Background: an optimization exercise with open tools, aiming at small area and a short achievable clock period. Do not read the settings as production practice. At most, simulation tests tie the RTL to the original design; equivalence was not proved. Not every run is shown, and edits may drop behaviour that the tests do not exercise. Only the layout flow was run in runs 6 to 10; the RTL was not checked for function there. Power is estimated from default activity; no workload was simulated.

--- design/flow/tw_rom_p_8_st_1_q_8.mem ---
00000100
FF4B00B5
FF000000
FF4BFF4B
--- design/flow/standard.sh ---
#!/bin/bash
# synth_recipe.tcl (not shown) runs the flow's synth.tcl, then flattens the netlist and writes it again
# the make line also repeats each setting of config.mk as NAME=value (left out here)
make -C /OpenROAD-flow-scripts/flow DESIGN_CONFIG=/design/flow/config.mk WORK_HOME=/design/flow/orfs CLKGATE_MAP_FILE= SYNTH_SCRIPT=/design/flow/synth_recipe.tcl "${@:-finish}"
--- design/flow/constraint.sdc ---
create_clock -name core_clock -period 6.5 [get_ports {clk}]
set_input_delay 1.3000 -clock core_clock [delete_from_list [all_inputs] [get_ports {clk}]]
set_output_delay 1.3000 -clock core_clock [all_outputs]
set_load 0.01 [all_outputs]
--- design/flow/flow/run.sh ---
#!/bin/bash
# Standard layout, with the ports buffered by buf_2 cells instead of the
# cell buffer_ports picks by default. Each ORFS step logs under orfs/logs/.
set -euo pipefail
bash standard.sh BUFFER_PORTS_ARGS="-buffer_cell sky130_fd_sc_hd__buf_2" finish > standard.log 2>&1
--- design/flow/config.mk ---
export PLATFORM = sky130hd
export DESIGN_NAME = bfu_dif_top
export DESIGN_NICKNAME = bfu_dif_top
export VERILOG_FILES = /design/flow/design.v
export SDC_FILE = /design/flow/constraint.sdc
export NUM_CORES = 4
export LEC_CHECK = 0
export CAP_MARGIN = 20
export CORE_MARGIN = 2
export CORE_UTILIZATION = 40
export SETUP_SLACK_MARGIN = 4.0
export SLEW_MARGIN = 20
--- design/flow/design.v ---
module cmx_add (
    input [31:0] a,
    input [31:0] b,
    input sub_flag,
    output [31:0] c
  );
  wire signed [15:0] a_real = a[15:0];
  wire signed [15:0] a_img = a[31:16];
  wire signed [15:0] b_real = b[15:0];
  wire signed [15:0] b_img = b[31:16];
  wire [15:0] c_real = (sub_flag)? (a_real - b_real):
       a_real + b_real;
  wire [15:0] c_img = (sub_flag)? (a_img - b_img):
       a_img + b_img;
  assign c = {c_img, c_real};     
endmodule
module bfu_internal(
    input [31:0] a,
    input [31:0] b,
    output [31:0] c_plus,
    output [31:0] c_minus
  );
  cmx_add u0_cmx_add_plus(
    .a(a),
    .b(b),
    .sub_flag(1'h0),
    .c(c_plus)
  );
  cmx_add u1_cmx_add_minus(
    .a(a),
    .b(b),
    .sub_flag(1'h1),
    .c(c_minus)
  );
endmodule
module cmx_mult # (parameter AWIDTH = 16, BWIDTH = 16)
  (
    input clk,
    input reset_n,
    input signed [AWIDTH-1:0]      ar, ai,
    input signed [BWIDTH-1:0]      br, bi,
    output signed [AWIDTH+BWIDTH:0] pr, pi
  );
  reg signed [AWIDTH-1:0] ai_d, ai_dd, ai_ddd, ai_dddd   ;
  reg signed [AWIDTH-1:0] ar_d, ar_dd, ar_ddd, ar_dddd   ;
  reg signed [BWIDTH-1:0] bi_d, bi_dd, bi_ddd, br_d, br_dd, br_ddd ;
  reg signed [AWIDTH:0]  addcommon     ;
  reg signed [BWIDTH:0]  addr, addi     ;
  reg signed [AWIDTH+BWIDTH:0] mult0, multr, multi, pr_int, pi_int  ;
  reg signed [AWIDTH+BWIDTH:0] common, commonr1, commonr2   ;
  always @(posedge clk or negedge reset_n)
  begin
    if (!reset_n)
    begin
      ar_d   <= 'h0;
      ar_dd  <= 'h0;
      ai_d   <= 'h0;
      ai_dd  <= 'h0;
      br_d   <= 'h0;
      br_dd  <= 'h0;
      br_ddd <= 'h0;
      bi_d   <= 'h0;
      bi_dd  <= 'h0;
      bi_ddd <= 'h0;
    end
    else
    begin
      ar_d   <= ar;
      ar_dd  <= ar_d;
      ai_d   <= ai;
      ai_dd  <= ai_d;
      br_d   <= br;
      br_dd  <= br_d;
      br_ddd <= br_dd;
      bi_d   <= bi;
      bi_dd  <= bi_d;
      bi_ddd <= bi_dd;
    end
  end
  always @(posedge clk or negedge reset_n)
  begin
    if (!reset_n)
    begin
      addcommon <= 'h0;
      mult0     <= 'h0;
      common    <= 'h0;
    end
    else
    begin
      addcommon <= ar_d - ai_d;
      mult0     <= addcommon * bi_dd;
      common    <= mult0;
    end
  end
  always @(posedge clk or negedge reset_n)
  begin
    if (!reset_n)
    begin
      ar_ddd   <= 'h0;
      ar_dddd  <= 'h0;
      addr     <= 'h0;
      multr    <= 'h0;
      commonr1 <= 'h0;
      pr_int   <= 'h0;
    end
    else
    begin
      ar_ddd   <= ar_dd;
      ar_dddd  <= ar_ddd;
      addr     <= br_ddd - bi_ddd;
      multr    <= addr * ar_dddd;
      commonr1 <= common;
      pr_int   <= multr + commonr1;
    end
  end
  always @(posedge clk or negedge reset_n)
  begin
    if (!reset_n)
    begin
      ai_ddd   <= 'h0;
      ai_dddd  <= 'h0;
      addi     <= 'h0;
      multi    <= 'h0;
      commonr2 <= 'h0;
      pi_int   <= 'h0;
    end
    else
    begin
      ai_ddd   <= ai_dd;
      ai_dddd  <= ai_ddd;
      addi     <= br_ddd + bi_ddd;
      multi    <= addi * ai_dddd;
      commonr2 <= common;
      pi_int   <= multi + commonr2;
    end
  end
  assign pr = pr_int;
  assign pi = pi_int;
endmodule  
module delay_buffer #(
    parameter  BIT_WIDTH = 32,
    parameter  DELAY_STAGES = 6
  ) (
    input clk,
    input reset_n,
    input [BIT_WIDTH-1:0] buf_in,
    output [BIT_WIDTH-1:0] buf_out
  );
  reg [BIT_WIDTH-1:0] r_stages [0:DELAY_STAGES-1];
  integer  i;
  always @(posedge clk or negedge reset_n)
  begin
    if (!reset_n)
    begin
      for (i=0; i<DELAY_STAGES; i=i+1)
      begin
        r_stages[i] <= 'h0;
      end
    end
    else
    begin
      r_stages[0] <= buf_in;
      for (i=0; i<(DELAY_STAGES-1); i=i+1)
      begin
        r_stages[i+1] <= r_stages[i];
      end
    end
  end
  assign buf_out = r_stages[DELAY_STAGES-1];
endmodule
module rom_async (
	addr,
	data
);
	parameter WIDTH = 8;
	parameter DEPTH = 256;
	parameter INIT_F = "";
	localparam ADDRW = $clog2(DEPTH);
	input wire [ADDRW - 1:0] addr;
	output reg [WIDTH - 1:0] data;
	reg [WIDTH - 1:0] memory [0:DEPTH - 1];
	initial begin
		$readmemh("tw_rom_p_8_st_1_q_8.mem", memory);
	end
	always @(*) data = memory[addr];
endmodule
module tw_rom #(parameter ROM_DEPTH = 4,
                  parameter ROM_WIDTH = 32,
                  parameter ROM_FILE = "tw_rom.mem",
                  parameter A_WIDTH = $clog2(ROM_DEPTH)
                 ) (
                   input [A_WIDTH-1:0] addr,
                   output  signed [15:0] tw_real,
                   output  signed [15:0] tw_img
                 );
  rom_async #(
              .WIDTH(ROM_WIDTH),
              .DEPTH(ROM_DEPTH),
              .INIT_F(ROM_FILE)
            ) tw_rom(
              .addr(addr),
              .data({tw_img, tw_real})
            );
endmodule
module bfu_dif_top
  #(parameter  Q_POINT = 8,
    parameter  TW_ROM_DEPTH = 4,
    parameter ADDR_W = $clog2(TW_ROM_DEPTH),
    parameter TW_ROM_FILE = "tw_rom_p_8_st_1_q_8.mem")
   (
     input clk,
     input reset_n,
     input [31:0] a,
     input [31:0] b,
     input [ADDR_W-1:0] tw_addr,
     output [31:0] c_plus,
     output [31:0] c_minus
   );
  function [11:0] kmul;
    input k;
    input [3:0] n;
    begin
      kmul[0] = (k & ~n[3] & ~n[2] & ~n[1] & n[0]) | (k & ~n[3] & ~n[2] & n[1] & n[0]) | (k & ~n[3] & n[2] & ~n[1] & n[0]) | (k & ~n[3] & n[2] & n[1] & n[0]) | (k & n[3] & ~n[2] & ~n[1] & n[0]) | (k & n[3] & ~n[2] & n[1] & n[0]) | (k & n[3] & n[2] & ~n[1] & n[0]) | (k & n[3] & n[2] & n[1] & n[0]);
      kmul[1] = (k & ~n[3] & ~n[2] & n[1] & ~n[0]) | (k & ~n[3] & ~n[2] & n[1] & n[0]) | (k & ~n[3] & n[2] & n[1] & ~n[0]) | (k & ~n[3] & n[2] & n[1] & n[0]) | (k & n[3] & ~n[2] & n[1] & ~n[0]) | (k & n[3] & ~n[2] & n[1] & n[0]) | (k & n[3] & n[2] & n[1] & ~n[0]) | (k & n[3] & n[2] & n[1] & n[0]);
      kmul[2] = (k & ~n[3] & ~n[2] & ~n[1] & n[0]) | (k & ~n[3] & ~n[2] & n[1] & n[0]) | (k & ~n[3] & n[2] & ~n[1] & ~n[0]) | (k & ~n[3] & n[2] & n[1] & ~n[0]) | (k & n[3] & ~n[2] & ~n[1] & n[0]) | (k & n[3] & ~n[2] & n[1] & n[0]) | (k & n[3] & n[2] & ~n[1] & ~n[0]) | (k & n[3] & n[2] & n[1] & ~n[0]);
      kmul[3] = (k & ~n[3] & ~n[2] & n[1] & ~n[0]) | (k & ~n[3] & ~n[2] & n[1] & n[0]) | (k & ~n[3] & n[2] & ~n[1] & n[0]) | (k & ~n[3] & n[2] & n[1] & ~n[0]) | (k & n[3] & ~n[2] & ~n[1] & ~n[0]) | (k & n[3] & ~n[2] & ~n[1] & n[0]) | (k & n[3] & n[2] & ~n[1] & ~n[0]) | (k & n[3] & n[2] & n[1] & n[0]);
      kmul[4] = (k & ~n[3] & ~n[2] & ~n[1] & n[0]) | (k & ~n[3] & ~n[2] & n[1] & n[0]) | (k & ~n[3] & n[2] & ~n[1] & ~n[0]) | (k & ~n[3] & n[2] & n[1] & ~n[0]) | (k & ~n[3] & n[2] & n[1] & n[0]) | (k & n[3] & ~n[2] & ~n[1] & n[0]) | (k & n[3] & ~n[2] & n[1] & ~n[0]) | (k & n[3] & n[2] & ~n[1] & ~n[0]) | (k & n[3] & n[2] & ~n[1] & n[0]) | (k & n[3] & n[2] & n[1] & n[0]);
      kmul[5] = (k & ~n[3] & ~n[2] & ~n[1] & n[0]) | (k & ~n[3] & ~n[2] & n[1] & ~n[0]) | (k & ~n[3] & n[2] & n[1] & ~n[0]) | (k & ~n[3] & n[2] & n[1] & n[0]) | (k & n[3] & ~n[2] & ~n[1] & ~n[0]) | (k & n[3] & n[2] & ~n[1] & ~n[0]) | (k & n[3] & n[2] & ~n[1] & n[0]) | (k & n[3] & n[2] & n[1] & ~n[0]);
      kmul[6] = (k & ~n[3] & ~n[2] & n[1] & ~n[0]) | (k & ~n[3] & n[2] & ~n[1] & ~n[0]) | (k & ~n[3] & n[2] & n[1] & n[0]) | (k & n[3] & ~n[2] & ~n[1] & n[0]) | (k & n[3] & ~n[2] & n[1] & n[0]) | (k & n[3] & n[2] & ~n[1] & ~n[0]) | (k & n[3] & n[2] & n[1] & ~n[0]);
      kmul[7] = (k & ~n[3] & ~n[2] & ~n[1] & n[0]) | (k & ~n[3] & n[2] & ~n[1] & ~n[0]) | (k & ~n[3] & n[2] & ~n[1] & n[0]) | (k & ~n[3] & n[2] & n[1] & n[0]) | (k & n[3] & ~n[2] & ~n[1] & ~n[0]) | (k & n[3] & ~n[2] & n[1] & n[0]) | (k & n[3] & n[2] & n[1] & ~n[0]) | (k & n[3] & n[2] & n[1] & n[0]);
      kmul[8] = (~k & ~n[3] & ~n[2] & ~n[1] & n[0]) | (~k & ~n[3] & ~n[2] & n[1] & n[0]) | (~k & ~n[3] & n[2] & ~n[1] & n[0]) | (~k & ~n[3] & n[2] & n[1] & n[0]) | (~k & n[3] & ~n[2] & ~n[1] & n[0]) | (~k & n[3] & ~n[2] & n[1] & n[0]) | (~k & n[3] & n[2] & ~n[1] & n[0]) | (~k & n[3] & n[2] & n[1] & n[0]) | (k & ~n[3] & ~n[2] & n[1] & ~n[0]) | (k & ~n[3] & n[2] & ~n[1] & n[0]) | (k & n[3] & ~n[2] & ~n[1] & ~n[0]) | (k & n[3] & ~n[2] & n[1] & ~n[0]) | (k & n[3] & ~n[2] & n[1] & n[0]) | (k & n[3] & n[2] & ~n[1] & n[0]) | (k & n[3] & n[2] & n[1] & ~n[0]);
      kmul[9] = (~k & ~n[3] & ~n[2] & n[1] & ~n[0]) | (~k & ~n[3] & ~n[2] & n[1] & n[0]) | (~k & ~n[3] & n[2] & n[1] & ~n[0]) | (~k & ~n[3] & n[2] & n[1] & n[0]) | (~k & n[3] & ~n[2] & n[1] & ~n[0]) | (~k & n[3] & ~n[2] & n[1] & n[0]) | (~k & n[3] & n[2] & n[1] & ~n[0]) | (~k & n[3] & n[2] & n[1] & n[0]) | (k & ~n[3] & ~n[2] & n[1] & n[0]) | (k & ~n[3] & n[2] & ~n[1] & ~n[0]) | (k & ~n[3] & n[2] & ~n[1] & n[0]) | (k & n[3] & ~n[2] & ~n[1] & n[0]) | (k & n[3] & ~n[2] & n[1] & ~n[0]) | (k & n[3] & ~n[2] & n[1] & n[0]) | (k & n[3] & n[2] & n[1] & n[0]);
      kmul[10] = (~k & ~n[3] & n[2] & ~n[1] & ~n[0]) | (~k & ~n[3] & n[2] & ~n[1] & n[0]) | (~k & ~n[3] & n[2] & n[1] & ~n[0]) | (~k & ~n[3] & n[2] & n[1] & n[0]) | (~k & n[3] & n[2] & ~n[1] & ~n[0]) | (~k & n[3] & n[2] & ~n[1] & n[0]) | (~k & n[3] & n[2] & n[1] & ~n[0]) | (~k & n[3] & n[2] & n[1] & n[0]) | (k & ~n[3] & n[2] & n[1] & ~n[0]) | (k & ~n[3] & n[2] & n[1] & n[0]) | (k & n[3] & ~n[2] & ~n[1] & ~n[0]) | (k & n[3] & ~n[2] & ~n[1] & n[0]) | (k & n[3] & ~n[2] & n[1] & ~n[0]) | (k & n[3] & ~n[2] & n[1] & n[0]);
      kmul[11] = (~k & n[3] & ~n[2] & ~n[1] & ~n[0]) | (~k & n[3] & ~n[2] & ~n[1] & n[0]) | (~k & n[3] & ~n[2] & n[1] & ~n[0]) | (~k & n[3] & ~n[2] & n[1] & n[0]) | (~k & n[3] & n[2] & ~n[1] & ~n[0]) | (~k & n[3] & n[2] & ~n[1] & n[0]) | (~k & n[3] & n[2] & n[1] & ~n[0]) | (~k & n[3] & n[2] & n[1] & n[0]) | (k & n[3] & n[2] & ~n[1] & ~n[0]) | (k & n[3] & n[2] & ~n[1] & n[0]) | (k & n[3] & n[2] & n[1] & ~n[0]) | (k & n[3] & n[2] & n[1] & n[0]);
    end
  endfunction
  function [7:0] kmul_top;
    input k;
    input [1:0] n;
    begin
      kmul_top[0] = (k & ~n[1] & n[0]) | (k & n[1] & n[0]);
      kmul_top[1] = (k & n[1] & ~n[0]) | (k & n[1] & n[0]);
      kmul_top[2] = (k & ~n[1] & n[0]) | (k & n[1] & ~n[0]);
      kmul_top[3] = (k & n[1] & n[0]);
      kmul_top[4] = (k & ~n[1] & n[0]) | (k & n[1] & ~n[0]);
      kmul_top[5] = (k & ~n[1] & n[0]);
      kmul_top[6] = (k & n[1] & n[0]);
      kmul_top[7] = (k & ~n[1] & n[0]) | (k & n[1] & ~n[0]);
    end
  endfunction
  function kmul_c;
    input k;
    input [7:0] n;
    reg [11:0] t0, t1;
    reg [4:0] s;
    begin
      t0 = kmul(k, n[3:0]);
      t1 = kmul(k, n[7:4]);
      s = {1'b0, t1[3:0]} + {1'b0, t0[7:4]};
      kmul_c = s[4];
    end
  endfunction
  function [7:0] kmul_q;
    input k;
    input [7:0] n;
    input c;
    reg [11:0] t0, t1;
    begin
      t0 = kmul(k, n[3:0]);
      t1 = kmul(k, n[7:4]);
      kmul_q = t1[11:4] + {4'd0, t0[11:8]} + {7'd0, c};
    end
  endfunction
  wire [8:0] srL = {1'b0, a[7:0]} + {1'b0, b[7:0]};
  wire [8:0] siL = {1'b0, a[23:16]} + {1'b0, b[23:16]};
  wire [8:0] ndL = {1'b0, b[7:0]} + {1'b0, ~a[7:0]} + {1'b1};
  wire [8:0] diL = {1'b0, a[23:16]} + {1'b0, ~b[23:16]} + {1'b1};
  reg [7:0] sr1, si1, nd1, di1;
  reg csr1, csi1, cnd1, cdi1;
  reg [7:0] arh1, aih1, brh1, bih1;
  reg r1_z2, r1_t3, r1_z0, r1_c;
  reg i1_nz0, i1_nz2, i1_nt3;
  reg k1;
  always @(posedge clk) begin
    sr1 <= srL[7:0]; si1 <= siL[7:0]; nd1 <= ndL[7:0]; di1 <= diL[7:0];
    csr1 <= srL[8]; csi1 <= siL[8]; cnd1 <= ndL[8]; cdi1 <= diL[8];
    arh1 <= a[15:8]; aih1 <= a[31:24]; brh1 <= b[15:8]; bih1 <= b[31:24];
    r1_z2 <= tw_addr == 2'd2; r1_t3 <= tw_addr == 2'd3; r1_z0 <= tw_addr == 2'd0; r1_c <= ~tw_addr[1];
    i1_nz0 <= tw_addr != 2'd0; i1_nz2 <= tw_addr != 2'd2; i1_nt3 <= tw_addr != 2'd3;
    k1 <= tw_addr[0];
  end
  wire [8:0] srH = {1'b0, arh1} + {1'b0, brh1} + {csr1};
  wire [8:0] siH = {1'b0, aih1} + {1'b0, bih1} + {csi1};
  wire [8:0] ndH = {1'b0, brh1} + {1'b0, ~arh1} + {cnd1};
  wire [8:0] diH = {1'b0, aih1} + {1'b0, ~bih1} + {cdi1};
  wire [7:0] xrL = r1_z2 ? 8'd0 : (r1_t3 ? nd1 : ~nd1);
  wire [7:0] yrL = r1_z0 ? 8'd0 : di1;
  wire [7:0] xiL = i1_nz0 ? nd1 : 8'd0;
  wire [7:0] yiL = i1_nz2 ? (i1_nt3 ? di1 : ~di1) : 8'd0;
  wire [8:0] urL = {1'b0, xrL} + {1'b0, yrL} + {r1_c};
  wire [8:0] uiL = {1'b0, xiL} + {1'b0, yiL} + {~i1_nt3};
  reg [31:0] p2;
  reg [7:0] ndh2, dih2, url2, uil2;
  reg cur2, cui2, ndz2;
  reg r2_z2, r2_t3, r2_z0;
  reg i2_nz0, i2_nz2, i2_nt3;
  reg k2, nk2;
  always @(posedge clk) begin
    p2 <= {siH[7:0], si1, srH[7:0], sr1};
    ndh2 <= ndH[7:0]; dih2 <= diH[7:0];
    url2 <= urL[7:0]; uil2 <= uiL[7:0]; cur2 <= urL[8]; cui2 <= uiL[8];
    ndz2 <= nd1 != 8'd0;
    r2_z2 <= r1_z2; r2_t3 <= r1_t3; r2_z0 <= r1_z0;
    i2_nz0 <= i1_nz0; i2_nz2 <= i1_nz2; i2_nt3 <= i1_nt3;
    k2 <= k1; nk2 <= ~k1;
  end
  wire nd_neg = ndh2[7] & (ndh2[6:0] != 7'd0 | ndz2);
  wire [9:0] ndxH = {{2{nd_neg}}, ndh2};
  wire [9:0] dixH = {{2{dih2[7]}}, dih2};
  wire [9:0] xrH = r2_z2 ? 10'd0 : (r2_t3 ? ndxH : ~ndxH);
  wire [9:0] yrH = r2_z0 ? 10'd0 : dixH;
  wire [9:0] xiH = i2_nz0 ? ndxH : 10'd0;
  wire [9:0] yiH = i2_nz2 ? (i2_nt3 ? dixH : ~dixH) : 10'd0;
  wire [10:0] urH = {1'b0, xrH} + {1'b0, yrH} + {cur2};
  wire [10:0] uiH = {1'b0, xiH} + {1'b0, yiH} + {cui2};
  reg [31:0] p3;
  reg [9:0] urh3, uih3;
  reg [7:0] url3, uil3;
  reg rqc3, iqc3;
  reg k3, nk3;
  always @(posedge clk) begin
    p3 <= p2;
    urh3 <= urH[9:0]; uih3 <= uiH[9:0];
    url3 <= url2; uil3 <= uil2;
    rqc3 <= kmul_c(k2, url2); iqc3 <= kmul_c(~nk2, uil2);
    k3 <= k2; nk3 <= nk2;
  end
  reg [31:0] p4;
  reg [9:0] urh4, uih4;
  reg [7:0] rq4, iq4;
  reg k4, nk4;
  always @(posedge clk) begin
    p4 <= p3;
    urh4 <= urh3; uih4 <= uih3;
    rq4 <= kmul_q(k3, url3, rqc3); iq4 <= kmul_q(~nk3, uil3, iqc3);
    k4 <= k3; nk4 <= nk3;
  end
  wire [11:0] rT2 = kmul(k4, urh4[3:0]), rT3 = kmul(k4, urh4[7:4]);
  wire [7:0] rT4 = kmul_top(k4, urh4[9:8]);
  wire rb_cs0 = rq4[0] ^ rT2[0] ^ 1'b0;
  wire rb_cc0 = (rq4[0] & rT2[0]) | (rq4[0] & 1'b0) | (rT2[0] & 1'b0);
  wire rb_cs1 = rq4[1] ^ rT2[1] ^ 1'b0;
  wire rb_cc1 = (rq4[1] & rT2[1]) | (rq4[1] & 1'b0) | (rT2[1] & 1'b0);
  wire rb_cs2 = rq4[2] ^ rT2[2] ^ 1'b0;
  wire rb_cc2 = (rq4[2] & rT2[2]) | (rq4[2] & 1'b0) | (rT2[2] & 1'b0);
  wire rb_cs3 = rq4[3] ^ rT2[3] ^ 1'b0;
  wire rb_cc3 = (rq4[3] & rT2[3]) | (rq4[3] & 1'b0) | (rT2[3] & 1'b0);
  wire rb_cs4 = rq4[4] ^ rT2[4] ^ rT3[0];
  wire rb_cc4 = (rq4[4] & rT2[4]) | (rq4[4] & rT3[0]) | (rT2[4] & rT3[0]);
  wire rb_cs5 = rq4[5] ^ rT2[5] ^ rT3[1];
  wire rb_cc5 = (rq4[5] & rT2[5]) | (rq4[5] & rT3[1]) | (rT2[5] & rT3[1]);
  wire rb_cs6 = rq4[6] ^ rT2[6] ^ rT3[2];
  wire rb_cc6 = (rq4[6] & rT2[6]) | (rq4[6] & rT3[2]) | (rT2[6] & rT3[2]);
  wire rb_cs7 = rq4[7] ^ rT2[7] ^ rT3[3];
  wire rb_cc7 = (rq4[7] & rT2[7]) | (rq4[7] & rT3[3]) | (rT2[7] & rT3[3]);
  wire [7:0] rbS = {rb_cs7, rb_cs6, rb_cs5, rb_cs4, rb_cs3, rb_cs2, rb_cs1, rb_cs0};
  wire [7:0] rbC = {rb_cc6, rb_cc5, rb_cc4, rb_cc3, rb_cc2, rb_cc1, rb_cc0, 1'b0};
  wire [8:0] rsb = {1'b0, rbS} + {1'b0, rbC};
  wire [7:0] rsbv = rsb[7:0];
  wire rcba = rsb[8], rcbb = rb_cc7;
  wire rc_cs0 = rT2[8] ^ rT3[4] ^ rT4[0];
  wire rc_cc0 = (rT2[8] & rT3[4]) | (rT2[8] & rT4[0]) | (rT3[4] & rT4[0]);
  wire rc_cs1 = rT2[9] ^ rT3[5] ^ rT4[1];
  wire rc_cc1 = (rT2[9] & rT3[5]) | (rT2[9] & rT4[1]) | (rT3[5] & rT4[1]);
  wire rc_cs2 = rT2[10] ^ rT3[6] ^ rT4[2];
  wire rc_cc2 = (rT2[10] & rT3[6]) | (rT2[10] & rT4[2]) | (rT3[6] & rT4[2]);
  wire rc_cs3 = rT2[11] ^ rT3[7] ^ rT4[3];
  wire rc_cc3 = (rT2[11] & rT3[7]) | (rT2[11] & rT4[3]) | (rT3[7] & rT4[3]);
  wire rc_cs4 = 1'b0 ^ rT3[8] ^ rT4[4];
  wire rc_cc4 = (1'b0 & rT3[8]) | (1'b0 & rT4[4]) | (rT3[8] & rT4[4]);
  wire rc_cs5 = 1'b0 ^ rT3[9] ^ rT4[5];
  wire rc_cc5 = (1'b0 & rT3[9]) | (1'b0 & rT4[5]) | (rT3[9] & rT4[5]);
  wire rc_cs6 = 1'b0 ^ rT3[10] ^ rT4[6];
  wire rc_cc6 = (1'b0 & rT3[10]) | (1'b0 & rT4[6]) | (rT3[10] & rT4[6]);
  wire rc_cs7 = 1'b0 ^ rT3[11] ^ rT4[7];
  wire rc_cc7 = (1'b0 & rT3[11]) | (1'b0 & rT4[7]) | (rT3[11] & rT4[7]);
  wire [7:0] rcS = {rc_cs7, rc_cs6, rc_cs5, rc_cs4, rc_cs3, rc_cs2, rc_cs1, rc_cs0};
  wire [6:0] rcC = {rc_cc6, rc_cc5, rc_cc4, rc_cc3, rc_cc2, rc_cc1, rc_cc0};
  wire [11:0] iT2 = kmul(~nk4, uih4[3:0]), iT3 = kmul(~nk4, uih4[7:4]);
  wire [7:0] iT4 = kmul_top(~nk4, uih4[9:8]);
  wire ib_cs0 = iq4[0] ^ iT2[0] ^ 1'b0;
  wire ib_cc0 = (iq4[0] & iT2[0]) | (iq4[0] & 1'b0) | (iT2[0] & 1'b0);
  wire ib_cs1 = iq4[1] ^ iT2[1] ^ 1'b0;
  wire ib_cc1 = (iq4[1] & iT2[1]) | (iq4[1] & 1'b0) | (iT2[1] & 1'b0);
  wire ib_cs2 = iq4[2] ^ iT2[2] ^ 1'b0;
  wire ib_cc2 = (iq4[2] & iT2[2]) | (iq4[2] & 1'b0) | (iT2[2] & 1'b0);
  wire ib_cs3 = iq4[3] ^ iT2[3] ^ 1'b0;
  wire ib_cc3 = (iq4[3] & iT2[3]) | (iq4[3] & 1'b0) | (iT2[3] & 1'b0);
  wire ib_cs4 = iq4[4] ^ iT2[4] ^ iT3[0];
  wire ib_cc4 = (iq4[4] & iT2[4]) | (iq4[4] & iT3[0]) | (iT2[4] & iT3[0]);
  wire ib_cs5 = iq4[5] ^ iT2[5] ^ iT3[1];
  wire ib_cc5 = (iq4[5] & iT2[5]) | (iq4[5] & iT3[1]) | (iT2[5] & iT3[1]);
  wire ib_cs6 = iq4[6] ^ iT2[6] ^ iT3[2];
  wire ib_cc6 = (iq4[6] & iT2[6]) | (iq4[6] & iT3[2]) | (iT2[6] & iT3[2]);
  wire ib_cs7 = iq4[7] ^ iT2[7] ^ iT3[3];
  wire ib_cc7 = (iq4[7] & iT2[7]) | (iq4[7] & iT3[3]) | (iT2[7] & iT3[3]);
  wire [7:0] ibS = {ib_cs7, ib_cs6, ib_cs5, ib_cs4, ib_cs3, ib_cs2, ib_cs1, ib_cs0};
  wire [7:0] ibC = {ib_cc6, ib_cc5, ib_cc4, ib_cc3, ib_cc2, ib_cc1, ib_cc0, 1'b0};
  wire [8:0] isb = {1'b0, ibS} + {1'b0, ibC};
  wire [7:0] isbv = isb[7:0];
  wire icba = isb[8], icbb = ib_cc7;
  wire ic_cs0 = iT2[8] ^ iT3[4] ^ iT4[0];
  wire ic_cc0 = (iT2[8] & iT3[4]) | (iT2[8] & iT4[0]) | (iT3[4] & iT4[0]);
  wire ic_cs1 = iT2[9] ^ iT3[5] ^ iT4[1];
  wire ic_cc1 = (iT2[9] & iT3[5]) | (iT2[9] & iT4[1]) | (iT3[5] & iT4[1]);
  wire ic_cs2 = iT2[10] ^ iT3[6] ^ iT4[2];
  wire ic_cc2 = (iT2[10] & iT3[6]) | (iT2[10] & iT4[2]) | (iT3[6] & iT4[2]);
  wire ic_cs3 = iT2[11] ^ iT3[7] ^ iT4[3];
  wire ic_cc3 = (iT2[11] & iT3[7]) | (iT2[11] & iT4[3]) | (iT3[7] & iT4[3]);
  wire ic_cs4 = 1'b0 ^ iT3[8] ^ iT4[4];
  wire ic_cc4 = (1'b0 & iT3[8]) | (1'b0 & iT4[4]) | (iT3[8] & iT4[4]);
  wire ic_cs5 = 1'b0 ^ iT3[9] ^ iT4[5];
  wire ic_cc5 = (1'b0 & iT3[9]) | (1'b0 & iT4[5]) | (iT3[9] & iT4[5]);
  wire ic_cs6 = 1'b0 ^ iT3[10] ^ iT4[6];
  wire ic_cc6 = (1'b0 & iT3[10]) | (1'b0 & iT4[6]) | (iT3[10] & iT4[6]);
  wire ic_cs7 = 1'b0 ^ iT3[11] ^ iT4[7];
  wire ic_cc7 = (1'b0 & iT3[11]) | (1'b0 & iT4[7]) | (iT3[11] & iT4[7]);
  wire [7:0] icS = {ic_cs7, ic_cs6, ic_cs5, ic_cs4, ic_cs3, ic_cs2, ic_cs1, ic_cs0};
  wire [6:0] icC = {ic_cc6, ic_cc5, ic_cc4, ic_cc3, ic_cc2, ic_cc1, ic_cc0};
  reg [31:0] p5;
  reg [7:0] rb5, ib5, rs5, is5;
  reg [6:0] rk5, ik5;
  reg rc5a, rc5b, ic5a, ic5b;
  always @(posedge clk) begin
    p5 <= p4;
    rb5 <= rsbv; ib5 <= isbv; rs5 <= rcS; is5 <= icS; rk5 <= rcC; ik5 <= icC;
    rc5a <= rcba; rc5b <= rcbb; ic5a <= icba; ic5b <= icbb;
  end
  reg [31:0] p6, m6;
  always @(posedge clk) begin
    p6 <= p5;
    m6 <= {is5 + {ik5, ic5a} + {7'd0, ic5b}, ib5, rs5 + {rk5, rc5a} + {7'd0, rc5b}, rb5};
  end
  assign c_plus = p6;
  assign c_minus = m6;
endmodule
==> summary.txt, run 1 <==
GRT
  • Vias in the first global route: 11.2k
  • GR Util met2: 22.8%
  • Initial antenna violation count: 2
  • GR Layer Usage met3: 3.81%
  • Largest net degree at the start of global routing: 34
  • First-pass GRT wire length: 51.4 mm

Die
  • Initial Utilization: 40.7%
  • Die area: 0.0457 mm^2
  • Tapcells: 585

Worst setup path
  • Crit Path Max Fanout: 4
  • Worst Setup End Kind: register

Routing
  • DRT met1 WL: 14.2 mm
  • Routed Antenna Nets: 0
  • Vias/cell: 4.54
  • DRT iter0 DRCs: 299

Cells and area
  • FF+latch count: 437
  • Multi-input gate area: 0.00861 mm^2
  • #MultiIn Comb: 1074
  • Clock network area share: 6.98%
  • Nets: 2115
  • Non-clock buffers: 175

Timing
  • Post-route minimum period: 2500 ps
  • Final period util: 38.4%
  • Final setup violating endpoints: 0
  • RSZ-0062 raised after global routing: yes

Logic synthesis
  • Seq/Total Area, Yosys: 49.7%
  • Post-Syn Nets: 1940
  • Largest family of logic cells by synthesized area: adder cells
  • Compound-Gate Fraction of Synth Area: 11.4%
  • Commonest cells post-synth: dfxtp_1 (437), ha_1 (138), inv_1 (129)
  • Largest area contributor in the synthesized netlist: dfxtp_1
  • Mux contribution to synthesized area: 0.227%
  • FFs w/ async S/R, synth: 0%
  • Synth Warn #: 1
  • Gate count of the mapped netlist: 1688
  • Simple-Gate Fraction of Synth Area: 11.4%

Clock network
  • TritonCTS Buffers: 45

Status
  • Outcome: no timing/DRC/antenna violations

Place
  • Placement Setup Slack: 3520 ps

Pwr
  • P_leak: 9.56 nW
run 1: report_power, final:
group / internal [mW] / total, mW / switching [mW] / leakage [nW]
clock network: 1.50 / 2.54 / 1.04 / 0.717
registers: 3.61 / 4.20 / 0.593 / 3.69
logic: 2.02 / 4.01 / 2.00 / 5.15
run 1: timing repair:
action / 4_1_cts / 5_1_grt
pin swaps: 19 / 29
buffers inserted: 25 / 20
endpoints found under the setup margin: 23 / 21
gates resized for setup: 77 / 54
cloned: 0 / 0
run 1: cell usage in the layout, fill, tap and decap left out, drive strengths merged, types with 5 or more instances in the layout:
cell / netlist / layout
dfxtp: 437 / 437
buf: 9 / 175
ha: 138 / 138
inv: 130 / 134
nor2: 123 / 123
xnor2: 107 / 107
a21oi: 102 / 102
nand2: 78 / 78
o21ai: 72 / 72
nor2b: 69 / 69
clkbuf: 38 / 59
xor2: 56 / 56
and2: 46 / 46
fa: 46 / 46
nand2b: 29 / 29
a21o: 27 / 27
o21bai: 23 / 23
nor3: 21 / 21
o21a: 15 / 15
nand3: 11 / 11
a211oi: 11 / 11
clkinv: 0 / 9
o211ai: 8 / 8
nor4: 8 / 8
a22o: 6 / 6
o221ai: 6 / 6
clkinvlp: 0 / 5
a2111oi: 5 / 5
run 1: worst max-delay path: stages, from the launching register on:
cell and delay (ps):
dfxtp_2 320, inv_2 80, a21oi_2 60, o21ai_1 140, o31ai_1 80, a22o_1 240
fa_2 390, fa_2 370, a21o_1 160, a21o_1 170, buf_4 150, o211a_1 120
o22ai_1 130
run 1: path summary, 6_finish.rpt:
kind,from,endpoint,slack (ps),cells after the start
max,url3[1]$_DFF_P_,rq4[6]$_DFF_P_,4000,12
min,p4[25]$_DFF_P_,p5[25]$_DFF_P_,320,0
max reg2reg,url3[1]$_DFF_P_,rq4[6]$_DFF_P_,4000,12
min reg2reg,p4[25]$_DFF_P_,p5[25]$_DFF_P_,320,0
run 1: kinds of logic (layout without fill, tap and decap cells):
group	count (synthesis)	after routing
other	0	1
AND/OR/NAND/NOR	404	404
multiplexers	4	4
AO/OA/AOI/OAI	315	315
buffers and inverters	177	386
XOR/XNOR	163	163
flip-flops	437	437
adder cells (fa/ha/maj)	188	188
run 1: metrics by stage:
stage	cells	hold WS [ps]
floorplan	1688	310
global route	2482	328
detailed placement	2356	312
CTS	2462	322
finish	2483	321
global placement	2356	310
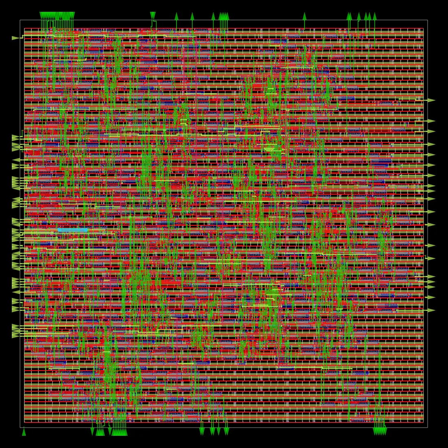
**Above:** run 1 (signal routing as the flow saved it).
metal3 WL: 1.64 mm
DR WL/cell: 12.5 um

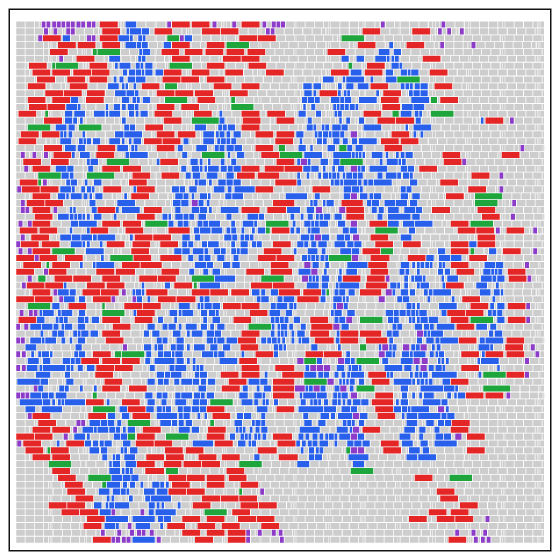
**Above:** run 1 (placed cells, one colour a class).
Fill, decap, tap and diode cells in grey.
class	colour	cells
clock drivers and dummy loads	green	81
combinational and other logic	blue	1204
sequential cells	red	437
remaining buffers and delay cells	purple	175
core box area: 0.0433 mm^2
Final Cell Area: 0.0212 mm^2
Layout Utilization: 48.9%
floorplan row count: 76
sequential cell area share: 41.8%

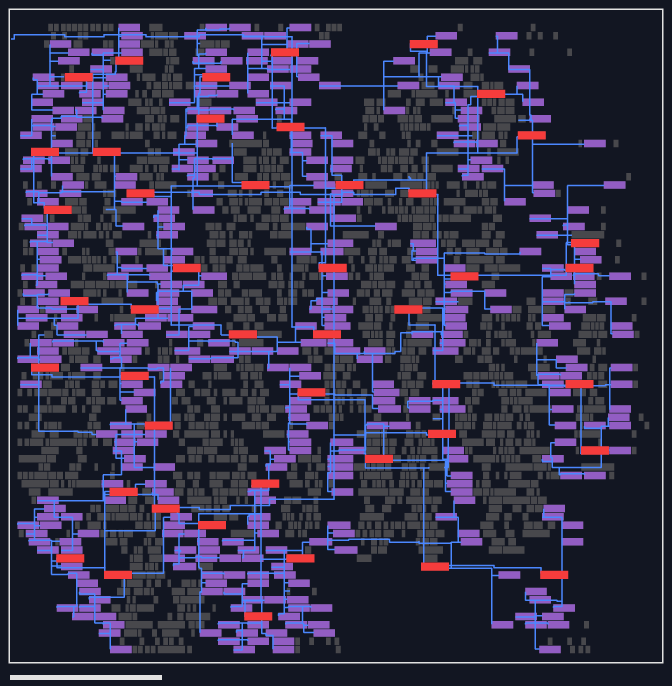
**Above:** run 1 (clock wires, drivers and flops).
Bar = 50 um.
[clock drivers] red | count: 45
[flip-flops] purple | count: 437
[clock wires] blue | length: 5070 um
routed clock nets	46
Post-Route Skew: 16.3 ps
Skew-Pair Late Insertion Delay: 570 ps
clock distribution power: 2.54 mW

**Run 1: routed metal, one colour a layer**

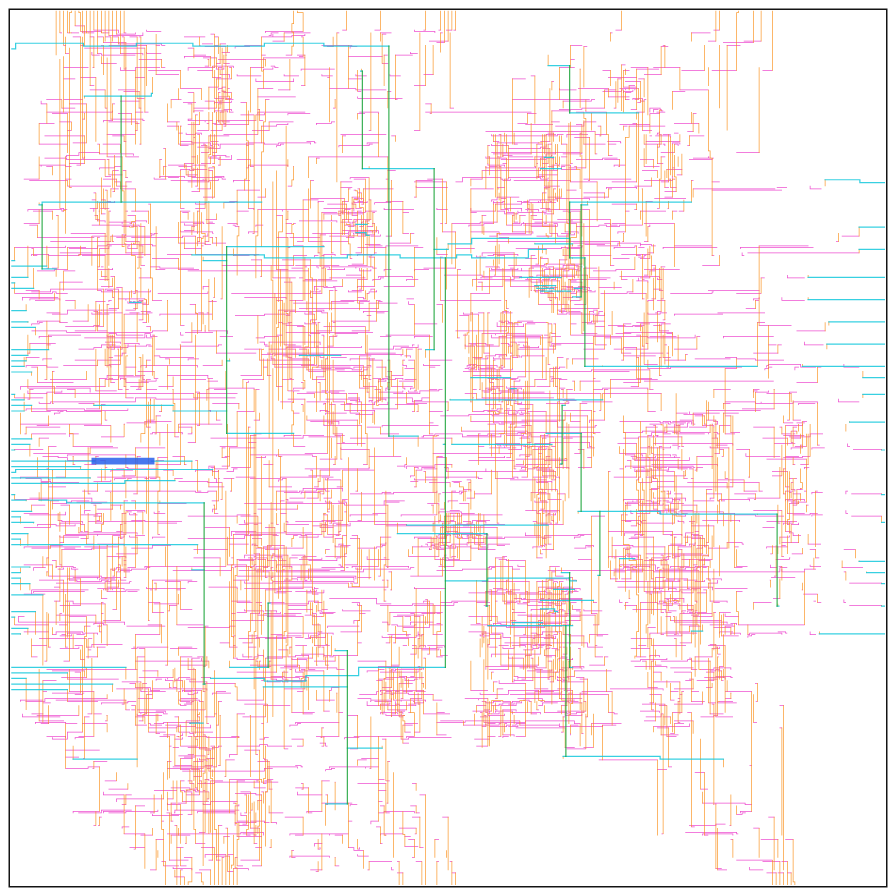

==> run 2, diff against run 1 <==
==> design/flow/flow/run.sh (replaced) <==
#!/bin/bash
# Standard layout, with the ports buffered by buf_2 cells instead of the
# cell buffer_ports picks by default, and a clock tree with larger sink
# clusters and no dummy loads. Each ORFS step logs under orfs/logs/.
set -euo pipefail
bash standard.sh BUFFER_PORTS_ARGS="-buffer_cell sky130_fd_sc_hd__buf_2" \
  CTS_ARGS="-sink_clustering_enable -repair_clock_nets -dont_use_dummy_load -sink_clustering_size 30 -sink_clustering_max_diameter 80" \
  finish > standard.log 2>&1
--- a/design/flow/config.mk
+++ b/design/flow/config.mk
@@ -9,4 +9,4 @@
 export CORE_MARGIN = 2
 export CORE_UTILIZATION = 40
-export SETUP_SLACK_MARGIN = 4.0
+export SETUP_SLACK_MARGIN = 4.2
 export SLEW_MARGIN = 20
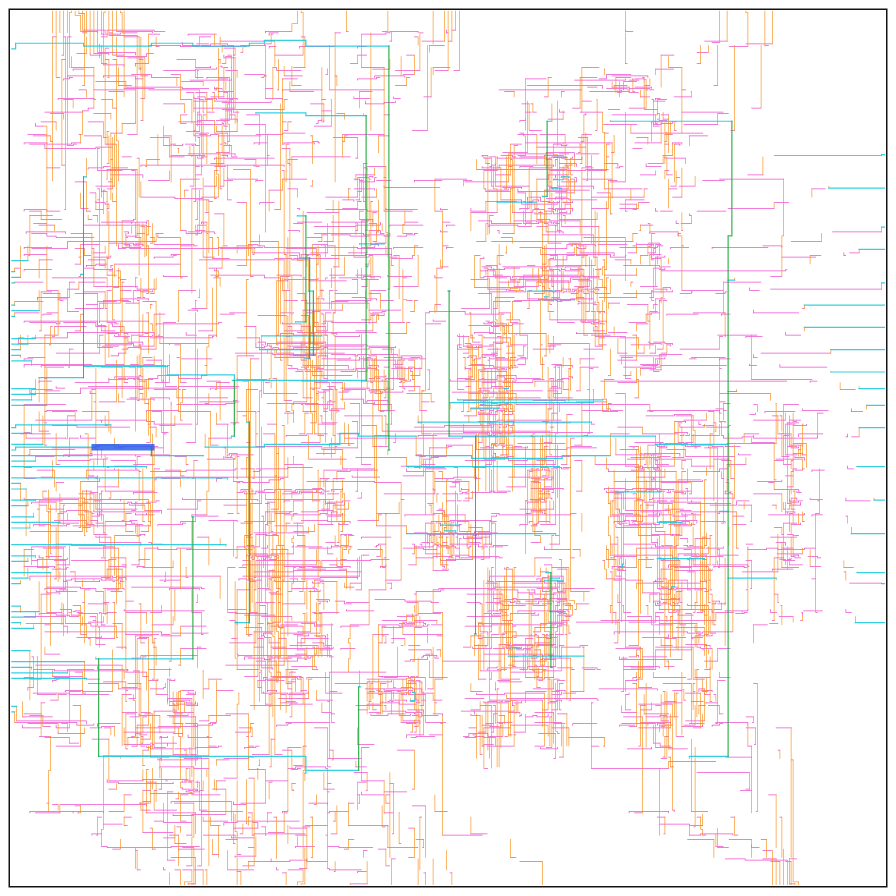
**Above:** run 2 (routed metal, one colour a layer).
layer	colour	wire length
metal 1	magenta	14200 um
metal 3	cyan	1470 um
metal 5	blue	13.8 um
metal 4	green	703 um
metal 2	orange	14500 um
Global Route Usage Sum: 13.6%
vias: 11.3k

==> summary.txt, run 2 <==
Status
  • Outcome: no timing/DRC/antenna violations

GRT
  • GR Layer Usage met3: 2.61% (-1.2 points)
  • GR Util met2: 23.3% (+0.46 points)
  • Vias in the first global route: 11.1k (-0.51%)
  • Initial antenna violation count: 1 (-1)
  • Largest net degree at the start of global routing: 34 (unchanged)
  • First-pass GRT wire length: 51.8 mm (+0.72%)

Logic synthesis
  • Post-Syn Nets: 1940 (unchanged)
  • Gate count of the mapped netlist: 1688 (unchanged)
  • Synth Warn #: 1 (unchanged)
  • Avg Inst Size Synth: 10.4 um^2
  • Largest area contributor in the synthesized netlist: dfxtp_1
  • Commonest cells post-synth: dfxtp_1 (437), ha_1 (138), inv_1 (129)
  • FFs w/ async S/R, synth: 0% (unchanged)
  • Seq/Total Area, Yosys: 49.7% (unchanged)
  • Largest cells by area after synthesis: dfxtp_1 (50%), ha_1 (9.8%), xnor2_1 (5.3%)

Routing
  • Routed Antenna Nets: 0 (unchanged)
  • Vias/cell: 4.61 (+1.4%)
  • DR WL/cell: 12.6 um (+1.1%)
  • DRT iter0 DRCs: 365 (+22%)

Timing
  • Final period util: 39.4% (+0.96 points)
  • RSZ-0062 raised after global routing: yes
  • Max_slew headroom: 66.7%
  • Post-Route Skew: 71.5 ps (+55.2 ps)
  • Final Worst Setup Slack: 3940 ps
  • Final setup violating endpoints: 0 (unchanged)
  • Post-route minimum period: 2560 ps (+62.4 ps)

Cells and area
  • Nets: 2115 (unchanged)
  • P&R area growth vs syn: 19.0%
  • Multi-input gate area: 0.00878 mm^2 (+2.0%)
  • Most common cell after layout, fill and taps aside: dfxtp_1
  • Most frequent cells in the layout: dfxtp_1 (368), ha_1 (124), inv_1 (117), nor2_1 (117), xnor2_1 (105)
  • Final Cell Area: 0.0210 mm^2 (-1.1%)

Worst setup path
  • Crit Path Max Fanout: 5 (+1)
  • Beginning of the worst register-to-register path: url3[1]$_DFF_P_
  • Delay of the slowest critical-path stage: 390 ps (about the same)
  • Worst Setup End Kind: register
  • Crit-path cells: inv_2 > a21oi_2 > o21ai_1 > o31ai_1 > a22o_1 > fa_2 > fa_2 > a21o_1 > a21o_1 > a21oi_2 > nor2_1 > a21oi_1 > o22ai_1
  • Slowest CP cell: fa_2
  • Crit path from: url3[1]$_DFF_P_

Min path
  • Min-delay src: si1[5]$_DFF_P_

Pwr
  • Seq pwr share: 42.7% (+3.6 points)
  • Share of total power in the clock network: 14.9% (-8.7 points)
  • Switching Share: 34.6% (+0.90 points)
  • P_leak: 9.37 nW (-1.9%)
  • Int Power: 6.47 mW (-9.2%)
  • P_sw: 3.42 mW (-5.6%)
  • Gate power share: 42.4% (+5.1 points)
  • Power density over the cells: 472 mW/mm^2

Die
  • Core box area: 0.0433 mm^2 (unchanged)
  • Die area: 0.0457 mm^2 (unchanged)
  • Floorplan row count: 76 (unchanged)
  • Initial Utilization: 40.7% (unchanged)

Clock network
  • CTS Sinks: 437
  • Skew-Pair Late Insertion Delay: 590 ps (+20 ps)
  • TritonCTS Buffers: 25 (-44%)

Place
  • Placement Setup Slack: 3520 ps (+3.06 ps)
  • Post-DP HPWL: 22.8 mm
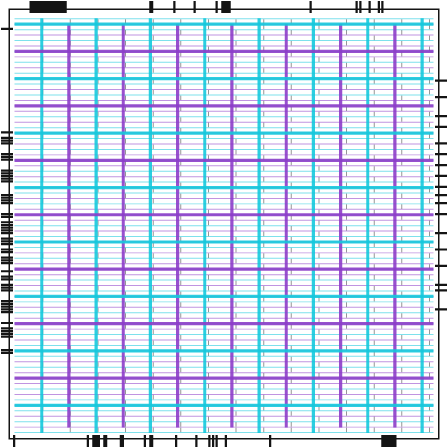
**Above:** run 2 (floorplan with the power grid).
Pins as bars on the die edge. Tap cells in grey.
net	colour
VDD	purple
VSS	cyan
rows	76
met4 straps	15
tap cells	585
met5 straps	15
Die W: 214 um
maximum vdd ir drop: 236 uV
die height: 214 um

## run 2: layer usage
| layer | routed length (um) | up-vias |
|---|---|---|
| li1 | - | 5889 |
| met1 | 14200 | 5159 |
| met2 | 14500 | 176 |
| met3 | 1470 | 42 |
| met4 | 702 | 2 |
| met5 | 13 | - |
## run 2: final cells by class
class	count	area share, %
Multi-Input combinational cell	1074	41.9
Inverter	130	2.53
Tap cell	585	3.49
Clock buffer	25	2.99
Timing Repair Buffer	195	6.62
Sequential cell	437	42.5
## run 2: worst max-delay path: cells and delay by family (launching register included)
kind,cells,cell delay (ps)
AOI/OAI and AO/OA,9,1220
adders and majority gates,2,760
DFF,1,330
buffers and inverters,1,90
and+or+nand+nor,1,50
## run 2: logic make-up after synthesis
group / share of synthesized area, %
DFF: 49.7
and+or+nand+nor: 11.4
AOI/OAI and AO/OA: 11.4
adders and majority gates: 15.3
buffers and inverters: 3.85
xor gates and xnor gates: 8.11
muxes: 0.227
## run 2: path summary, 6_finish.rpt
check / to / slack, ps / depth (start not counted)
worst max-delay path: rq4[6]$_DFF_P_ / 3940 / 13
worst min-delay path: p2[21]$_DFF_P_ / 260 / 0
worst max register to register: rq4[6]$_DFF_P_ / 3940 / 13
worst min register to register: p2[21]$_DFF_P_ / 260 / 0
## run 2: what timing repair did
| action | in CTS | in global routing |
|---|---|---|
| gates cloned | 0 | 0 |
| gates resized for setup | 125 | 80 |
| setup endpoints to repair | 75 | 82 |
| setup buffers | 44 | 21 |
| pin swaps | 37 | 65 |
## run 2: power groups by stage
stage / Clock, mW / Sequential (mW) / Combinational, mW
final: 1.47 / 4.23 / 4.20
after floorplan: 0 / 3.99 / 3.03
after detailed placement: 0 / 4.27 / 3.61
after CTS: 1.55 / 4.21 / 4.05
after global placement: 0 / 4.26 / 3.55
after global routing: 1.65 / 4.34 / 4.78
## run 2: stage by stage
stage / util [%] / std cells / hold WS [ps]
after floorplan: - / 1688 / 310
after global placement: 44.3 / 2356 / 310
after detailed placement: 44.3 / 2356 / 312
after CTS: 47.4 / 2425 / 269
after global routing: 48.4 / 2446 / 263
final: 48.4 / 2446 / 265
**Run 2: signal routing as the flow saved it**

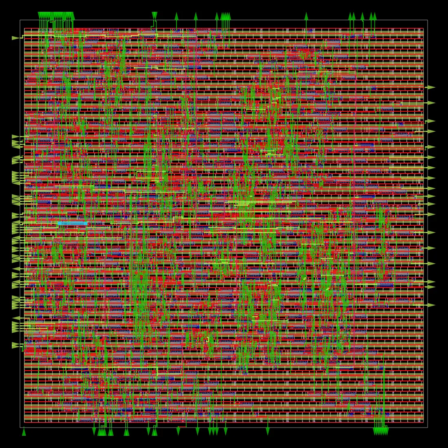

==> run 3, diff against run 2 <==
--- a/design/flow/config.mk
+++ b/design/flow/config.mk
@@ -9,4 +9,4 @@
 export CORE_MARGIN = 2
 export CORE_UTILIZATION = 40
-export SETUP_SLACK_MARGIN = 4.2
+export SETUP_SLACK_MARGIN = 4.0
 export SLEW_MARGIN = 20
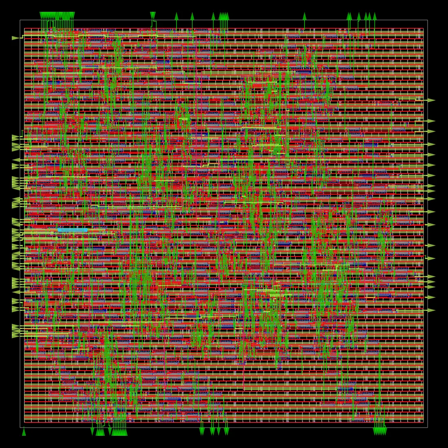
**Above:** run 3 (signal routing as the flow saved it).
metal3 WL: 1.43 mm
Global Route Usage Sum: 13.3%
DR WL/cell: 12.5 um
WL met2: 14.4 mm

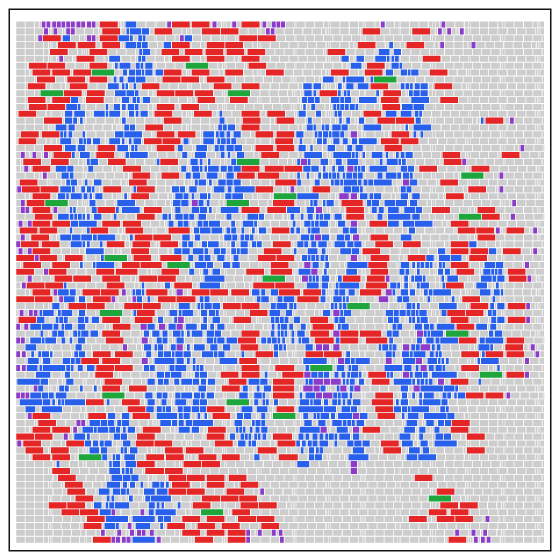
**Above:** run 3 (placed cells, one colour a class).
Fill, decap, tap and diode cells in grey.
Layout Utilization: 47.3%
sequential cell area share: 43.3%
Final Cell Area: 0.0205 mm^2

==> summary.txt, run 3 <==
Cells and area
  • P&R area growth vs syn: 16.2%
  • Most frequent cells in the layout: dfxtp_1 (401), buf_2 (130), ha_1 (128)
  • Nets: 2107 (-0.38%)

Timing
  • Final hold slack: 273 ps (+7.94 ps)
  • RSZ-0062 raised after global routing: yes
  • Max_slew headroom: 63.3% (-3.4 points)
  • Post-route minimum period: 2510 ps (-47.0 ps)

Logic synthesis
  • Synth Warn #: 1 (unchanged)
  • Gate count of the mapped netlist: 1688 (unchanged)
  • Largest area contributor in the synthesized netlist: dfxtp_1
  • Avg Inst Size Synth: 10.4 um^2 (unchanged)
  • Commonest cells post-synth: dfxtp_1 (437), ha_1 (138), inv_1 (129)
  • FFs w/ async S/R, synth: 0% (unchanged)
  • Largest cells by area after synthesis: dfxtp_1 (50%), ha_1 (9.8%), xnor2_1 (5.3%)
  • Largest family of logic cells by synthesized area: adder cells
  • Post-Syn Nets: 1940 (unchanged)
  • Post-Synth Adder-Cell Area: 15.3% (unchanged)
  • Seq/Total Area, Yosys: 49.7% (unchanged)
  • Compound-Gate Fraction of Synth Area: 11.4% (unchanged)
  • Simple-Gate Fraction of Synth Area: 11.4% (unchanged)

Die
  • Die area: 0.0457 mm^2 (unchanged)
  • Core box area: 0.0433 mm^2 (unchanged)
  • Floorplan row count: 76 (unchanged)
  • Initial Utilization: 40.7% (unchanged)
  • Die height: 214 um (unchanged)

Routing
  • Vias/cell: 4.56 (-1.0%)
  • Vias: 11.1k (-1.3%)

Clock network
  • TritonCTS Buffers: 25 (unchanged)
  • Skew-Pair Late Insertion Delay: 560 ps (-30 ps)

GRT
  • First-pass GRT wire length: 50.2 mm (-3.1%)
  • Initial antenna violation count: 2 (+1)
  • GR Util met2: 22.7% (-0.60 points)

Worst setup path
  • Crit Path Max Fanout: 5 (unchanged)
  • Worst Setup End Kind: register

Pwr
  • P_leak: 9.23 nW (-1.6%)

Place
  • Post-DP HPWL: 22.7 mm (-0.28%)

Status
  • Outcome: no timing/DRC/antenna violations
## run 3: cell count changes in the layout (fill, tap and decap cells not counted), moves of 5 or more
cell,previous run,this run
buf_4,60,48
o21ai_0,53,59
dfxtp_1,368,401
a21oi_2,25,19
buf_2,96,130
o21ai_1,11,6
buf_6,35,7
a21oi_1,77,83
dfxtp_2,44,13
## run 3: metal layers
metal | vias to the layer above | wire length [um]
li1 | 5872 | -
met1 | 5053 | 14000
met2 | 155 | 14400
met3 | 38 | 1430
met4 | 2 | 530
met5 | - | 13
## run 3: cell type report
| type | instances | area [um^2] |
|---|---|---|
| clock buffers | 25 | 626 |
| repair buffers | 187 | 1100 |
| inverters | 130 | 513 |
| flip-flops and latches | 437 | 8850 |
| multi-input cells | 1074 | 8640 |
| well taps | 585 | 732 |
| fillers | 3993 | 22800 |
| diodes | 1 | 2.50 |
## run 3: what timing repair did
action / 4_1_cts / 5_1_grt
setup endpoints to repair: 23 / 22
buffers inserted: 22 / 35
cloned: 0 / 0
pin swaps: 20 / 25
resized for setup: 79 / 59
## run 3: cell families (layout without fill, tap and decap cells)
| kind of cell | count (synthesis) | after routing |
|---|---|---|
| compound gates | 315 | 315 |
| flops | 437 | 437 |
| buf+inv | 177 | 342 |
| mux | 4 | 4 |
| xor+xnor | 163 | 163 |
| simple gates | 404 | 404 |
| fa+ha+maj | 188 | 188 |
| other cells | 0 | 1 |
## run 3: power by group
| group | leakage, nW | internal [mW] | switching [mW] |
|---|---|---|---|
| Sequential | 3.69 | 3.61 | 0.597 |
| Clock | 0.308 | 0.681 | 0.783 |
| Combinational | 5.23 | 2.03 | 2.00 |
## run 3: worst max-delay path, cell delays in order (launching register included)
cell and delay [ps]:
dfxtp_4 380, inv_4 70, nand2_4 60, o221ai_4 190
a21oi_2 90, fa_2 440, fa_2 360, a21o_1 160
a21o_1 200, nand2_1 90, o21ai_1 70, a211o_1 300
## run 3: final timing paths
kind | startpoint | end | depth (start not counted)
worst max-delay path | uil3[5]$_DFF_P_ | iq4[6]$_DFF_P_ | 11
worst min-delay path | si1[4]$_DFF_P_ | p2[20]$_DFF_P_ | 0
worst max register to register | uil3[5]$_DFF_P_ | iq4[6]$_DFF_P_ | 11
worst min register to register | si1[4]$_DFF_P_ | p2[20]$_DFF_P_ | 0
**Run 3: clock wires, drivers and flops**

Bar = 50 um.
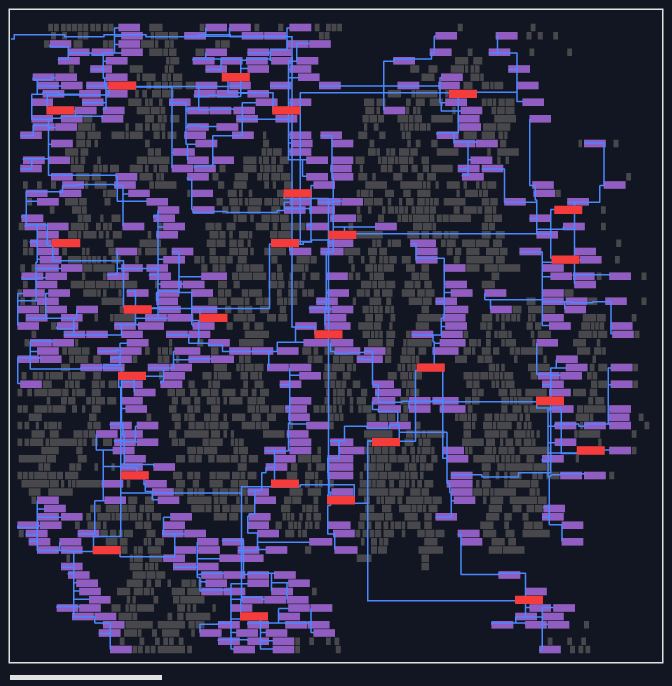

==> run 4, diff against run 3 <==
--- a/design/flow/config.mk
+++ b/design/flow/config.mk
@@ -8,5 +8,6 @@
 export CAP_MARGIN = 20
 export CORE_MARGIN = 2
-export CORE_UTILIZATION = 40
+export CORE_UTILIZATION = 60
+export PLACE_DENSITY = 0.75
 export SETUP_SLACK_MARGIN = 4.0
 export SLEW_MARGIN = 20
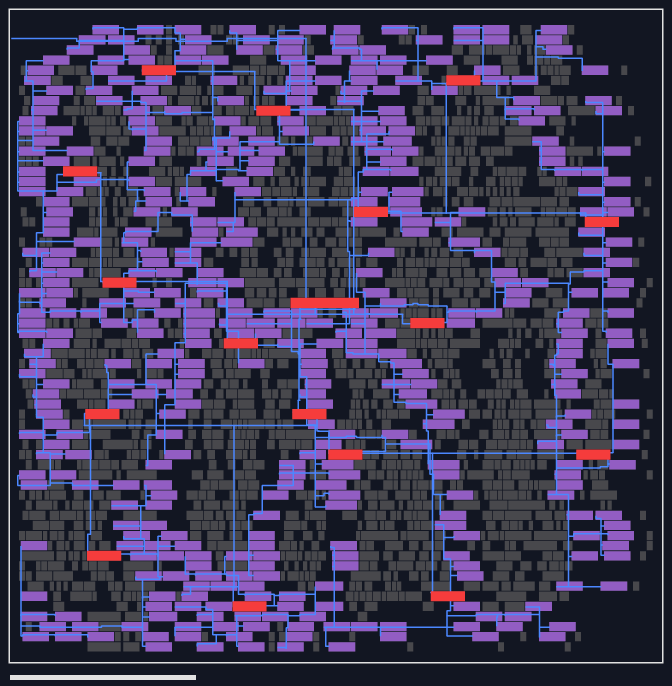
**Above:** run 4 (clock wires, drivers and flops).
Bar = 50 um.
[flip-flops] purple | count: 437
[clock wires] blue | length: 3720 um
[clock drivers] red | count: 18
flops lie	spread over the die
Post-Route Skew: 61.0 ps
clock distribution power: 1.23 mW
Skew-Pair Late Insertion Delay: 540 ps
share of total power in the clock network: 13.0%

==> summary.txt, run 4 <==
GRT
  • First-pass GRT wire length: 49.3 mm (-1.7%)
  • Initial antenna violation count: 2 (unchanged)
  • Global Route Usage Sum: 18.9% (+5.7 points)

Worst setup path
  • WP buf/inv: 1 (unchanged)
  • Beginning of the worst register-to-register path: url3[1]$_DFF_P_
  • Crit-path cells: inv_4 > nor2_2 > o21ai_1 > o31ai_1 > a22o_1 > fa_2 > fa_2 > a21o_1 > a21o_1 > a21oi_2 > nor2_1 > a21oi_1 > o22ai_1
  • Delay of the slowest critical-path stage: 380 ps (-60 ps)
  • Crit Path Max Fanout: 5 (unchanged)
  • Worst Setup End Kind: register
  • CP delay by family, top: compound AO/OA/AOI/OAI gates
  • Stages on worst setup path: 13 (+2)
  • Critical Path End: rq4[6]$_DFF_P_
  • Slowest CP cell: fa_2

Cells and area
  • P&R area growth vs syn: 13.8%
  • Fillers: 2129 (-47%)
  • Final Cell Area: 0.0200 mm^2 (-2.1%)

Pwr
  • Int Power: 6.14 mW (-2.9%)
  • P_sw: 3.33 mW (-1.6%)
  • Gate power share: 42.7% (+1.1 points)

Timing
  • Final hold slack: 295 ps (+22.8 ps)
  • Post-route minimum period: 2580 ps (+72.9 ps)

Die
  • Initial Utilization: 61.2% (+20 points)
  • Floorplan row count: 62 (-18%)
  • Die area: 0.0307 mm^2 (-33%)

Logic synthesis
  • Seq/Total Area, Yosys: 49.7% (unchanged)
  • Commonest cells post-synth: dfxtp_1 (437), ha_1 (138), inv_1 (129)
  • Synth Warn #: 1 (unchanged)
  • Largest cells by area after synthesis: dfxtp_1 (50%), ha_1 (9.8%), xnor2_1 (5.3%)
  • Largest area contributor in the synthesized netlist: dfxtp_1
  • Gate count of the mapped netlist: 1688 (unchanged)
  • FFs w/ async S/R, synth: 0% (unchanged)

Clock network
  • TritonCTS Buffers: 18 (-28%)

Status
  • Outcome: no timing/DRC/antenna violations

Routing
  • DR WL/cell: 13.2 um (+5.8%)
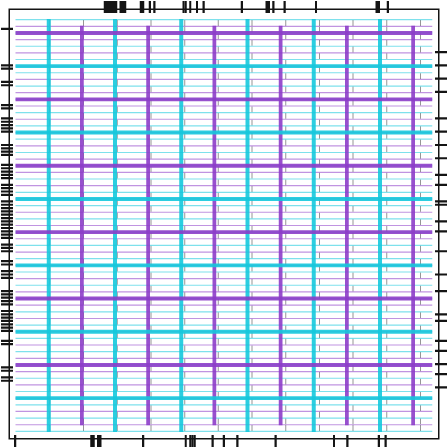
**Above:** run 4 (floorplan with the power grid).
Pins as bars on the die edge. Tap cells in grey.
Die W: 175 um
die height: 175 um
core box area: 0.0288 mm^2

==> run 4: cell counts after synthesis <==
Identical to the previous run, type by type.
==> run 4: worst min-delay path by stage <==
stage / startpoint / to / cells past startpoint
6_report: p3[20]$_DFF_P_ / p4[20]$_DFF_P_ / 0
4_1_cts: uih3[0]$_DFF_P_ / uih4[0]$_DFF_P_ / 0
3_3_place_gp: p5[14]$_DFF_P_ / p6[14]$_DFF_P_ / 0
5_1_grt: uih3[0]$_DFF_P_ / uih4[0]$_DFF_P_ / 0
2_1_floorplan: rb5[0]$_DFF_P_ / m6[0]$_DFF_P_ / 0
3_5_place_dp: rb5[5]$_DFF_P_ / m6[5]$_DFF_P_ / 0
==> run 4: power groups by stage <==
stage	Clock (mW)	Combinational, mW	Sequential, mW
final	1.23	4.05	4.19
after CTS	1.28	3.75	4.18
after global placement	0	3.31	4.21
after detailed placement	0	3.42	4.24
after global routing	1.37	4.55	4.30
after floorplan	0	2.88	3.98
==> run 4: final cells by class <==
class / count / area [um^2] / share of cell area [%]
flip-flops and latches: 437 / 8860 / 44.2
clock buffers: 18 / 450 / 2.25
diodes: 1 / 2.50 / 0.0125
repair buffers: 186 / 1080 / 5.40
multi-input cells: 1074 / 8640 / 43.1
well taps: 384 / 480 / 2.40
inverters: 130 / 518 / 2.59
==> run 4: layer usage <==
| metal | GRT usage [%] | routed length (um) | share of wire (%) | vias up |
|---|---|---|---|---|
| li1 | - | - | - | 5857 |
| met1 | 23.9 | 13100 | 45 | 5250 |
| met2 | 34.1 | 14600 | 50 | 186 |
| met3 | 3.18 | 1220 | 4.2 | 36 |
| met5 | 0 | 7 | 0.024 | - |
| met4 | 4.06 | 464 | 1.6 | 2 |
==> run 4: kinds of logic (layout without fill, tap and decap cells) <==
family	count (synthesis)	count (layout)	synth area share [%]
buf+inv	177	334	3.85
fa+ha+maj	188	188	15.3
mux	4	4	0.227
compound gates	315	315	11.4
other cells	0	1	0
xor+xnor	163	163	8.11
flops	437	437	49.7
simple gates	404	404	11.4
==> run 4: what timing repair did <==
item | 4_1_cts | 5_1_grt
resized for setup | 79 | 70
pin swaps | 16 | 42
setup buffers | 26 | 30
setup endpoints to repair | 25 | 22
cloned | 0 | 0
==> run 4: stage by stage <==
step | cells | utilization [%]
after global routing | 2229 | 69.6
after CTS | 2199 | 68.1
final | 2230 | 69.6
after floorplan | 1688 | -
after detailed placement | 2155 | 65.1
after global placement | 2155 | 65.1
**Run 4: placed cells, one colour a class**

Fill, decap, tap and diode cells in grey.
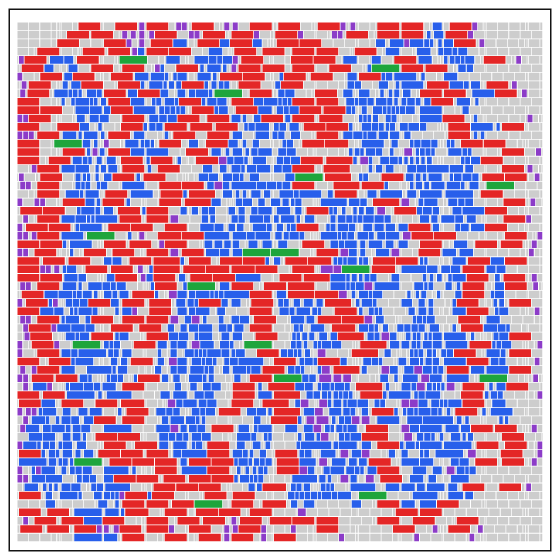

==> run 5, diff against run 4 <==
--- a/design/flow/flow/run.sh
+++ b/design/flow/flow/run.sh
@@ -5,4 +5,4 @@
 set -euo pipefail
 bash standard.sh BUFFER_PORTS_ARGS="-buffer_cell sky130_fd_sc_hd__buf_2" \
-  CTS_ARGS="-sink_clustering_enable -repair_clock_nets -dont_use_dummy_load -sink_clustering_size 30 -sink_clustering_max_diameter 80" \
+  CTS_ARGS="-sink_clustering_enable -repair_clock_nets -dont_use_dummy_load -sink_clustering_size 18 -sink_clustering_max_diameter 60 -buf_list sky130_fd_sc_hd__clkbuf_8" \
   finish > standard.log 2>&1
--- a/design/flow/config.mk
+++ b/design/flow/config.mk
@@ -8,6 +8,5 @@
 export CAP_MARGIN = 20
 export CORE_MARGIN = 2
-export CORE_UTILIZATION = 60
-export PLACE_DENSITY = 0.75
+export CORE_UTILIZATION = 40
 export SETUP_SLACK_MARGIN = 4.0
 export SLEW_MARGIN = 20
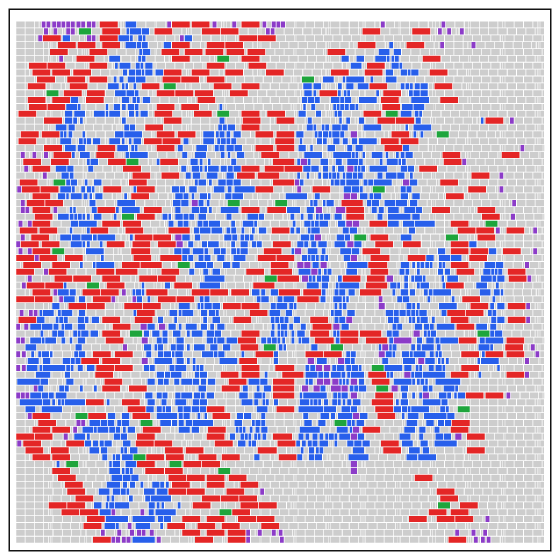
**Above:** run 5 (placed cells, one colour a class).
Fill, decap, tap and diode cells in grey.
sequential cell area share: 43.5%
Final Cell Area: 0.0204 mm^2
Layout Utilization: 47.1%
core box area: 0.0433 mm^2

==> summary.txt, run 5 <==
Status
  • Outcome: no timing/DRC/antenna violations

GRT
  • Global Route Usage Sum: 13.5% (-5.4 points)
  • Routing usage on met1: 17.2% (-6.7 points)
  • GR Util met2: 22.6% (-11 points)
  • GR Layer Usage met3: 3.02% (-0.16 points)
  • First-pass GRT wire length: 50.7 mm (+2.8%)
  • Initial antenna violation count: 2 (unchanged)
  • GR peak layer: met2

Logic synthesis
  • FFs w/ async S/R, synth: 0% (unchanged)
  • Seq/Total Area, Yosys: 49.7% (unchanged)
  • Commonest cells post-synth: dfxtp_1 (437), ha_1 (138), inv_1 (129)
  • Largest area contributor in the synthesized netlist: dfxtp_1
  • Yosys top cell area share: 49.7%
  • Gate count of the mapped netlist: 1688 (unchanged)
  • Synth Warn #: 1 (unchanged)

Worst setup path
  • Delay of the slowest critical-path stage: 430 ps (+50 ps)
  • Worst Setup End Kind: register
  • Crit-path cells: buf_4 > nand2_4 > o221ai_4 > a21oi_2 > fa_2 > fa_2 > a21o_1 > a21o_1 > nand2_2 > a21oi_1 > a211o_1
  • Beginning of the worst register-to-register path: uil3[6]$_DFF_P_
  • Crit Path Max Fanout: 4 (-1)
  • Slowest CP cell: fa_2
  • CP delay by family, top: compound AO/OA/AOI/OAI gates
  • CP required: 6890 ps

Die
  • Die W: 214 um (+22%)
  • Floorplan row count: 76 (+23%)
  • Initial Utilization: 40.7% (-20 points)
  • Die area: 0.0457 mm^2 (+49%)
  • Die height: 214 um (+22%)

Timing
  • Final hold slack: 305 ps (+9.71 ps)
  • Setup TNS: 0 ps
  • Post-route minimum period: 2560 ps (-20.6 ps)

Clock network
  • TritonCTS Buffers: 37 (+19)

Min path
  • Min-delay src: p5[3]$_DFF_P_

Cells and area
  • P&R area growth vs syn: 15.7%
  • Multi-input gate area: 0.00864 mm^2 (about the same)
  • Fillers: 4010 (+88%)

Routing
  • Vias: 11.3k
  • DR WL/cell: 12.5 um (-4.9%)
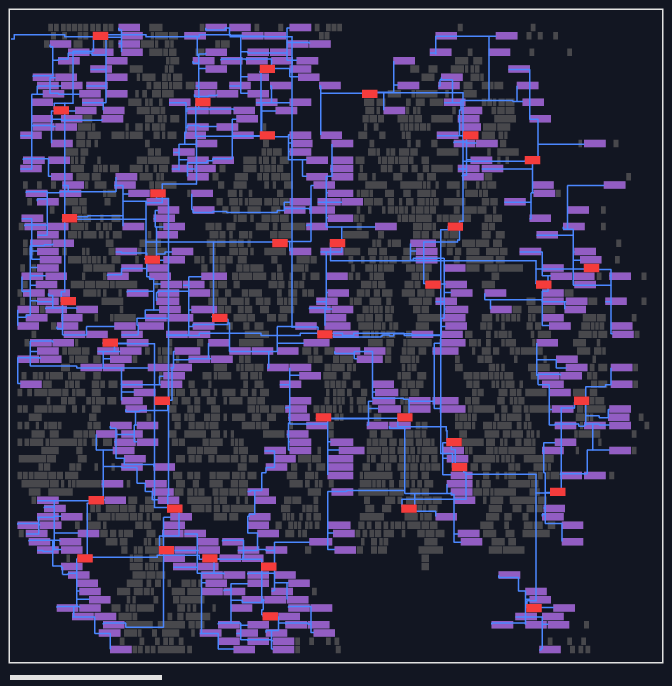
**Above:** run 5 (clock wires, drivers and flops).
Bar = 50 um.
Post-Route Skew: 88.4 ps
clock distribution power: 1.30 mW
Skew-Pair Late Insertion Delay: 610 ps
share of total power in the clock network: 13.5%

==> run 5: power by group <==
| part | switching [mW] | total [mW] | leakage [nW] | internal, mW |
|---|---|---|---|---|
| Combinational | 2.04 | 4.10 | 5.24 | 2.07 |
| Sequential | 0.583 | 4.19 | 3.69 | 3.61 |
| Clock | 0.786 | 1.30 | 0.266 | 0.510 |
| Total | 3.41 | 9.59 | 9.19 | 6.18 |
==> run 5: final timing paths <==
path	endpoint	slack, ps	cells after the start
worst max-delay path	iq4[6]$_DFF_P_	3940	11
worst min-delay path	p6[3]$_DFF_P_	310	0
worst max register to register	iq4[6]$_DFF_P_	3940	11
worst min register to register	p6[3]$_DFF_P_	310	0
==> run 5: area by class of cell <==
type,count,share of cell area (%)
sequential,437,43.5
multi-input combinational,1074,42.4
timing repair buffer,190,5.47
tap,585,3.59
inverter,130,2.53
clock buffer,37,2.50
antenna,1,0.0123
==> run 5: stage by stage <==
step           util, %  std cells  cell area, um^2  setup WS, ps  power (mW)
3_5_place_dp      43.9       2356            19000          3520        7.75
5_1_grt           47.1       2453            20400          3760        10.4
4_1_cts           46.1       2426            19900          3910        9.41
6_report          47.1       2454            20400          3940        9.59
2_1_floorplan        -       1688            17800          3870        6.86
3_3_place_gp      43.9       2356            19000          3540        7.65
==> run 5: kinds of logic (layout without fill, tap and decap cells) <==
kind of cell    count (synthesis)  after routing  share of synthesized area [%]
flops                         437            437                           49.7
compound gates                315            315                           11.4
fa+ha+maj                     188            188                           15.3
buf+inv                       177            357                           3.85
other cells                     0              1                              0
xor+xnor                      163            163                           8.11
simple gates                  404            404                           11.4
mux                             4              4                          0.227
==> run 5: routing by layer <==
metal | share of wire (%) | up-vias
met2 | 47 | 180
met4 | 2.3 | 2
met3 | 4.8 | 55
li1 | - | 5896
met5 | 0.042 | -
met1 | 46 | 5124
==> run 5: what timing repair did <==
action                                  in CTS  in global routing
endpoints found under the setup margin      26                 21
resized for setup                           85                 53
pin swaps                                   23                 23
setup buffers                               33                 27
**Run 5: signal routing as the flow saved it**

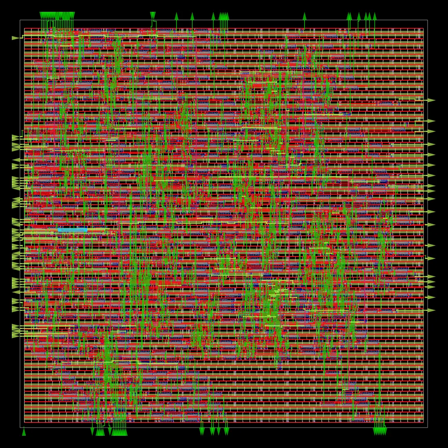

==> run 6, diff against run 5 <==
--- a/design/flow/design.v
+++ b/design/flow/design.v
@@ -387,4 +387,6 @@
   wire [7:0] rcS = {rc_cs7, rc_cs6, rc_cs5, rc_cs4, rc_cs3, rc_cs2, rc_cs1, rc_cs0};
   wire [6:0] rcC = {rc_cc6, rc_cc5, rc_cc4, rc_cc3, rc_cc2, rc_cc1, rc_cc0};
+  wire [8:0] rsc = {1'b0, rcS} + {1'b0, {rcC, 1'b0}};
+  wire [7:0] rscv = rsc[7:0];
   wire [11:0] iT2 = kmul(~nk4, uih4[3:0]), iT3 = kmul(~nk4, uih4[7:4]);
   wire [7:0] iT4 = kmul_top(~nk4, uih4[9:8]);
@@ -428,11 +430,12 @@
   wire [7:0] icS = {ic_cs7, ic_cs6, ic_cs5, ic_cs4, ic_cs3, ic_cs2, ic_cs1, ic_cs0};
   wire [6:0] icC = {ic_cc6, ic_cc5, ic_cc4, ic_cc3, ic_cc2, ic_cc1, ic_cc0};
+  wire [8:0] isc = {1'b0, icS} + {1'b0, {icC, 1'b0}};
+  wire [7:0] iscv = isc[7:0];
   reg [31:0] p5;
   reg [7:0] rb5, ib5, rs5, is5;
-  reg [6:0] rk5, ik5;
   reg rc5a, rc5b, ic5a, ic5b;
   always @(posedge clk) begin
     p5 <= p4;
-    rb5 <= rsbv; ib5 <= isbv; rs5 <= rcS; is5 <= icS; rk5 <= rcC; ik5 <= icC;
+    rb5 <= rsbv; ib5 <= isbv; rs5 <= rscv; is5 <= iscv;
     rc5a <= rcba; rc5b <= rcbb; ic5a <= icba; ic5b <= icbb;
   end
@@ -440,5 +443,5 @@
   always @(posedge clk) begin
     p6 <= p5;
-    m6 <= {is5 + {ik5, ic5a} + {7'd0, ic5b}, ib5, rs5 + {rk5, rc5a} + {7'd0, rc5b}, rb5};
+    m6 <= {is5 + {7'd0, ic5a} + {7'd0, ic5b}, ib5, rs5 + {7'd0, rc5a} + {7'd0, rc5b}, rb5};
   end
   assign c_plus = p6;
==> design/flow/flow/run.sh (replaced) <==
#!/bin/bash
# Standard layout, with the ports buffered by buf_2 cells instead of the
# cell buffer_ports picks by default, and a clock tree with larger sink
# clusters and no dummy loads. Each ORFS step logs under orfs/logs/.
set -euo pipefail
bash standard.sh BUFFER_PORTS_ARGS="-buffer_cell sky130_fd_sc_hd__buf_2" \
  CTS_ARGS="-sink_clustering_enable -repair_clock_nets -dont_use_dummy_load -sink_clustering_size 30 -sink_clustering_max_diameter 80" \
  finish > standard.log 2>&1
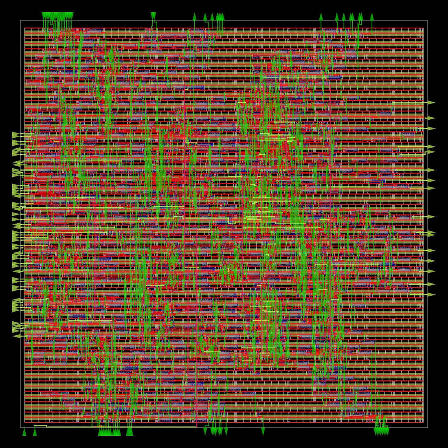
**Above:** run 6 (signal routing as the flow saved it).
DRT met1 WL: 14.4 mm
vias: 11.6k
WL final: 31.7 mm

==> summary.txt, run 6 <==
Status
  • Outcome: no timing/DRC/antenna violations

Timing
  • Max frequency: 377 MHz
  • Setup TNS: 0 ps (unchanged)
  • Post-route minimum period: 2650 ps (+87.8 ps)
  • Final Worst Setup Slack: 3850 ps (-87.8 ps)
  • Final hold vios: 0
  • RSZ-0062 raised after global routing: yes
  • Final period util: 40.8%
  • Final hold slack: 314 ps (+8.92 ps)
  • Post-Route Skew: 71.5 ps (-16.9 ps)

Pwr
  • Power after layout: 10.3 mW (+7.4%)
  • Power density over the cells: 497 mW/mm^2

GRT
  • First-pass GRT wire length: 51.8 mm (+2.2%)
  • Global Route Usage Sum: 13.6% (+0.052 points)
  • Vias in the first global route: 11.3k
  • Initial antenna violation count: 1 (-1)

Die
  • Die area: 0.0455 mm^2 (-0.37%)
  • Floorplan row count: 76 (unchanged)
  • Initial Utilization: 40.6% (-0.064 points)
  • IO Pins: 132

Cells and area
  • Most common cell after layout, fill and taps aside: dfxtp_1
  • Layout Utilization: 48.0% (+0.96 points)
  • Multi-input gate area: 0.00891 mm^2 (+3.1%)
  • Layout cells sized above 1: 21.4%
  • Reg area: 0.00859 mm^2
  • Fillers: 3964 (-1.1%)
  • P&R area growth vs syn: 18.2%
  • Nets: 2171

Worst setup path
  • Crit Path Max Fanout: 5 (+1)
  • R2R setup slack: 3850 ps (-90 ps)
  • Crit path DAT: 3020 ps
  • Beginning of the worst register-to-register path: url3[6]$_DFF_P_
  • CP required: 6870 ps (-20 ps)
  • Worst Setup End Kind: register

Min path
  • Worst hold-check path type: reg2reg
  • Min-delay src: uih3[7]$_DFF_P_

Logic synthesis
  • Largest area contributor in the synthesized netlist: dfxtp_1
  • Count leader, synth: dfxtp_1
  • Synth Warn #: 1 (unchanged)
  • Gate count of the mapped netlist: 1722 (+2.0%)
  • Largest cells by area after synthesis: dfxtp_1 (48%), ha_1 (10%), xnor2_1 (5.6%)
  • Commonest cells post-synth: dfxtp_1 (423), inv_1 (147), ha_1 (140)
  • Yosys top cell area share: 48.3% (-1.4 points)
  • Seq/Total Area, Yosys: 48.3% (-1.4 points)
  • FFs w/ async S/R, synth: 0% (unchanged)

Place
  • Placement Setup Slack: 3360 ps (-161 ps)
  • Post-DP HPWL: 22.7 mm
  • Port bufs: 130

Clock network
  • Skew-Pair Late Insertion Delay: 570 ps (-40 ps)
  • CTS tree: built
  • Deepest clock path buffer count: 3
  • TritonCTS Buffers: 23 (-38%)

Routing
  • Initial DRT Pass Iterations: 5
  • DR WL/cell: 12.7 um (+1.1%)

Job
  • Max_cap viols: 0
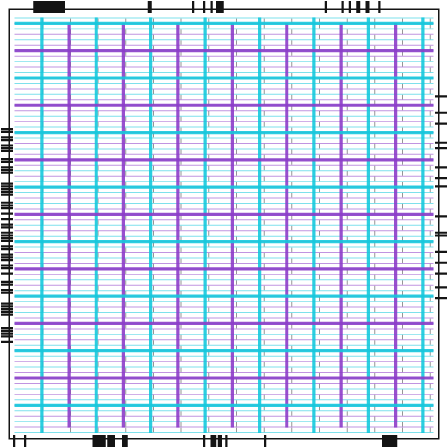
**Above:** run 6 (floorplan with the power grid).
Pins as bars on the die edge. Tap cells in grey.
Die W: 213 um
core box area: 0.0432 mm^2
maximum vdd ir drop: 222 uV
die height: 213 um

-- run 6: kinds of logic (layout without fill, tap and decap cells) --
| family | Yosys count | in the layout | share of synthesized area (%) |
|---|---|---|---|
| buffers and inverters | 200 | 393 | 4.35 |
| AND/OR/NAND/NOR | 407 | 407 | 11.5 |
| XOR/XNOR | 168 | 168 | 8.39 |
| multiplexers | 2 | 2 | 0.114 |
| adder cells (fa/ha/maj) | 190 | 190 | 15.5 |
| other | 0 | 2 | 0 |
| flip-flops | 423 | 423 | 48.3 |
| AO/OA/AOI/OAI | 332 | 332 | 11.9 |
-- run 6: final timing paths --
check | endpoint | cells past startpoint
max | rq4[5]$_DFF_P_ | 12
min | uih4[7]$_DFF_P_ | 0
min reg2reg | uih4[7]$_DFF_P_ | 0
max reg2reg | rq4[5]$_DFF_P_ | 12
-- run 6: where the power goes --
| part | total [mW] | internal (mW) | switching, mW |
|---|---|---|---|
| clock network | 1.39 | 0.629 | 0.763 |
| registers | 4.07 | 3.51 | 0.563 |
| logic | 4.84 | 2.43 | 2.41 |
| total | 10.3 | 6.57 | 3.74 |
-- run 6: metrics by stage --
stage	cell area (um^2)	instances
floorplan	17800	1722
detailed placement	19000	2392
finish	20700	2502
global route	20700	2500
CTS	20000	2452
global placement	19000	2392
-- run 6: cell type report --
type | instances | share of cell area (%)
multi-input cells | 1099 | 43.0
flip-flops and latches | 423 | 41.4
repair buffers | 215 | 6.35
well taps | 585 | 3.53
inverters | 155 | 2.94
clock buffers | 23 | 2.78
diodes | 2 | 0.0241
-- run 6: repair_timing --
| action | 4_1_cts | 5_1_grt |
|---|---|---|
| resized for setup | 76 | 95 |
| hold endpoints to repair | 0 | 0 |
| setup endpoints to repair | 34 | 28 |
| pin swaps | 27 | 68 |
| setup buffers | 37 | 48 |
-- run 6: routing by layer --
layer / vias up / wire length [um] / track usage [%]
li1: 6035 / - / -
met1: 5304 / 14400 / 17.3
met2: 192 / 15100 / 23.6
met3: 51 / 1370 / 2.67
met4: 0 / 871 / 3.66
met5: - / 0 / 0
-- run 6: worst max-delay path, cell delays in order, from the launching register on --
cell	delay (ps)
dfxtp_4	340
nand2b_4	140
or2_4	230
o21ai_1	70
nor2_1	50
o21a_1	190
fa_2	370
buf_6	140
a211oi_4	310
o21bai_4	130
buf_4	150
o32ai_1	250
a21oi_1	110
**Run 6: placed cells, one colour a class**

Fill, decap, tap and diode cells in grey.
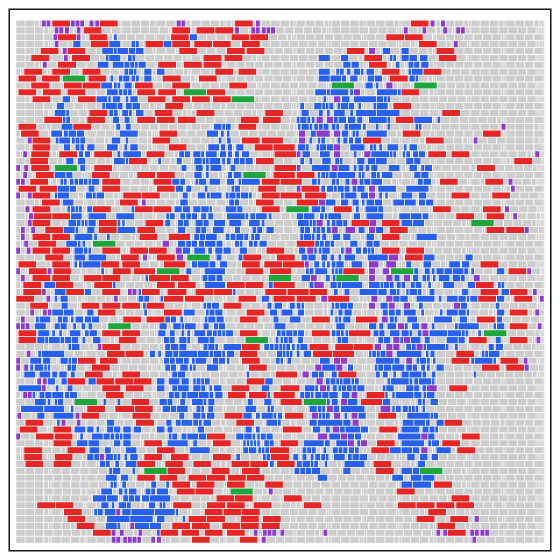

==> run 7, diff against run 6 <==
--- a/design/flow/design.v
+++ b/design/flow/design.v
@@ -280,5 +280,4 @@
   reg [7:0] arh1, aih1, brh1, bih1;
   reg r1_z2, r1_t3, r1_z0, r1_c;
-  reg i1_nz0, i1_nz2, i1_nt3;
   reg k1;
   always @(posedge clk) begin
@@ -287,5 +286,4 @@
     arh1 <= a[15:8]; aih1 <= a[31:24]; brh1 <= b[15:8]; bih1 <= b[31:24];
     r1_z2 <= tw_addr == 2'd2; r1_t3 <= tw_addr == 2'd3; r1_z0 <= tw_addr == 2'd0; r1_c <= ~tw_addr[1];
-    i1_nz0 <= tw_addr != 2'd0; i1_nz2 <= tw_addr != 2'd2; i1_nt3 <= tw_addr != 2'd3;
     k1 <= tw_addr[0];
   end
@@ -296,14 +294,13 @@
   wire [7:0] xrL = r1_z2 ? 8'd0 : (r1_t3 ? nd1 : ~nd1);
   wire [7:0] yrL = r1_z0 ? 8'd0 : di1;
-  wire [7:0] xiL = i1_nz0 ? nd1 : 8'd0;
-  wire [7:0] yiL = i1_nz2 ? (i1_nt3 ? di1 : ~di1) : 8'd0;
+  wire [7:0] xiL = ~r1_z0 ? nd1 : 8'd0;
+  wire [7:0] yiL = ~r1_z2 ? (~r1_t3 ? di1 : ~di1) : 8'd0;
   wire [8:0] urL = {1'b0, xrL} + {1'b0, yrL} + {r1_c};
-  wire [8:0] uiL = {1'b0, xiL} + {1'b0, yiL} + {~i1_nt3};
+  wire [8:0] uiL = {1'b0, xiL} + {1'b0, yiL} + {r1_t3};
   reg [31:0] p2;
   reg [7:0] ndh2, dih2, url2, uil2;
   reg cur2, cui2, ndz2;
   reg r2_z2, r2_t3, r2_z0;
-  reg i2_nz0, i2_nz2, i2_nt3;
-  reg k2, nk2;
+  reg k2;
   always @(posedge clk) begin
     p2 <= {siH[7:0], si1, srH[7:0], sr1};
@@ -312,6 +309,5 @@
     ndz2 <= nd1 != 8'd0;
     r2_z2 <= r1_z2; r2_t3 <= r1_t3; r2_z0 <= r1_z0;
-    i2_nz0 <= i1_nz0; i2_nz2 <= i1_nz2; i2_nt3 <= i1_nt3;
-    k2 <= k1; nk2 <= ~k1;
+    k2 <= k1;
   end
   wire nd_neg = ndh2[7] & (ndh2[6:0] != 7'd0 | ndz2);
@@ -320,6 +316,6 @@
   wire [9:0] xrH = r2_z2 ? 10'd0 : (r2_t3 ? ndxH : ~ndxH);
   wire [9:0] yrH = r2_z0 ? 10'd0 : dixH;
-  wire [9:0] xiH = i2_nz0 ? ndxH : 10'd0;
-  wire [9:0] yiH = i2_nz2 ? (i2_nt3 ? dixH : ~dixH) : 10'd0;
+  wire [9:0] xiH = ~r2_z0 ? ndxH : 10'd0;
+  wire [9:0] yiH = ~r2_z2 ? (~r2_t3 ? dixH : ~dixH) : 10'd0;
   wire [10:0] urH = {1'b0, xrH} + {1'b0, yrH} + {cur2};
   wire [10:0] uiH = {1'b0, xiH} + {1'b0, yiH} + {cui2};
@@ -328,21 +324,21 @@
   reg [7:0] url3, uil3;
   reg rqc3, iqc3;
-  reg k3, nk3;
+  reg k3;
   always @(posedge clk) begin
     p3 <= p2;
     urh3 <= urH[9:0]; uih3 <= uiH[9:0];
     url3 <= url2; uil3 <= uil2;
-    rqc3 <= kmul_c(k2, url2); iqc3 <= kmul_c(~nk2, uil2);
-    k3 <= k2; nk3 <= nk2;
+    rqc3 <= kmul_c(k2, url2); iqc3 <= kmul_c(k2, uil2);
+    k3 <= k2;
   end
   reg [31:0] p4;
   reg [9:0] urh4, uih4;
   reg [7:0] rq4, iq4;
-  reg k4, nk4;
+  reg k4;
   always @(posedge clk) begin
     p4 <= p3;
     urh4 <= urh3; uih4 <= uih3;
-    rq4 <= kmul_q(k3, url3, rqc3); iq4 <= kmul_q(~nk3, uil3, iqc3);
-    k4 <= k3; nk4 <= nk3;
+    rq4 <= kmul_q(k3, url3, rqc3); iq4 <= kmul_q(k3, uil3, iqc3);
+    k4 <= k3;
   end
   wire [11:0] rT2 = kmul(k4, urh4[3:0]), rT3 = kmul(k4, urh4[7:4]);
@@ -389,6 +385,6 @@
   wire [8:0] rsc = {1'b0, rcS} + {1'b0, {rcC, 1'b0}};
   wire [7:0] rscv = rsc[7:0];
-  wire [11:0] iT2 = kmul(~nk4, uih4[3:0]), iT3 = kmul(~nk4, uih4[7:4]);
-  wire [7:0] iT4 = kmul_top(~nk4, uih4[9:8]);
+  wire [11:0] iT2 = kmul(k4, uih4[3:0]), iT3 = kmul(k4, uih4[7:4]);
+  wire [7:0] iT4 = kmul_top(k4, uih4[9:8]);
   wire ib_cs0 = iq4[0] ^ iT2[0] ^ 1'b0;
   wire ib_cc0 = (iq4[0] & iT2[0]) | (iq4[0] & 1'b0) | (iT2[0] & 1'b0);
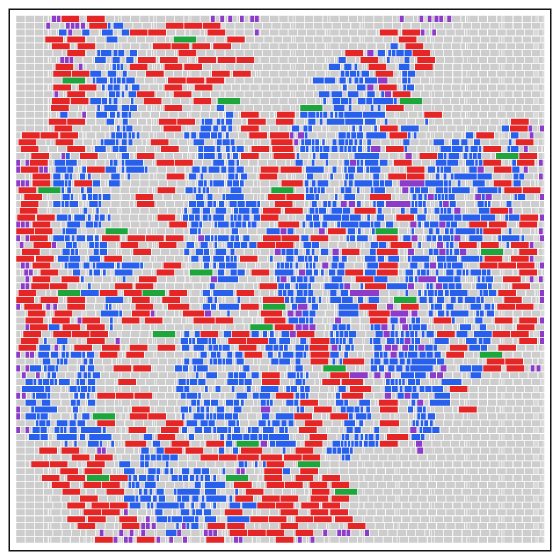
**Above:** run 7 (placed cells, one colour a class).
Fill, decap, tap and diode cells in grey.
class	colour	cells
sequential cells	red	414
clock drivers	green	26
remaining buffers and delay cells	purple	211
combinational and other logic	blue	1306
Final Cell Area: 0.0208 mm^2
Layout Utilization: 47.4%
floorplan row count: 77
sequential cell area share: 40.4%

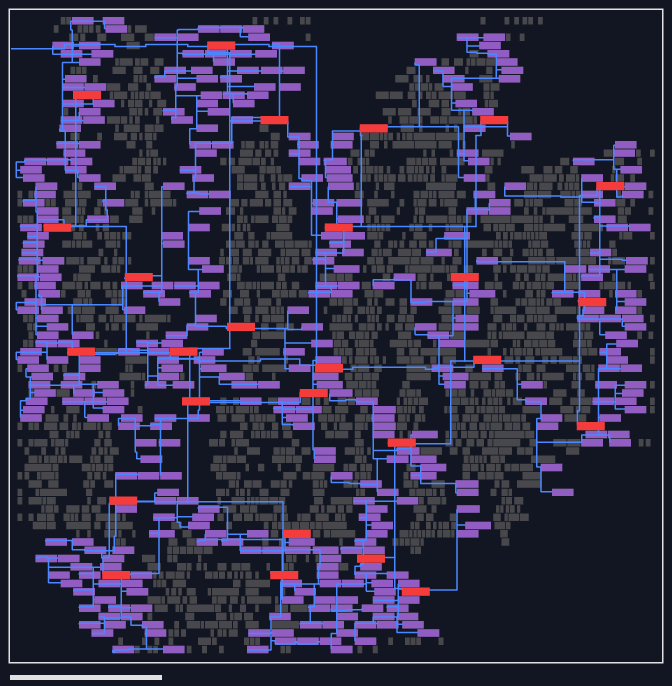
**Above:** run 7 (clock wires, drivers and flops).
Bar = 50 um.
[clock wires] blue | length: 4330 um
[flip-flops] purple | count: 414
[clock drivers] red | count: 26
routed clock nets	27
flops lie	spread over the die
Post-Route Skew: 67.6 ps
share of total power in the clock network: 14.3%
Skew-Pair Late Insertion Delay: 590 ps
clock distribution power: 1.47 mW

==> summary.txt, run 7 <==
Timing
  • Final period util: 41.7% (+0.87 points)
  • Final hold slack: 275 ps (-39.5 ps)
  • Final hold vios: 0 (unchanged)
  • Setup TNS: 0 ps (unchanged)

Cells and area
  • Layout cells sized above 1: 20.6% (-0.77 points)
  • ANT cells: 0 (-2)

Pwr
  • Int Power: 6.49 mW (-1.1%)
  • Seq pwr share: 39.1% (-0.4 points)
  • Switching Share: 36.9% (+0.59 points)
  • Gate power share: 46.6% (-0.4 points)

GRT
  • Initial antenna violation count: 0 (-1)
  • First-pass GRT wire length: 55.5 mm (+7.0%)

Logic synthesis
  • Commonest cells post-synth: dfxtp_1 (414), inv_1 (163), ha_1 (140)
  • FFs w/ async S/R, synth: 0% (unchanged)
  • Seq/Total Area, Yosys: 46.8% (-1.4 points)
  • Synth Warn #: 1 (unchanged)
  • Count leader, synth: dfxtp_1

Routing
  • Initial DRT Pass Iterations: 5 (unchanged)
  • WL final: 32.7 mm (+3.3%)

Status
  • Outcome: no timing/DRC/antenna violations

Worst setup path
  • CP required: 6950 ps (+80 ps)
  • Most used cell, CP: a21oi_1
  • Delay of the slowest critical-path stage: 460 ps (+90 ps)
  • CP delay by family, top: compound AO/OA/AOI/OAI gates

Die
  • Die W: 214 um (+0.42%)

Clock network
  • TritonCTS Buffers: 26 (+13%)
  • Deepest clock path buffer count: 3 (unchanged)
[run 7: cell count changes after synthesis, moves of 17 or more]
cell and change:
xnor2_1 -19, and2_1 -22, buf_2 +21, nand2_1 +38
nand2b_1 -22, o21ai_0 +25, nor3_1 +17, o21ai_1 -34
[run 7: worst paths after layout]
check	endpoint	start	cells after the start	slack [ps]
worst max register to register	ib5[7]$_DFF_P_	k4$_DFF_P_	9	3790
worst min-delay path	p4[22]$_DFF_P_	p3[22]$_DFF_P_	0	270
worst max-delay path	ib5[7]$_DFF_P_	k4$_DFF_P_	9	3790
worst min register to register	p4[22]$_DFF_P_	p3[22]$_DFF_P_	0	270
[run 7: cells by family (layout without fill, tap and decap cells)]
logic type / after synthesis / after routing / synth area share, %
and+or+nand+nor: 428 / 428 / 11.3
xor gates and xnor gates: 159 / 159 / 7.87
adders and majority gates: 193 / 193 / 15.5
AOI/OAI and AO/OA: 358 / 358 / 13.2
muxes: 3 / 3 / 0.170
DFF: 414 / 414 / 46.8
buffers and inverters: 228 / 402 / 5.11
[run 7: worst reg2reg max path, delay by kind of cell (launching register included)]
family,cells,cell delay [ps]
AO/OA/AOI/OAI,4,820
XOR/XNOR,1,130
flip-flops,1,360
buffers and inverters,2,510
adder cells (fa/ha/maj),2,790
[run 7: final cells by class]
cell class / instances / area, um^2 / area share, %
multi-input combinational: 1141 / 8980 / 43.1
sequential: 414 / 8410 / 40.4
timing repair buffer: 211 / 1370 / 6.59
tap: 592 / 741 / 3.56
inverter: 164 / 662 / 3.18
clock buffer: 26 / 651 / 3.12
timing repair inverter: 1 / 5.00 / 0.0240
[run 7: stage by stage]
| step | instance area, um^2 | power, mW |
|---|---|---|
| after floorplan | 18100 | 7.23 |
| after global placement | 19000 | 7.98 |
| after detailed placement | 19000 | 8.10 |
| after CTS | 20400 | 9.98 |
| after global routing | 20800 | 11.2 |
| final | 20800 | 10.3 |
[run 7: metal layers]
layer	vias up	part of all wire, %	global-route usage (%)
met2	176	48	25.2
met4	0	2.3	3.89
li1	6261	-	-
met3	50	3.8	2.35
met5	-	0	0
met1	5566	46	17.7
[run 7: power groups by stage]
stage / Sequential (mW) / Combinational (mW) / Clock, mW
floorplan: 3.83 / 3.41 / 0
global placement: 4.08 / 3.90 / 0
detailed placement: 4.11 / 3.99 / 0
CTS: 4.03 / 4.40 / 1.55
global route: 4.13 / 5.45 / 1.63
finish: 4.02 / 4.79 / 1.47
**Run 7: routed metal, one colour a layer**

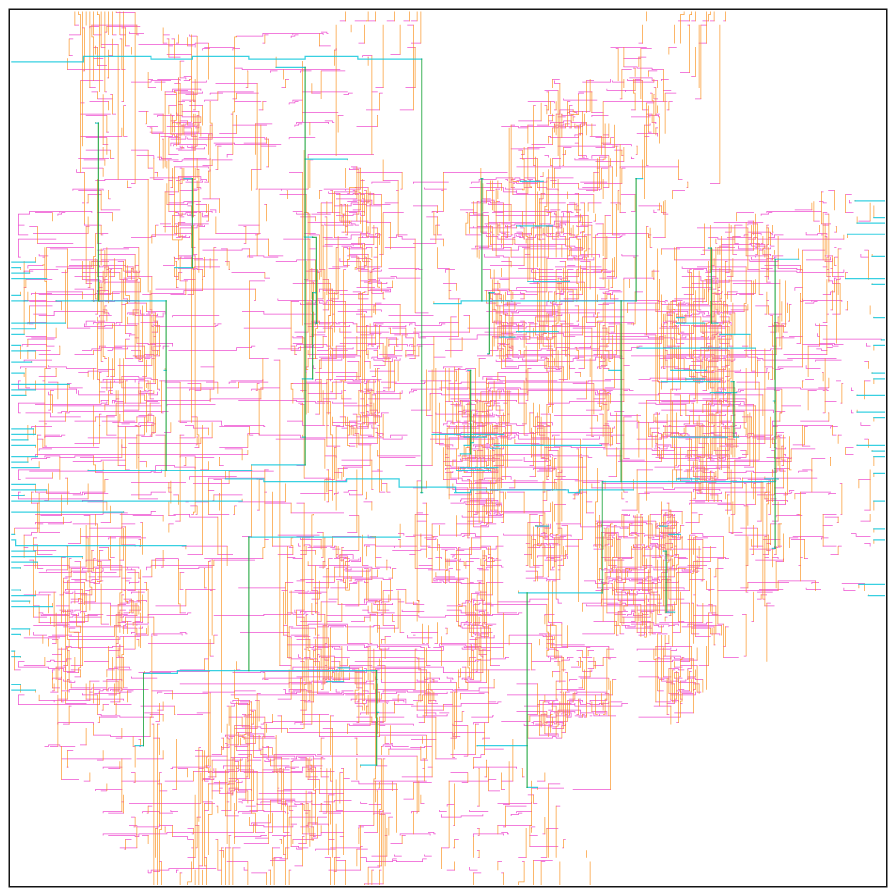

==> run 8: too many edits to list; what changed since run 7 <==
design/flow/design.v: 445 -> 742 lines; modules unchanged: 6
  bfu_dif_top: edited, 241 -> 538 lines
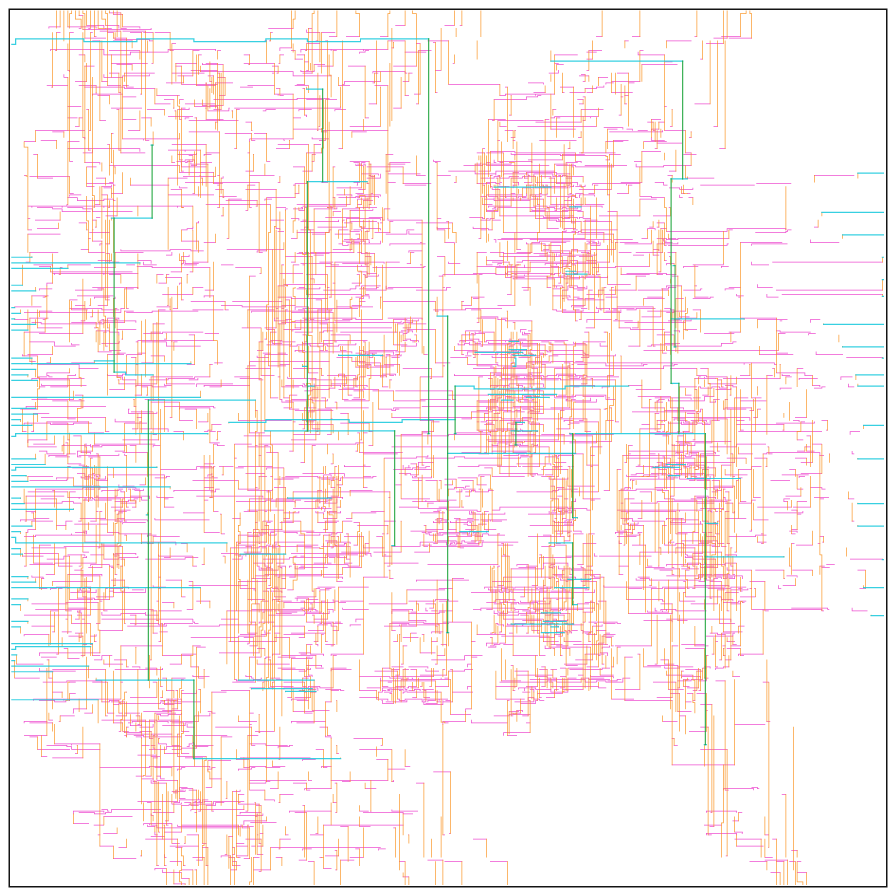
**Above:** run 8 (routed metal, one colour a layer).
vias: 10.9k
Global Route Usage Sum: 13.4%
WL final: 30.1 mm
DR WL/cell: 12.7 um

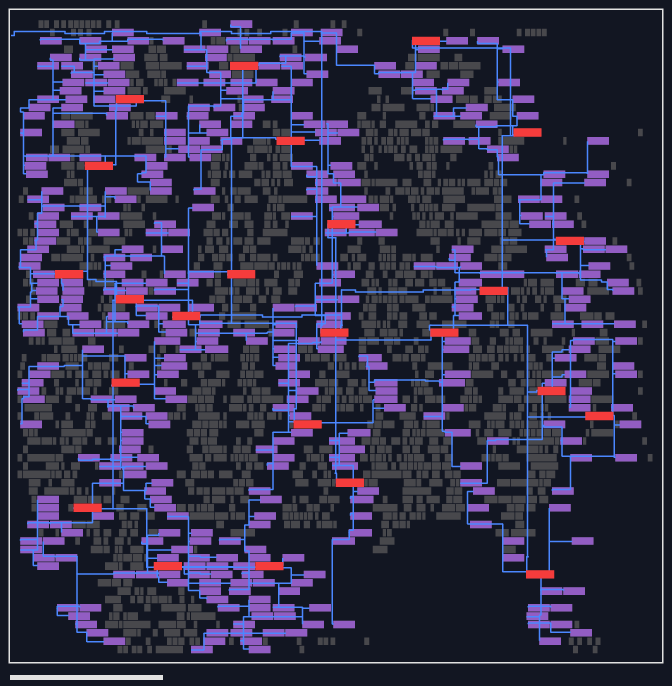
**Above:** run 8 (clock wires, drivers and flops).
Bar = 50 um.
Post-Route Skew: 67.6 ps
clock distribution power: 1.44 mW
share of total power in the clock network: 15.0%
Skew-Pair Late Insertion Delay: 580 ps

==> summary.txt, run 8 <==
Worst setup path
  • R2r endpoint: rq4[6]$_DFF_P_
  • R2R cell count: 13 (+4)
  • Delay of the slowest critical-path stage: 380 ps (-80 ps)
  • Critical Path End: rq4[6]$_DFF_P_
  • Stages on worst setup path: 13 (+4)
  • Beginning of the worst register-to-register path: url3[6]$_DFF_P_
  • R2R setup slack: 3890 ps (+100 ps)
  • Crit path from: url3[6]$_DFF_P_
  • CP delay by family, top: compound AO/OA/AOI/OAI gates
  • Crit Path Max Fanout: 3
  • Kind of critical path: reg2reg
  • CP required: 6980 ps (+30 ps)

Clock network
  • Hold Buf Count CTS: 0
  • TritonCTS Buffers: 24 (-7.7%)
  • Deepest clock path buffer count: 3 (unchanged)
  • CTS clock-pin slew for the worst setup and hold paths: 100 ps

Logic synthesis
  • FF+latch count, synth: 437
  • Avg Inst Size Synth: 10.7 um^2
  • Post-Syn Nets: 1892
  • Synth Warn #: 1 (unchanged)
  • Count leader, synth: dfxtp_1
  • FFs w/ async S/R, synth: 0% (unchanged)
  • Commonest cells post-synth: dfxtp_1 (437), inv_1 (133), ha_1 (126)
  • Seq/Total Area, Yosys: 50.2% (+3.4 points)

Timing
  • Final hold vios: 0 (unchanged)
  • Final period util: 40.2% (-1.5 points)
  • Setup TNS: 0 ps (unchanged)

Cells and area
  • Most common cell after layout, fill and taps aside: dfxtp_1
  • Most frequent cells in the layout: dfxtp_1 (401), buf_2 (130), inv_1 (127)
  • Reg area: 0.00885 mm^2 (+5.2%)
  • Final Non-Filler Cells: 2368
  • Layout cells sized above 1: 18.5% (-2.2 points)
  • ANT cells: 0 (unchanged)
  • Multi-input gate area: 0.00840 mm^2 (-6.5%)
  • Nets: 2043

Pwr
  • Sequential cell power: 4.21 mW (+5%)
  • Switching Share: 35.3% (-1.6 points)
  • Largest power group: sequential cells
  • Seq pwr share: 43.9% (+4.8 points)
  • Power Combinational: 3.94 mW (-18%)
  • Gate power share: 41.1% (-5.5 points)
  • Int Power: 6.21 mW (-4.4%)

Die
  • Floorplan row count: 76 (-1.3%)
  • Die W: 213 um (-0.76%)

Place
  • Dpl cells: 2303
  • Placement Setup Slack: 3270 ps

GRT
  • Initial antenna violation count: 1 (+1)
  • First-pass GRT wire length: 50.4 mm (-9.1%)

Status
  • Outcome: no timing/DRC/antenna violations

Routing
  • Initial DRT Pass Iterations: 5 (unchanged)
  • Routed Antenna Nets: 0
==> run 8: cell types whose count changed after synthesis, sizes merged, moves of 11 or more <==
cell | previous run | this run
ha | 140 | 126
nor3 | 36 | 19
nand3 | 20 | 8
inv | 163 | 138
buf | 31 | 8
nand2 | 118 | 78
nor2 | 130 | 113
fa | 46 | 64
dfxtp | 414 | 437
nand2b | 14 | 25
a21oi | 99 | 86
o211ai | 29 | 6
and2 | 19 | 38
xor2 | 66 | 50
==> run 8: kinds of logic after synthesis <==
family | share of synthesized area [%]
buf+inv | 4.06
flops | 50.2
mux | 0.237
simple gates | 10.4
fa+ha+maj | 16.6
compound gates | 11.4
xor+xnor | 7.14
==> run 8: final cells by class <==
type	instances	share of cell area, %
Sequential cell	437	44.0
Inverter	139	2.76
Clock buffer	24	2.99
Timing Repair Buffer	171	4.84
Tap cell	585	3.64
Multi-Input combinational cell	1012	41.8
==> run 8: worst min path at each step <==
stage | from | endpoint | slack [ps] | depth (start not counted)
floorplan | rb5[0]$_DFF_P_ | m6[0]$_DFF_P_ | 310 | 0
global placement | p5[31]$_DFF_P_ | p6[31]$_DFF_P_ | 310 | 0
detailed placement | p3[12]$_DFF_P_ | p4[12]$_DFF_P_ | 310 | 0
CTS | p2[17]$_DFF_P_ | p3[17]$_DFF_P_ | 300 | 0
global route | p2[17]$_DFF_P_ | p3[17]$_DFF_P_ | 300 | 0
finish | p2[17]$_DFF_P_ | p3[17]$_DFF_P_ | 300 | 0
==> run 8: through the flow <==
step	utilization, %	power (mW)	cell area [um^2]	hold WS (ps)
after floorplan	-	6.82	17600	310
after global placement	43.6	7.63	18800	309
after detailed placement	43.6	7.72	18800	312
after CTS	45.9	9.47	19800	298
after global routing	46.7	10.4	20100	297
final	46.7	9.60	20100	295
==> run 8: what timing repair did <==
item,4_1_cts,5_1_grt
setup buffers,27,14
pin swaps,17,26
gates resized for setup,61,65
endpoints found under the setup margin,25,19
==> run 8: layer usage <==
layer | track usage [%] | up-vias | part of all wire, %
met1 | 17.4 | 5027 | 46
met2 | 23.0 | 173 | 47
met3 | 2.79 | 44 | 4.8
met4 | 3.09 | 0 | 2.2
li1 | - | 5645 | -
met5 | 0 | - | 0
**Run 8: placed cells, one colour a class**

Fill, decap, tap and diode cells in grey.
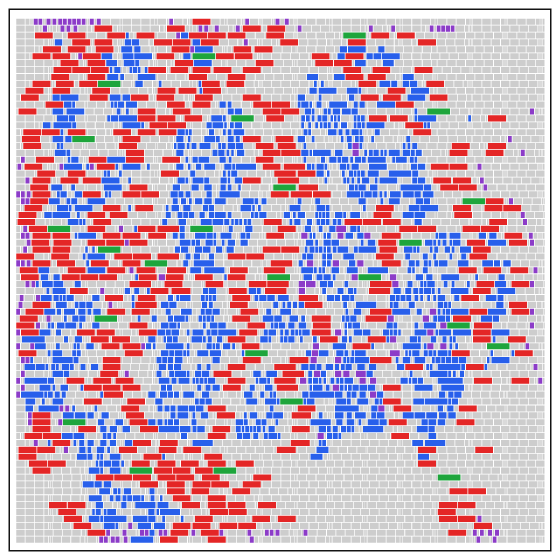

==> run 9, diff against run 8 <==
==> design/flow/flow/run.sh (replaced) <==
#!/bin/bash
# Standard layout, with the ports buffered by buf_1 cells instead of the
# cell buffer_ports picks by default, and a clock tree with larger sink
# clusters and no dummy loads. Each ORFS step logs under orfs/logs/.
set -euo pipefail
bash standard.sh BUFFER_PORTS_ARGS="-buffer_cell sky130_fd_sc_hd__buf_1" \
  CTS_ARGS="-sink_clustering_enable -repair_clock_nets -dont_use_dummy_load -sink_clustering_size 30 -sink_clustering_max_diameter 80" \
  finish > standard.log 2>&1
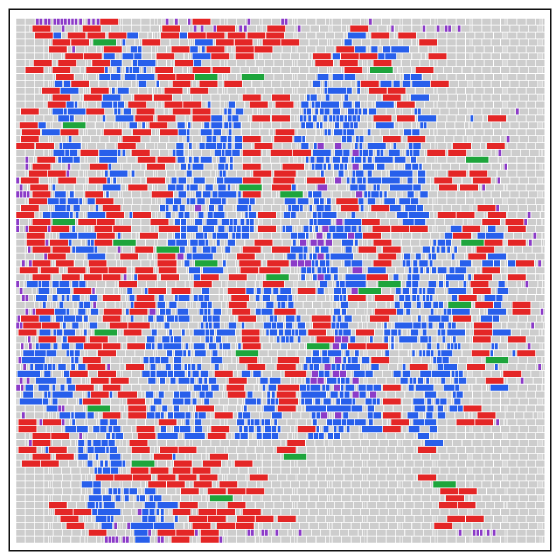
**Above:** run 9 (placed cells, one colour a class).
Fill, decap, tap and diode cells in grey.
class	colour	cells
clock drivers	green	26
sequential cells	red	437
remaining buffers and delay cells	purple	171
combinational and other logic	blue	1151
sequential cell area share: 44.3%
Layout Utilization: 46.3%
floorplan row count: 76

==> summary.txt, run 9 <==
Status
  • Outcome: no timing/DRC/antenna violations

Min path
  • Min-delay src: p3[19]$_DFF_P_
  • Hold endpoint: p4[19]$_DFF_P_
  • Hold depth: 0 (unchanged)

Logic synthesis
  • Commonest cells post-synth: dfxtp_1 (437), inv_1 (133), ha_1 (126)
  • Post-Syn Nets: 1892 (unchanged)
  • Count leader, synth: dfxtp_1
  • Synth Warn #: 1 (unchanged)
  • Gate count of the mapped netlist: 1634
  • Seq/Total Area, Yosys: 50.2% (unchanged)
  • FFs w/ async S/R, synth: 0% (unchanged)
  • FF+latch count, synth: 437 (unchanged)
  • Avg Inst Size Synth: 10.7 um^2 (unchanged)

Pwr
  • Power after layout: 9.57 mW (-0.28%)
  • Power density over the cells: 480 mW/mm^2

Worst setup path
  • CP required: 6930 ps (-50 ps)
  • Crit Path Max Fanout: 3 (unchanged)
  • Kind of critical path: reg2reg
  • Crit-path cells: nand2b_4 > or2_4 > o21ai_2 > nor2_1 > o21a_1 > fa_2 > fa_2 > a21o_1 > a21oi_2 > o21ai_1 > nand3_1 > o21ai_1 > a21o_1
  • Worst Setup Start Kind: register
  • CP delay by family, top: compound AO/OA/AOI/OAI gates
  • Beginning of the worst register-to-register path: url3[6]$_DFF_P_
  • R2R cell count: 13 (unchanged)
  • Delay of the slowest critical-path stage: 370 ps (about the same)
  • R2r endpoint: rq4[6]$_DFF_P_

GRT
  • GR peak layer: met2
  • Routing usage on met1: 17.4% (+0.045 points)
  • GR Util met2: 22.2% (-0.71 points)
  • GR Layer Usage met3: 2.43% (-0.37 points)
  • First-pass GRT wire length: 49.5 mm (-1.7%)
  • Global Route Usage Sum: 13.2% (-0.21 points)
  • Vias in the first global route: 10.6k

Cells and area
  • Final Cell Area: 0.0199 mm^2 (-0.80%)
  • Layout cells sized above 1: 11.1% (-7.4 points)
  • Final Non-Filler Cells: 2370 (+0.084%)
  • Most common cell after layout, fill and taps aside: dfxtp_1
  • Most frequent cells in the layout: dfxtp_1 (403), buf_1 (128), inv_1 (126)
  • ANT cells: 0 (unchanged)
  • Nets: 2045 (+0.098%)

Timing
  • Max-slew violations: 0
  • Slew @ Worst Pin: 650 ps
  • Final hold slack: 301 ps (+5.81 ps)
  • Post-Route Skew: 103 ps (+35.6 ps)
  • Setup TNS: 0 ps (unchanged)

Place
  • Placement Setup Slack: 3280 ps (+13.9 ps)
  • Dpl cells: 2303 (unchanged)
  • Dpl cell area: 0.0186 mm^2 (-0.87%)

Routing
  • Vias: 10.8k (-0.78%)
  • DR WL/cell: 12.7 um (-0.33%)
  • Initial DRT Pass Iterations: 4 (-1)
  • WL final: 30.0 mm (-0.25%)
  • Routed Antenna Nets: 0 (unchanged)

Die
  • Core box area: 0.0431 mm^2

Clock network
  • Deepest clock path buffer count: 3 (unchanged)
  • TritonCTS Buffers: 26 (+8.3%)
  • Hold Buf Count CTS: 0 (unchanged)
  • CTS clock-pin slew for the worst setup and hold paths: 100 ps (about the same)
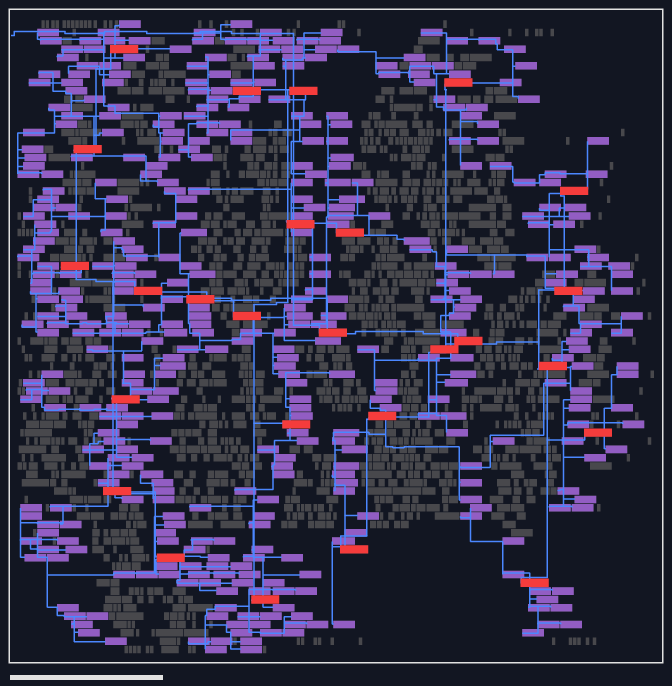
**Above:** run 9 (clock wires, drivers and flops).
Bar = 50 um.
Skew-Pair Late Insertion Delay: 590 ps
share of total power in the clock network: 15.8%

==> run 9: cell counts after synthesis <==
No cell type changed its count.
==> run 9: where the power goes <==
part,internal (mW),total [mW],switching [mW]
combinational,1.87,3.85,1.98
sequential,3.60,4.21,0.613
clock,0.706,1.51,0.805
total,6.17,9.57,3.40
==> run 9: area by class of cell <==
class	count	area [um^2]	share of cell area [%]
inverters	139	564	2.83
flip-flops and latches	437	8840	44.3
clock buffers	26	651	3.26
multi-input cells	1012	8350	41.9
repair buffers	171	806	4.04
well taps	585	732	3.67
==> run 9: worst max path at each step <==
stage,from,endpoint,slack (ps),depth (start not counted)
after floorplan,url3[7]$_DFF_P_,rq4[6]$_DFF_P_,3820,13
after global placement,b[0],sr1[6]$_DFF_P_,3330,10
after detailed placement,url3[7]$_DFF_P_,rq4[6]$_DFF_P_,3280,13
after CTS,url3[6]$_DFF_P_,rq4[6]$_DFF_P_,3770,13
after global routing,url3[6]$_DFF_P_,rq4[6]$_DFF_P_,3730,13
final,url3[6]$_DFF_P_,rq4[6]$_DFF_P_,3830,13
==> run 9: logic make-up (layout without fill, tap and decap cells) <==
kind of cell	after synthesis	after routing	share of synthesized area [%]
AO/OA/AOI/OAI	305	305	11.4
XOR/XNOR	142	142	7.14
adder cells (fa/ha/maj)	193	193	16.6
buffers and inverters	185	336	4.06
flip-flops	437	437	50.2
multiplexers	4	4	0.237
AND/OR/NAND/NOR	368	368	10.4
==> run 9: what timing repair did <==
| item | CTS | global route |
|---|---|---|
| pin swaps | 12 | 29 |
| setup buffers | 17 | 24 |
| setup endpoints to repair | 29 | 23 |
| hold endpoints to repair | 0 | 0 |
| gates resized for setup | 55 | 63 |
==> run 9: worst reg2reg max path, delay by kind of cell (launching register included) <==
family	cells	cell delay, ps
compound gates	7	930
flops	1	350
simple gates	4	540
fa+ha+maj	2	730
==> run 9: per-layer routing <==
layer	wire [um]	share of wire [%]
met1	14200	47
met2	13900	46
met3	1210	4.0
met4	722	2.4
met5	0	0
**Run 9: routed metal, one colour a layer**

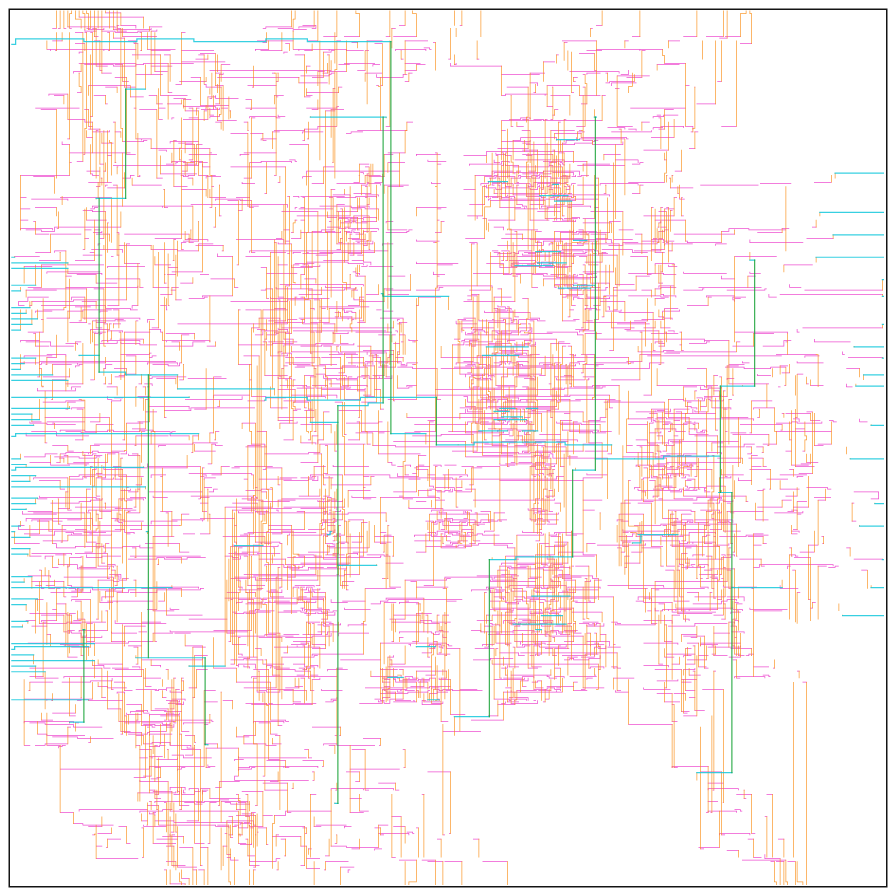

==> run 10, diff against run 9 <==
==> design/flow/flow/run.sh (replaced) <==
#!/bin/bash
# Standard layout, with the ports buffered by buf_2 cells instead of the
# cell buffer_ports picks by default, and a clock tree with larger sink
# clusters and no dummy loads. Each ORFS step logs under orfs/logs/.
set -euo pipefail
bash standard.sh BUFFER_PORTS_ARGS="-buffer_cell sky130_fd_sc_hd__buf_2" \
  CTS_ARGS="-sink_clustering_enable -repair_clock_nets -dont_use_dummy_load -sink_clustering_size 18 -sink_clustering_max_diameter 60 -buf_list sky130_fd_sc_hd__clkbuf_8" \
  finish > standard.log 2>&1
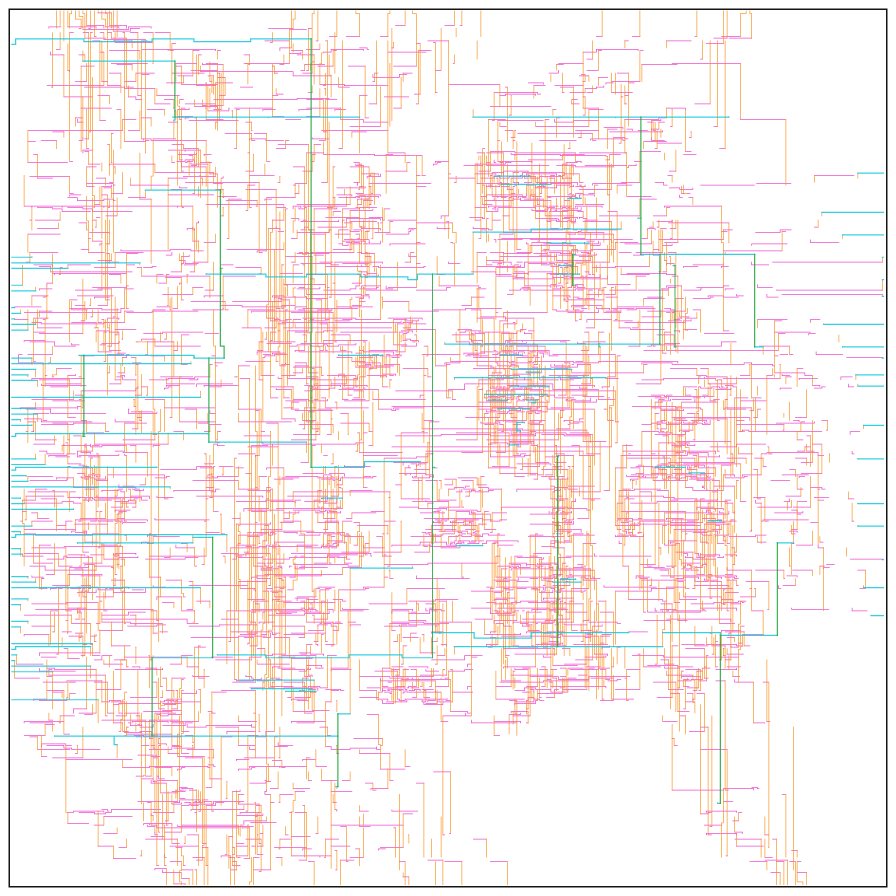
**Above:** run 10 (routed metal, one colour a layer).
WL final: 30.5 mm
DR WL/cell: 12.8 um

==> summary.txt, run 10 <==
Timing
  • Setup TNS: 0 ps (unchanged)
  • Max-slew violations: 0 (unchanged)
  • Final hold slack: 284 ps (-16.8 ps)
  • Post-Route Skew: 61.8 ps (-41.4 ps)
  • Slew @ Worst Pin: 674 ps (+24.4 ps)

Routing
  • Initial DRT Pass Iterations: 5 (+1)
  • Vias: 11.0k (+1.9%)

Worst setup path
  • Kind of critical path: reg2reg
  • R2r endpoint: rq4[6]$_DFF_P_
  • Slowest CP cell: fa_2
  • CP required: 6990 ps (+60 ps)
  • R2R cell count: 13 (unchanged)
  • Crit-path cells: nand2b_4 > or2_4 > o21ai_2 > nor2_1 > o21a_1 > fa_2 > fa_2 > a21o_1 > a21oi_2 > buf_4 > o221ai_2 > o41ai_1 > a21o_1
  • Worst Setup Start Kind: register
  • Delay of the slowest critical-path stage: 370 ps (about the same)

Logic synthesis
  • Gate count of the mapped netlist: 1634 (unchanged)
  • Synth Warn #: 1 (unchanged)
  • Post-synth EDFFs: 0
  • Avg Inst Size Synth: 10.7 um^2 (unchanged)
  • FF+latch count, synth: 437 (unchanged)
  • Commonest cells post-synth: dfxtp_1 (437), inv_1 (133), ha_1 (126)
  • Count leader, synth: dfxtp_1
  • Seq/Total Area, Yosys: 50.2% (unchanged)
  • FFs w/ async S/R, synth: 0% (unchanged)

Place
  • Dpl cells: 2303 (unchanged)
  • Placement Setup Slack: 3270 ps (-13.9 ps)
  • Dpl cell area: 0.0188 mm^2 (+0.87%)
  • Port bufs: 130

Min path
  • Hold depth: 0 (unchanged)
  • Hold endpoint: p2[22]$_DFF_P_
  • Min-delay src: si1[6]$_DFF_P_

Clock network
  • Deepest clock path buffer count: 3 (unchanged)
  • Skew-Pair Late Insertion Delay: 580 ps (about the same)
  • CTS clock-pin slew for the worst setup and hold paths: 100 ps (about the same)
  • TritonCTS Buffers: 38 (+46%)

GRT
  • First-pass GRT wire length: 50.7 mm (+2.3%)
  • Global Route Usage Sum: 13.7% (+0.47 points)
  • Vias in the first global route: 10.8k (+1.6%)

Status
  • Outcome: no timing/DRC/antenna violations

Cells and area
  • Nets: 2064 (+0.93%)
  • Most common cell after layout, fill and taps aside: dfxtp_1
  • Most frequent cells in the layout: dfxtp_1 (401), buf_2 (130), inv_1 (127)
  • Layout cells sized above 1: 19.6% (+8.5 points)
  • Final Cell Area: 0.0201 mm^2 (+0.88%)
  • Final Non-Filler Cells: 2389 (+0.80%)
  • ANT cells: 0 (unchanged)

Pwr
  • Power after layout: 9.51 mW (-0.58%)
  • Power density over the cells: 473 mW/mm^2 (-1.5%)

Die
  • Floorplan row count: 76 (unchanged)
  • IO Pins: 132
  • Initial Utilization: 40.4%
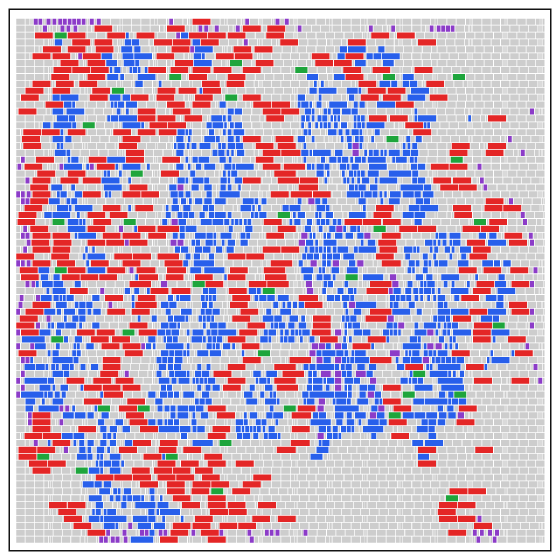
**Above:** run 10 (placed cells, one colour a class).
Fill, decap, tap and diode cells in grey.
class	colour	cells
remaining buffers and delay cells	purple	178
combinational and other logic	blue	1151
clock drivers	green	38
sequential cells	red	437
core box area: 0.0431 mm^2
sequential cell area share: 44.0%

==> run 10: layout make-up <==
cell class	count	area, um^2
timing repair buffer	178	1020
tap	585	732
clock buffer	38	523
sequential	437	8850
fill	4029	23000
multi-input combinational	1012	8440
inverter	139	561
==> run 10: worst max-delay path by stage <==
stage | start | to | slack (ps) | cells past startpoint
final | url3[6]$_DFF_P_ | rq4[6]$_DFF_P_ | 3870 | 13
after global routing | url3[6]$_DFF_P_ | rq4[6]$_DFF_P_ | 3790 | 13
after CTS | url3[6]$_DFF_P_ | rq4[6]$_DFF_P_ | 3790 | 13
after detailed placement | url3[7]$_DFF_P_ | rq4[6]$_DFF_P_ | 3270 | 13
after global placement | url3[7]$_DFF_P_ | rq4[6]$_DFF_P_ | 3350 | 13
after floorplan | url3[7]$_DFF_P_ | rq4[6]$_DFF_P_ | 3820 | 13
==> run 10: where the power goes <==
part | total, mW | internal, mW | switching, mW
logic | 3.98 | 1.97 | 2.01
clock network | 1.31 | 0.523 | 0.789
registers | 4.22 | 3.60 | 0.616
total | 9.51 | 6.10 | 3.42
==> run 10: routing by layer <==
layer	global-route usage, %	vias to the layer above	part of all wire (%)
li1	-	5689	-
met1	17.3	5105	46
met2	22.8	180	47
met3	3.96	40	5.7
met4	3.74	0	1.9
met5	0	-	0
==> run 10: what timing repair did <==
| action | 4_1_cts | 5_1_grt |
|---|---|---|
| resized for setup | 63 | 71 |
| endpoints found under the setup margin | 26 | 19 |
| buffers inserted | 24 | 24 |
| pin swaps | 15 | 38 |
==> run 10: kinds of logic after synthesis <==
logic type | count (synthesis) | synth area share [%]
AO/OA/AOI/OAI | 305 | 11.4
adder cells (fa/ha/maj) | 193 | 16.6
XOR/XNOR | 142 | 7.14
buffers and inverters | 185 | 4.06
AND/OR/NAND/NOR | 368 | 10.4
flip-flops | 437 | 50.2
multiplexers | 4 | 0.237
==> run 10: critical path: cells and delay by family, from the launching register on <==
kind                     cells  cell delay (ps)
buffers and inverters        1              150
adder cells (fa/ha/maj)      2              730
AND/OR/NAND/NOR              3              420
AO/OA/AOI/OAI                7              880
flip-flops                   1              350
**Run 10: floorplan with the power grid**

Pins as bars on the die edge. Tap cells in grey.
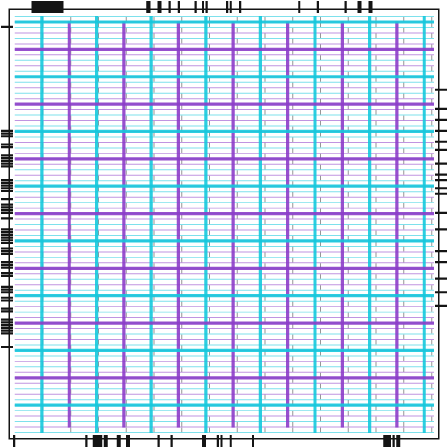

==> run 11, diff against run 10 <==
--- a/design/flow/design.v
+++ b/design/flow/design.v
@@ -249,27 +249,4 @@
     end
   endfunction
-  function kmul_c;
-    input k;
-    input [7:0] n;
-    reg [11:0] t0, t1;
-    reg [4:0] s;
-    begin
-      t0 = kmul(k, n[3:0]);
-      t1 = kmul(k, n[7:4]);
-      s = {1'b0, t1[3:0]} + {1'b0, t0[7:4]};
-      kmul_c = s[4];
-    end
-  endfunction
-  function [7:0] kmul_q;
-    input k;
-    input [7:0] n;
-    input c;
-    reg [11:0] t0, t1;
-    begin
-      t0 = kmul(k, n[3:0]);
-      t1 = kmul(k, n[7:4]);
-      kmul_q = t1[11:4] + {4'd0, t0[11:8]} + {7'd0, c};
-    end
-  endfunction
   wire [8:0] srL = {1'b0, a[7:0]} + {1'b0, b[7:0]};
   wire [8:0] siL = {1'b0, a[23:16]} + {1'b0, b[23:16]};
@@ -520,7 +497,12 @@
   wire [10:0] urH = {1'b0, xrH} + {1'b0, yrH} + {cur2};
   wire [10:0] uiH = {1'b0, xiH} + {1'b0, yiH} + {cui2};
+  wire [11:0] rlo_t0 = kmul(k2, url2[3:0]), rlo_t1 = kmul(k2, url2[7:4]);
+  wire [11:0] ilo_t0 = kmul(~nk2, uil2[3:0]), ilo_t1 = kmul(~nk2, uil2[7:4]);
+  wire [4:0] rlo_c = {1'b0, rlo_t0[7:4]} + {1'b0, rlo_t1[3:0]};
+  wire [4:0] ilo_c = {1'b0, ilo_t0[7:4]} + {1'b0, ilo_t1[3:0]};
   reg [31:0] p3;
   reg [9:0] urh3, uih3;
-  reg [7:0] url3, uil3;
+  reg [3:0] rt03, it03;
+  reg [7:0] rt13, it13;
   reg rqc3, iqc3;
   reg k3, nk3;
@@ -528,6 +510,7 @@
     p3 <= p2;
     urh3 <= urH[9:0]; uih3 <= uiH[9:0];
-    url3 <= url2; uil3 <= uil2;
-    rqc3 <= kmul_c(k2, url2); iqc3 <= kmul_c(~nk2, uil2);
+    rt03 <= rlo_t0[11:8]; rt13 <= rlo_t1[11:4];
+    it03 <= ilo_t0[11:8]; it13 <= ilo_t1[11:4];
+    rqc3 <= rlo_c[4]; iqc3 <= ilo_c[4];
     k3 <= k2; nk3 <= nk2;
   end
@@ -539,5 +522,5 @@
     p4 <= p3;
     urh4 <= urh3; uih4 <= uih3;
-    rq4 <= kmul_q(k3, url3, rqc3); iq4 <= kmul_q(~nk3, uil3, iqc3);
+    rq4 <= rt13 + {4'd0, rt03} + {7'd0, rqc3}; iq4 <= it13 + {4'd0, it03} + {7'd0, iqc3};
     k4 <= k3; nk4 <= nk3;
   end
==> design/flow/flow/run.sh (replaced) <==
#!/bin/bash
# Standard layout, with the ports buffered by buf_2 cells instead of the
# cell buffer_ports picks by default, and a clock tree with larger sink
# clusters and no dummy loads. Each ORFS step logs under orfs/logs/.
set -euo pipefail
bash standard.sh BUFFER_PORTS_ARGS="-buffer_cell sky130_fd_sc_hd__buf_2" \
  CTS_ARGS="-sink_clustering_enable -repair_clock_nets -dont_use_dummy_load -sink_clustering_size 30 -sink_clustering_max_diameter 80" \
  finish > standard.log 2>&1
--- a/design/flow/config.mk
+++ b/design/flow/config.mk
@@ -9,4 +9,4 @@
 export CORE_MARGIN = 2
 export CORE_UTILIZATION = 40
-export SETUP_SLACK_MARGIN = 4.0
+export SETUP_SLACK_MARGIN = 4.15
 export SLEW_MARGIN = 20
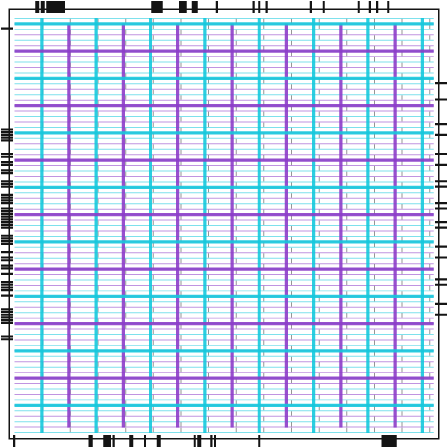
**Above:** run 11 (floorplan with the power grid).
Pins as bars on the die edge. Tap cells in grey.
net	colour
VDD	purple
VSS	cyan
met1 rails	77
rows	76
maximum vdd ir drop: 238 uV
Die W: 214 um
core box area: 0.0433 mm^2
die height: 214 um

==> summary.txt, run 11 <==
Status
  • Outcome: no timing/DRC/antenna violations

Place
  • Port bufs: 130 (unchanged)
  • Dpl cell area: 0.0191 mm^2 (+1.6%)

Timing
  • Post-Route Skew: 59.7 ps (-2.11 ps)
  • Setup TNS: 0 ps (unchanged)

Logic synthesis
  • Gate count of the mapped netlist: 1673 (+2.4%)
  • Synth Area in XOR/XNOR: 7.17% (+0.033 points)

Cells and area
  • Most common cell after layout, fill and taps aside: dfxtp_1
  • Non-clk buf share: 5.30% (+0.23 points)
  • #MultiIn Comb: 1023 (+1.1%)
  • Final Cell Area: 0.0204 mm^2 (+1.5%)

Clock network
  • TritonCTS Buffers: 23 (-39%)

Pwr
  • P_sw: 3.27 mW (-4.4%)

GRT
  • First-pass GRT wire length: 49.7 mm (-2.0%)
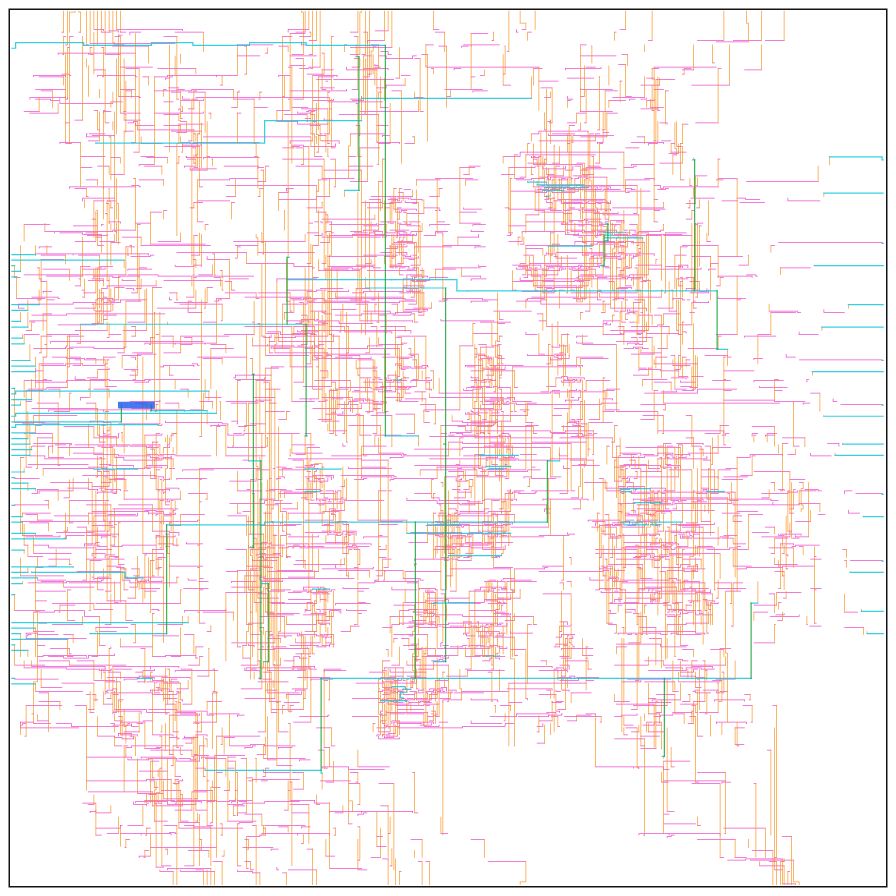
**Above:** run 11 (routed metal, one colour a layer).
layer	colour	wire length
metal 4	green	579 um
metal 3	cyan	1500 um
metal 5	blue	7.40 um
metal 1	magenta	13900 um
metal 2	orange	13700 um
vias: 10.9k
Global Route Usage Sum: 13.2%
WL final: 29.8 mm

[run 11: changes by cell type in the layout (fill, tap and decap cells not counted), moves of 12 or more]
cell,change
nor2_1,+12
nor2b_1,-17
nand2_1,+21
o21ai_0,+13
buf_6,+18
clkbuf_8,-38
dfxtp_2,+17
buf_2,-22
clkbuf_16,+23
[run 11: worst min-delay path by stage]
stage,start,end,cells past startpoint
floorplan,k3$_DFF_P_,k4$_DFF_P_,0
global placement,p5[31]$_DFF_P_,p6[31]$_DFF_P_,0
detailed placement,sr1[5]$_DFF_P_,p2[5]$_DFF_P_,0
CTS,urh3[0]$_DFF_P_,urh4[0]$_DFF_P_,0
global route,urh3[0]$_DFF_P_,urh4[0]$_DFF_P_,0
finish,p4[24]$_DFF_P_,p5[24]$_DFF_P_,0

Re-timed with assumed drivers on the ports (clkbuf_16 on the clock, buf_2 on other inputs), run 11 has 4.030 ns of setup slack against 4.030 ns with ideal ports, and 3.667 ns once port delays also move by the mid clock arrival of 0.596 ns.
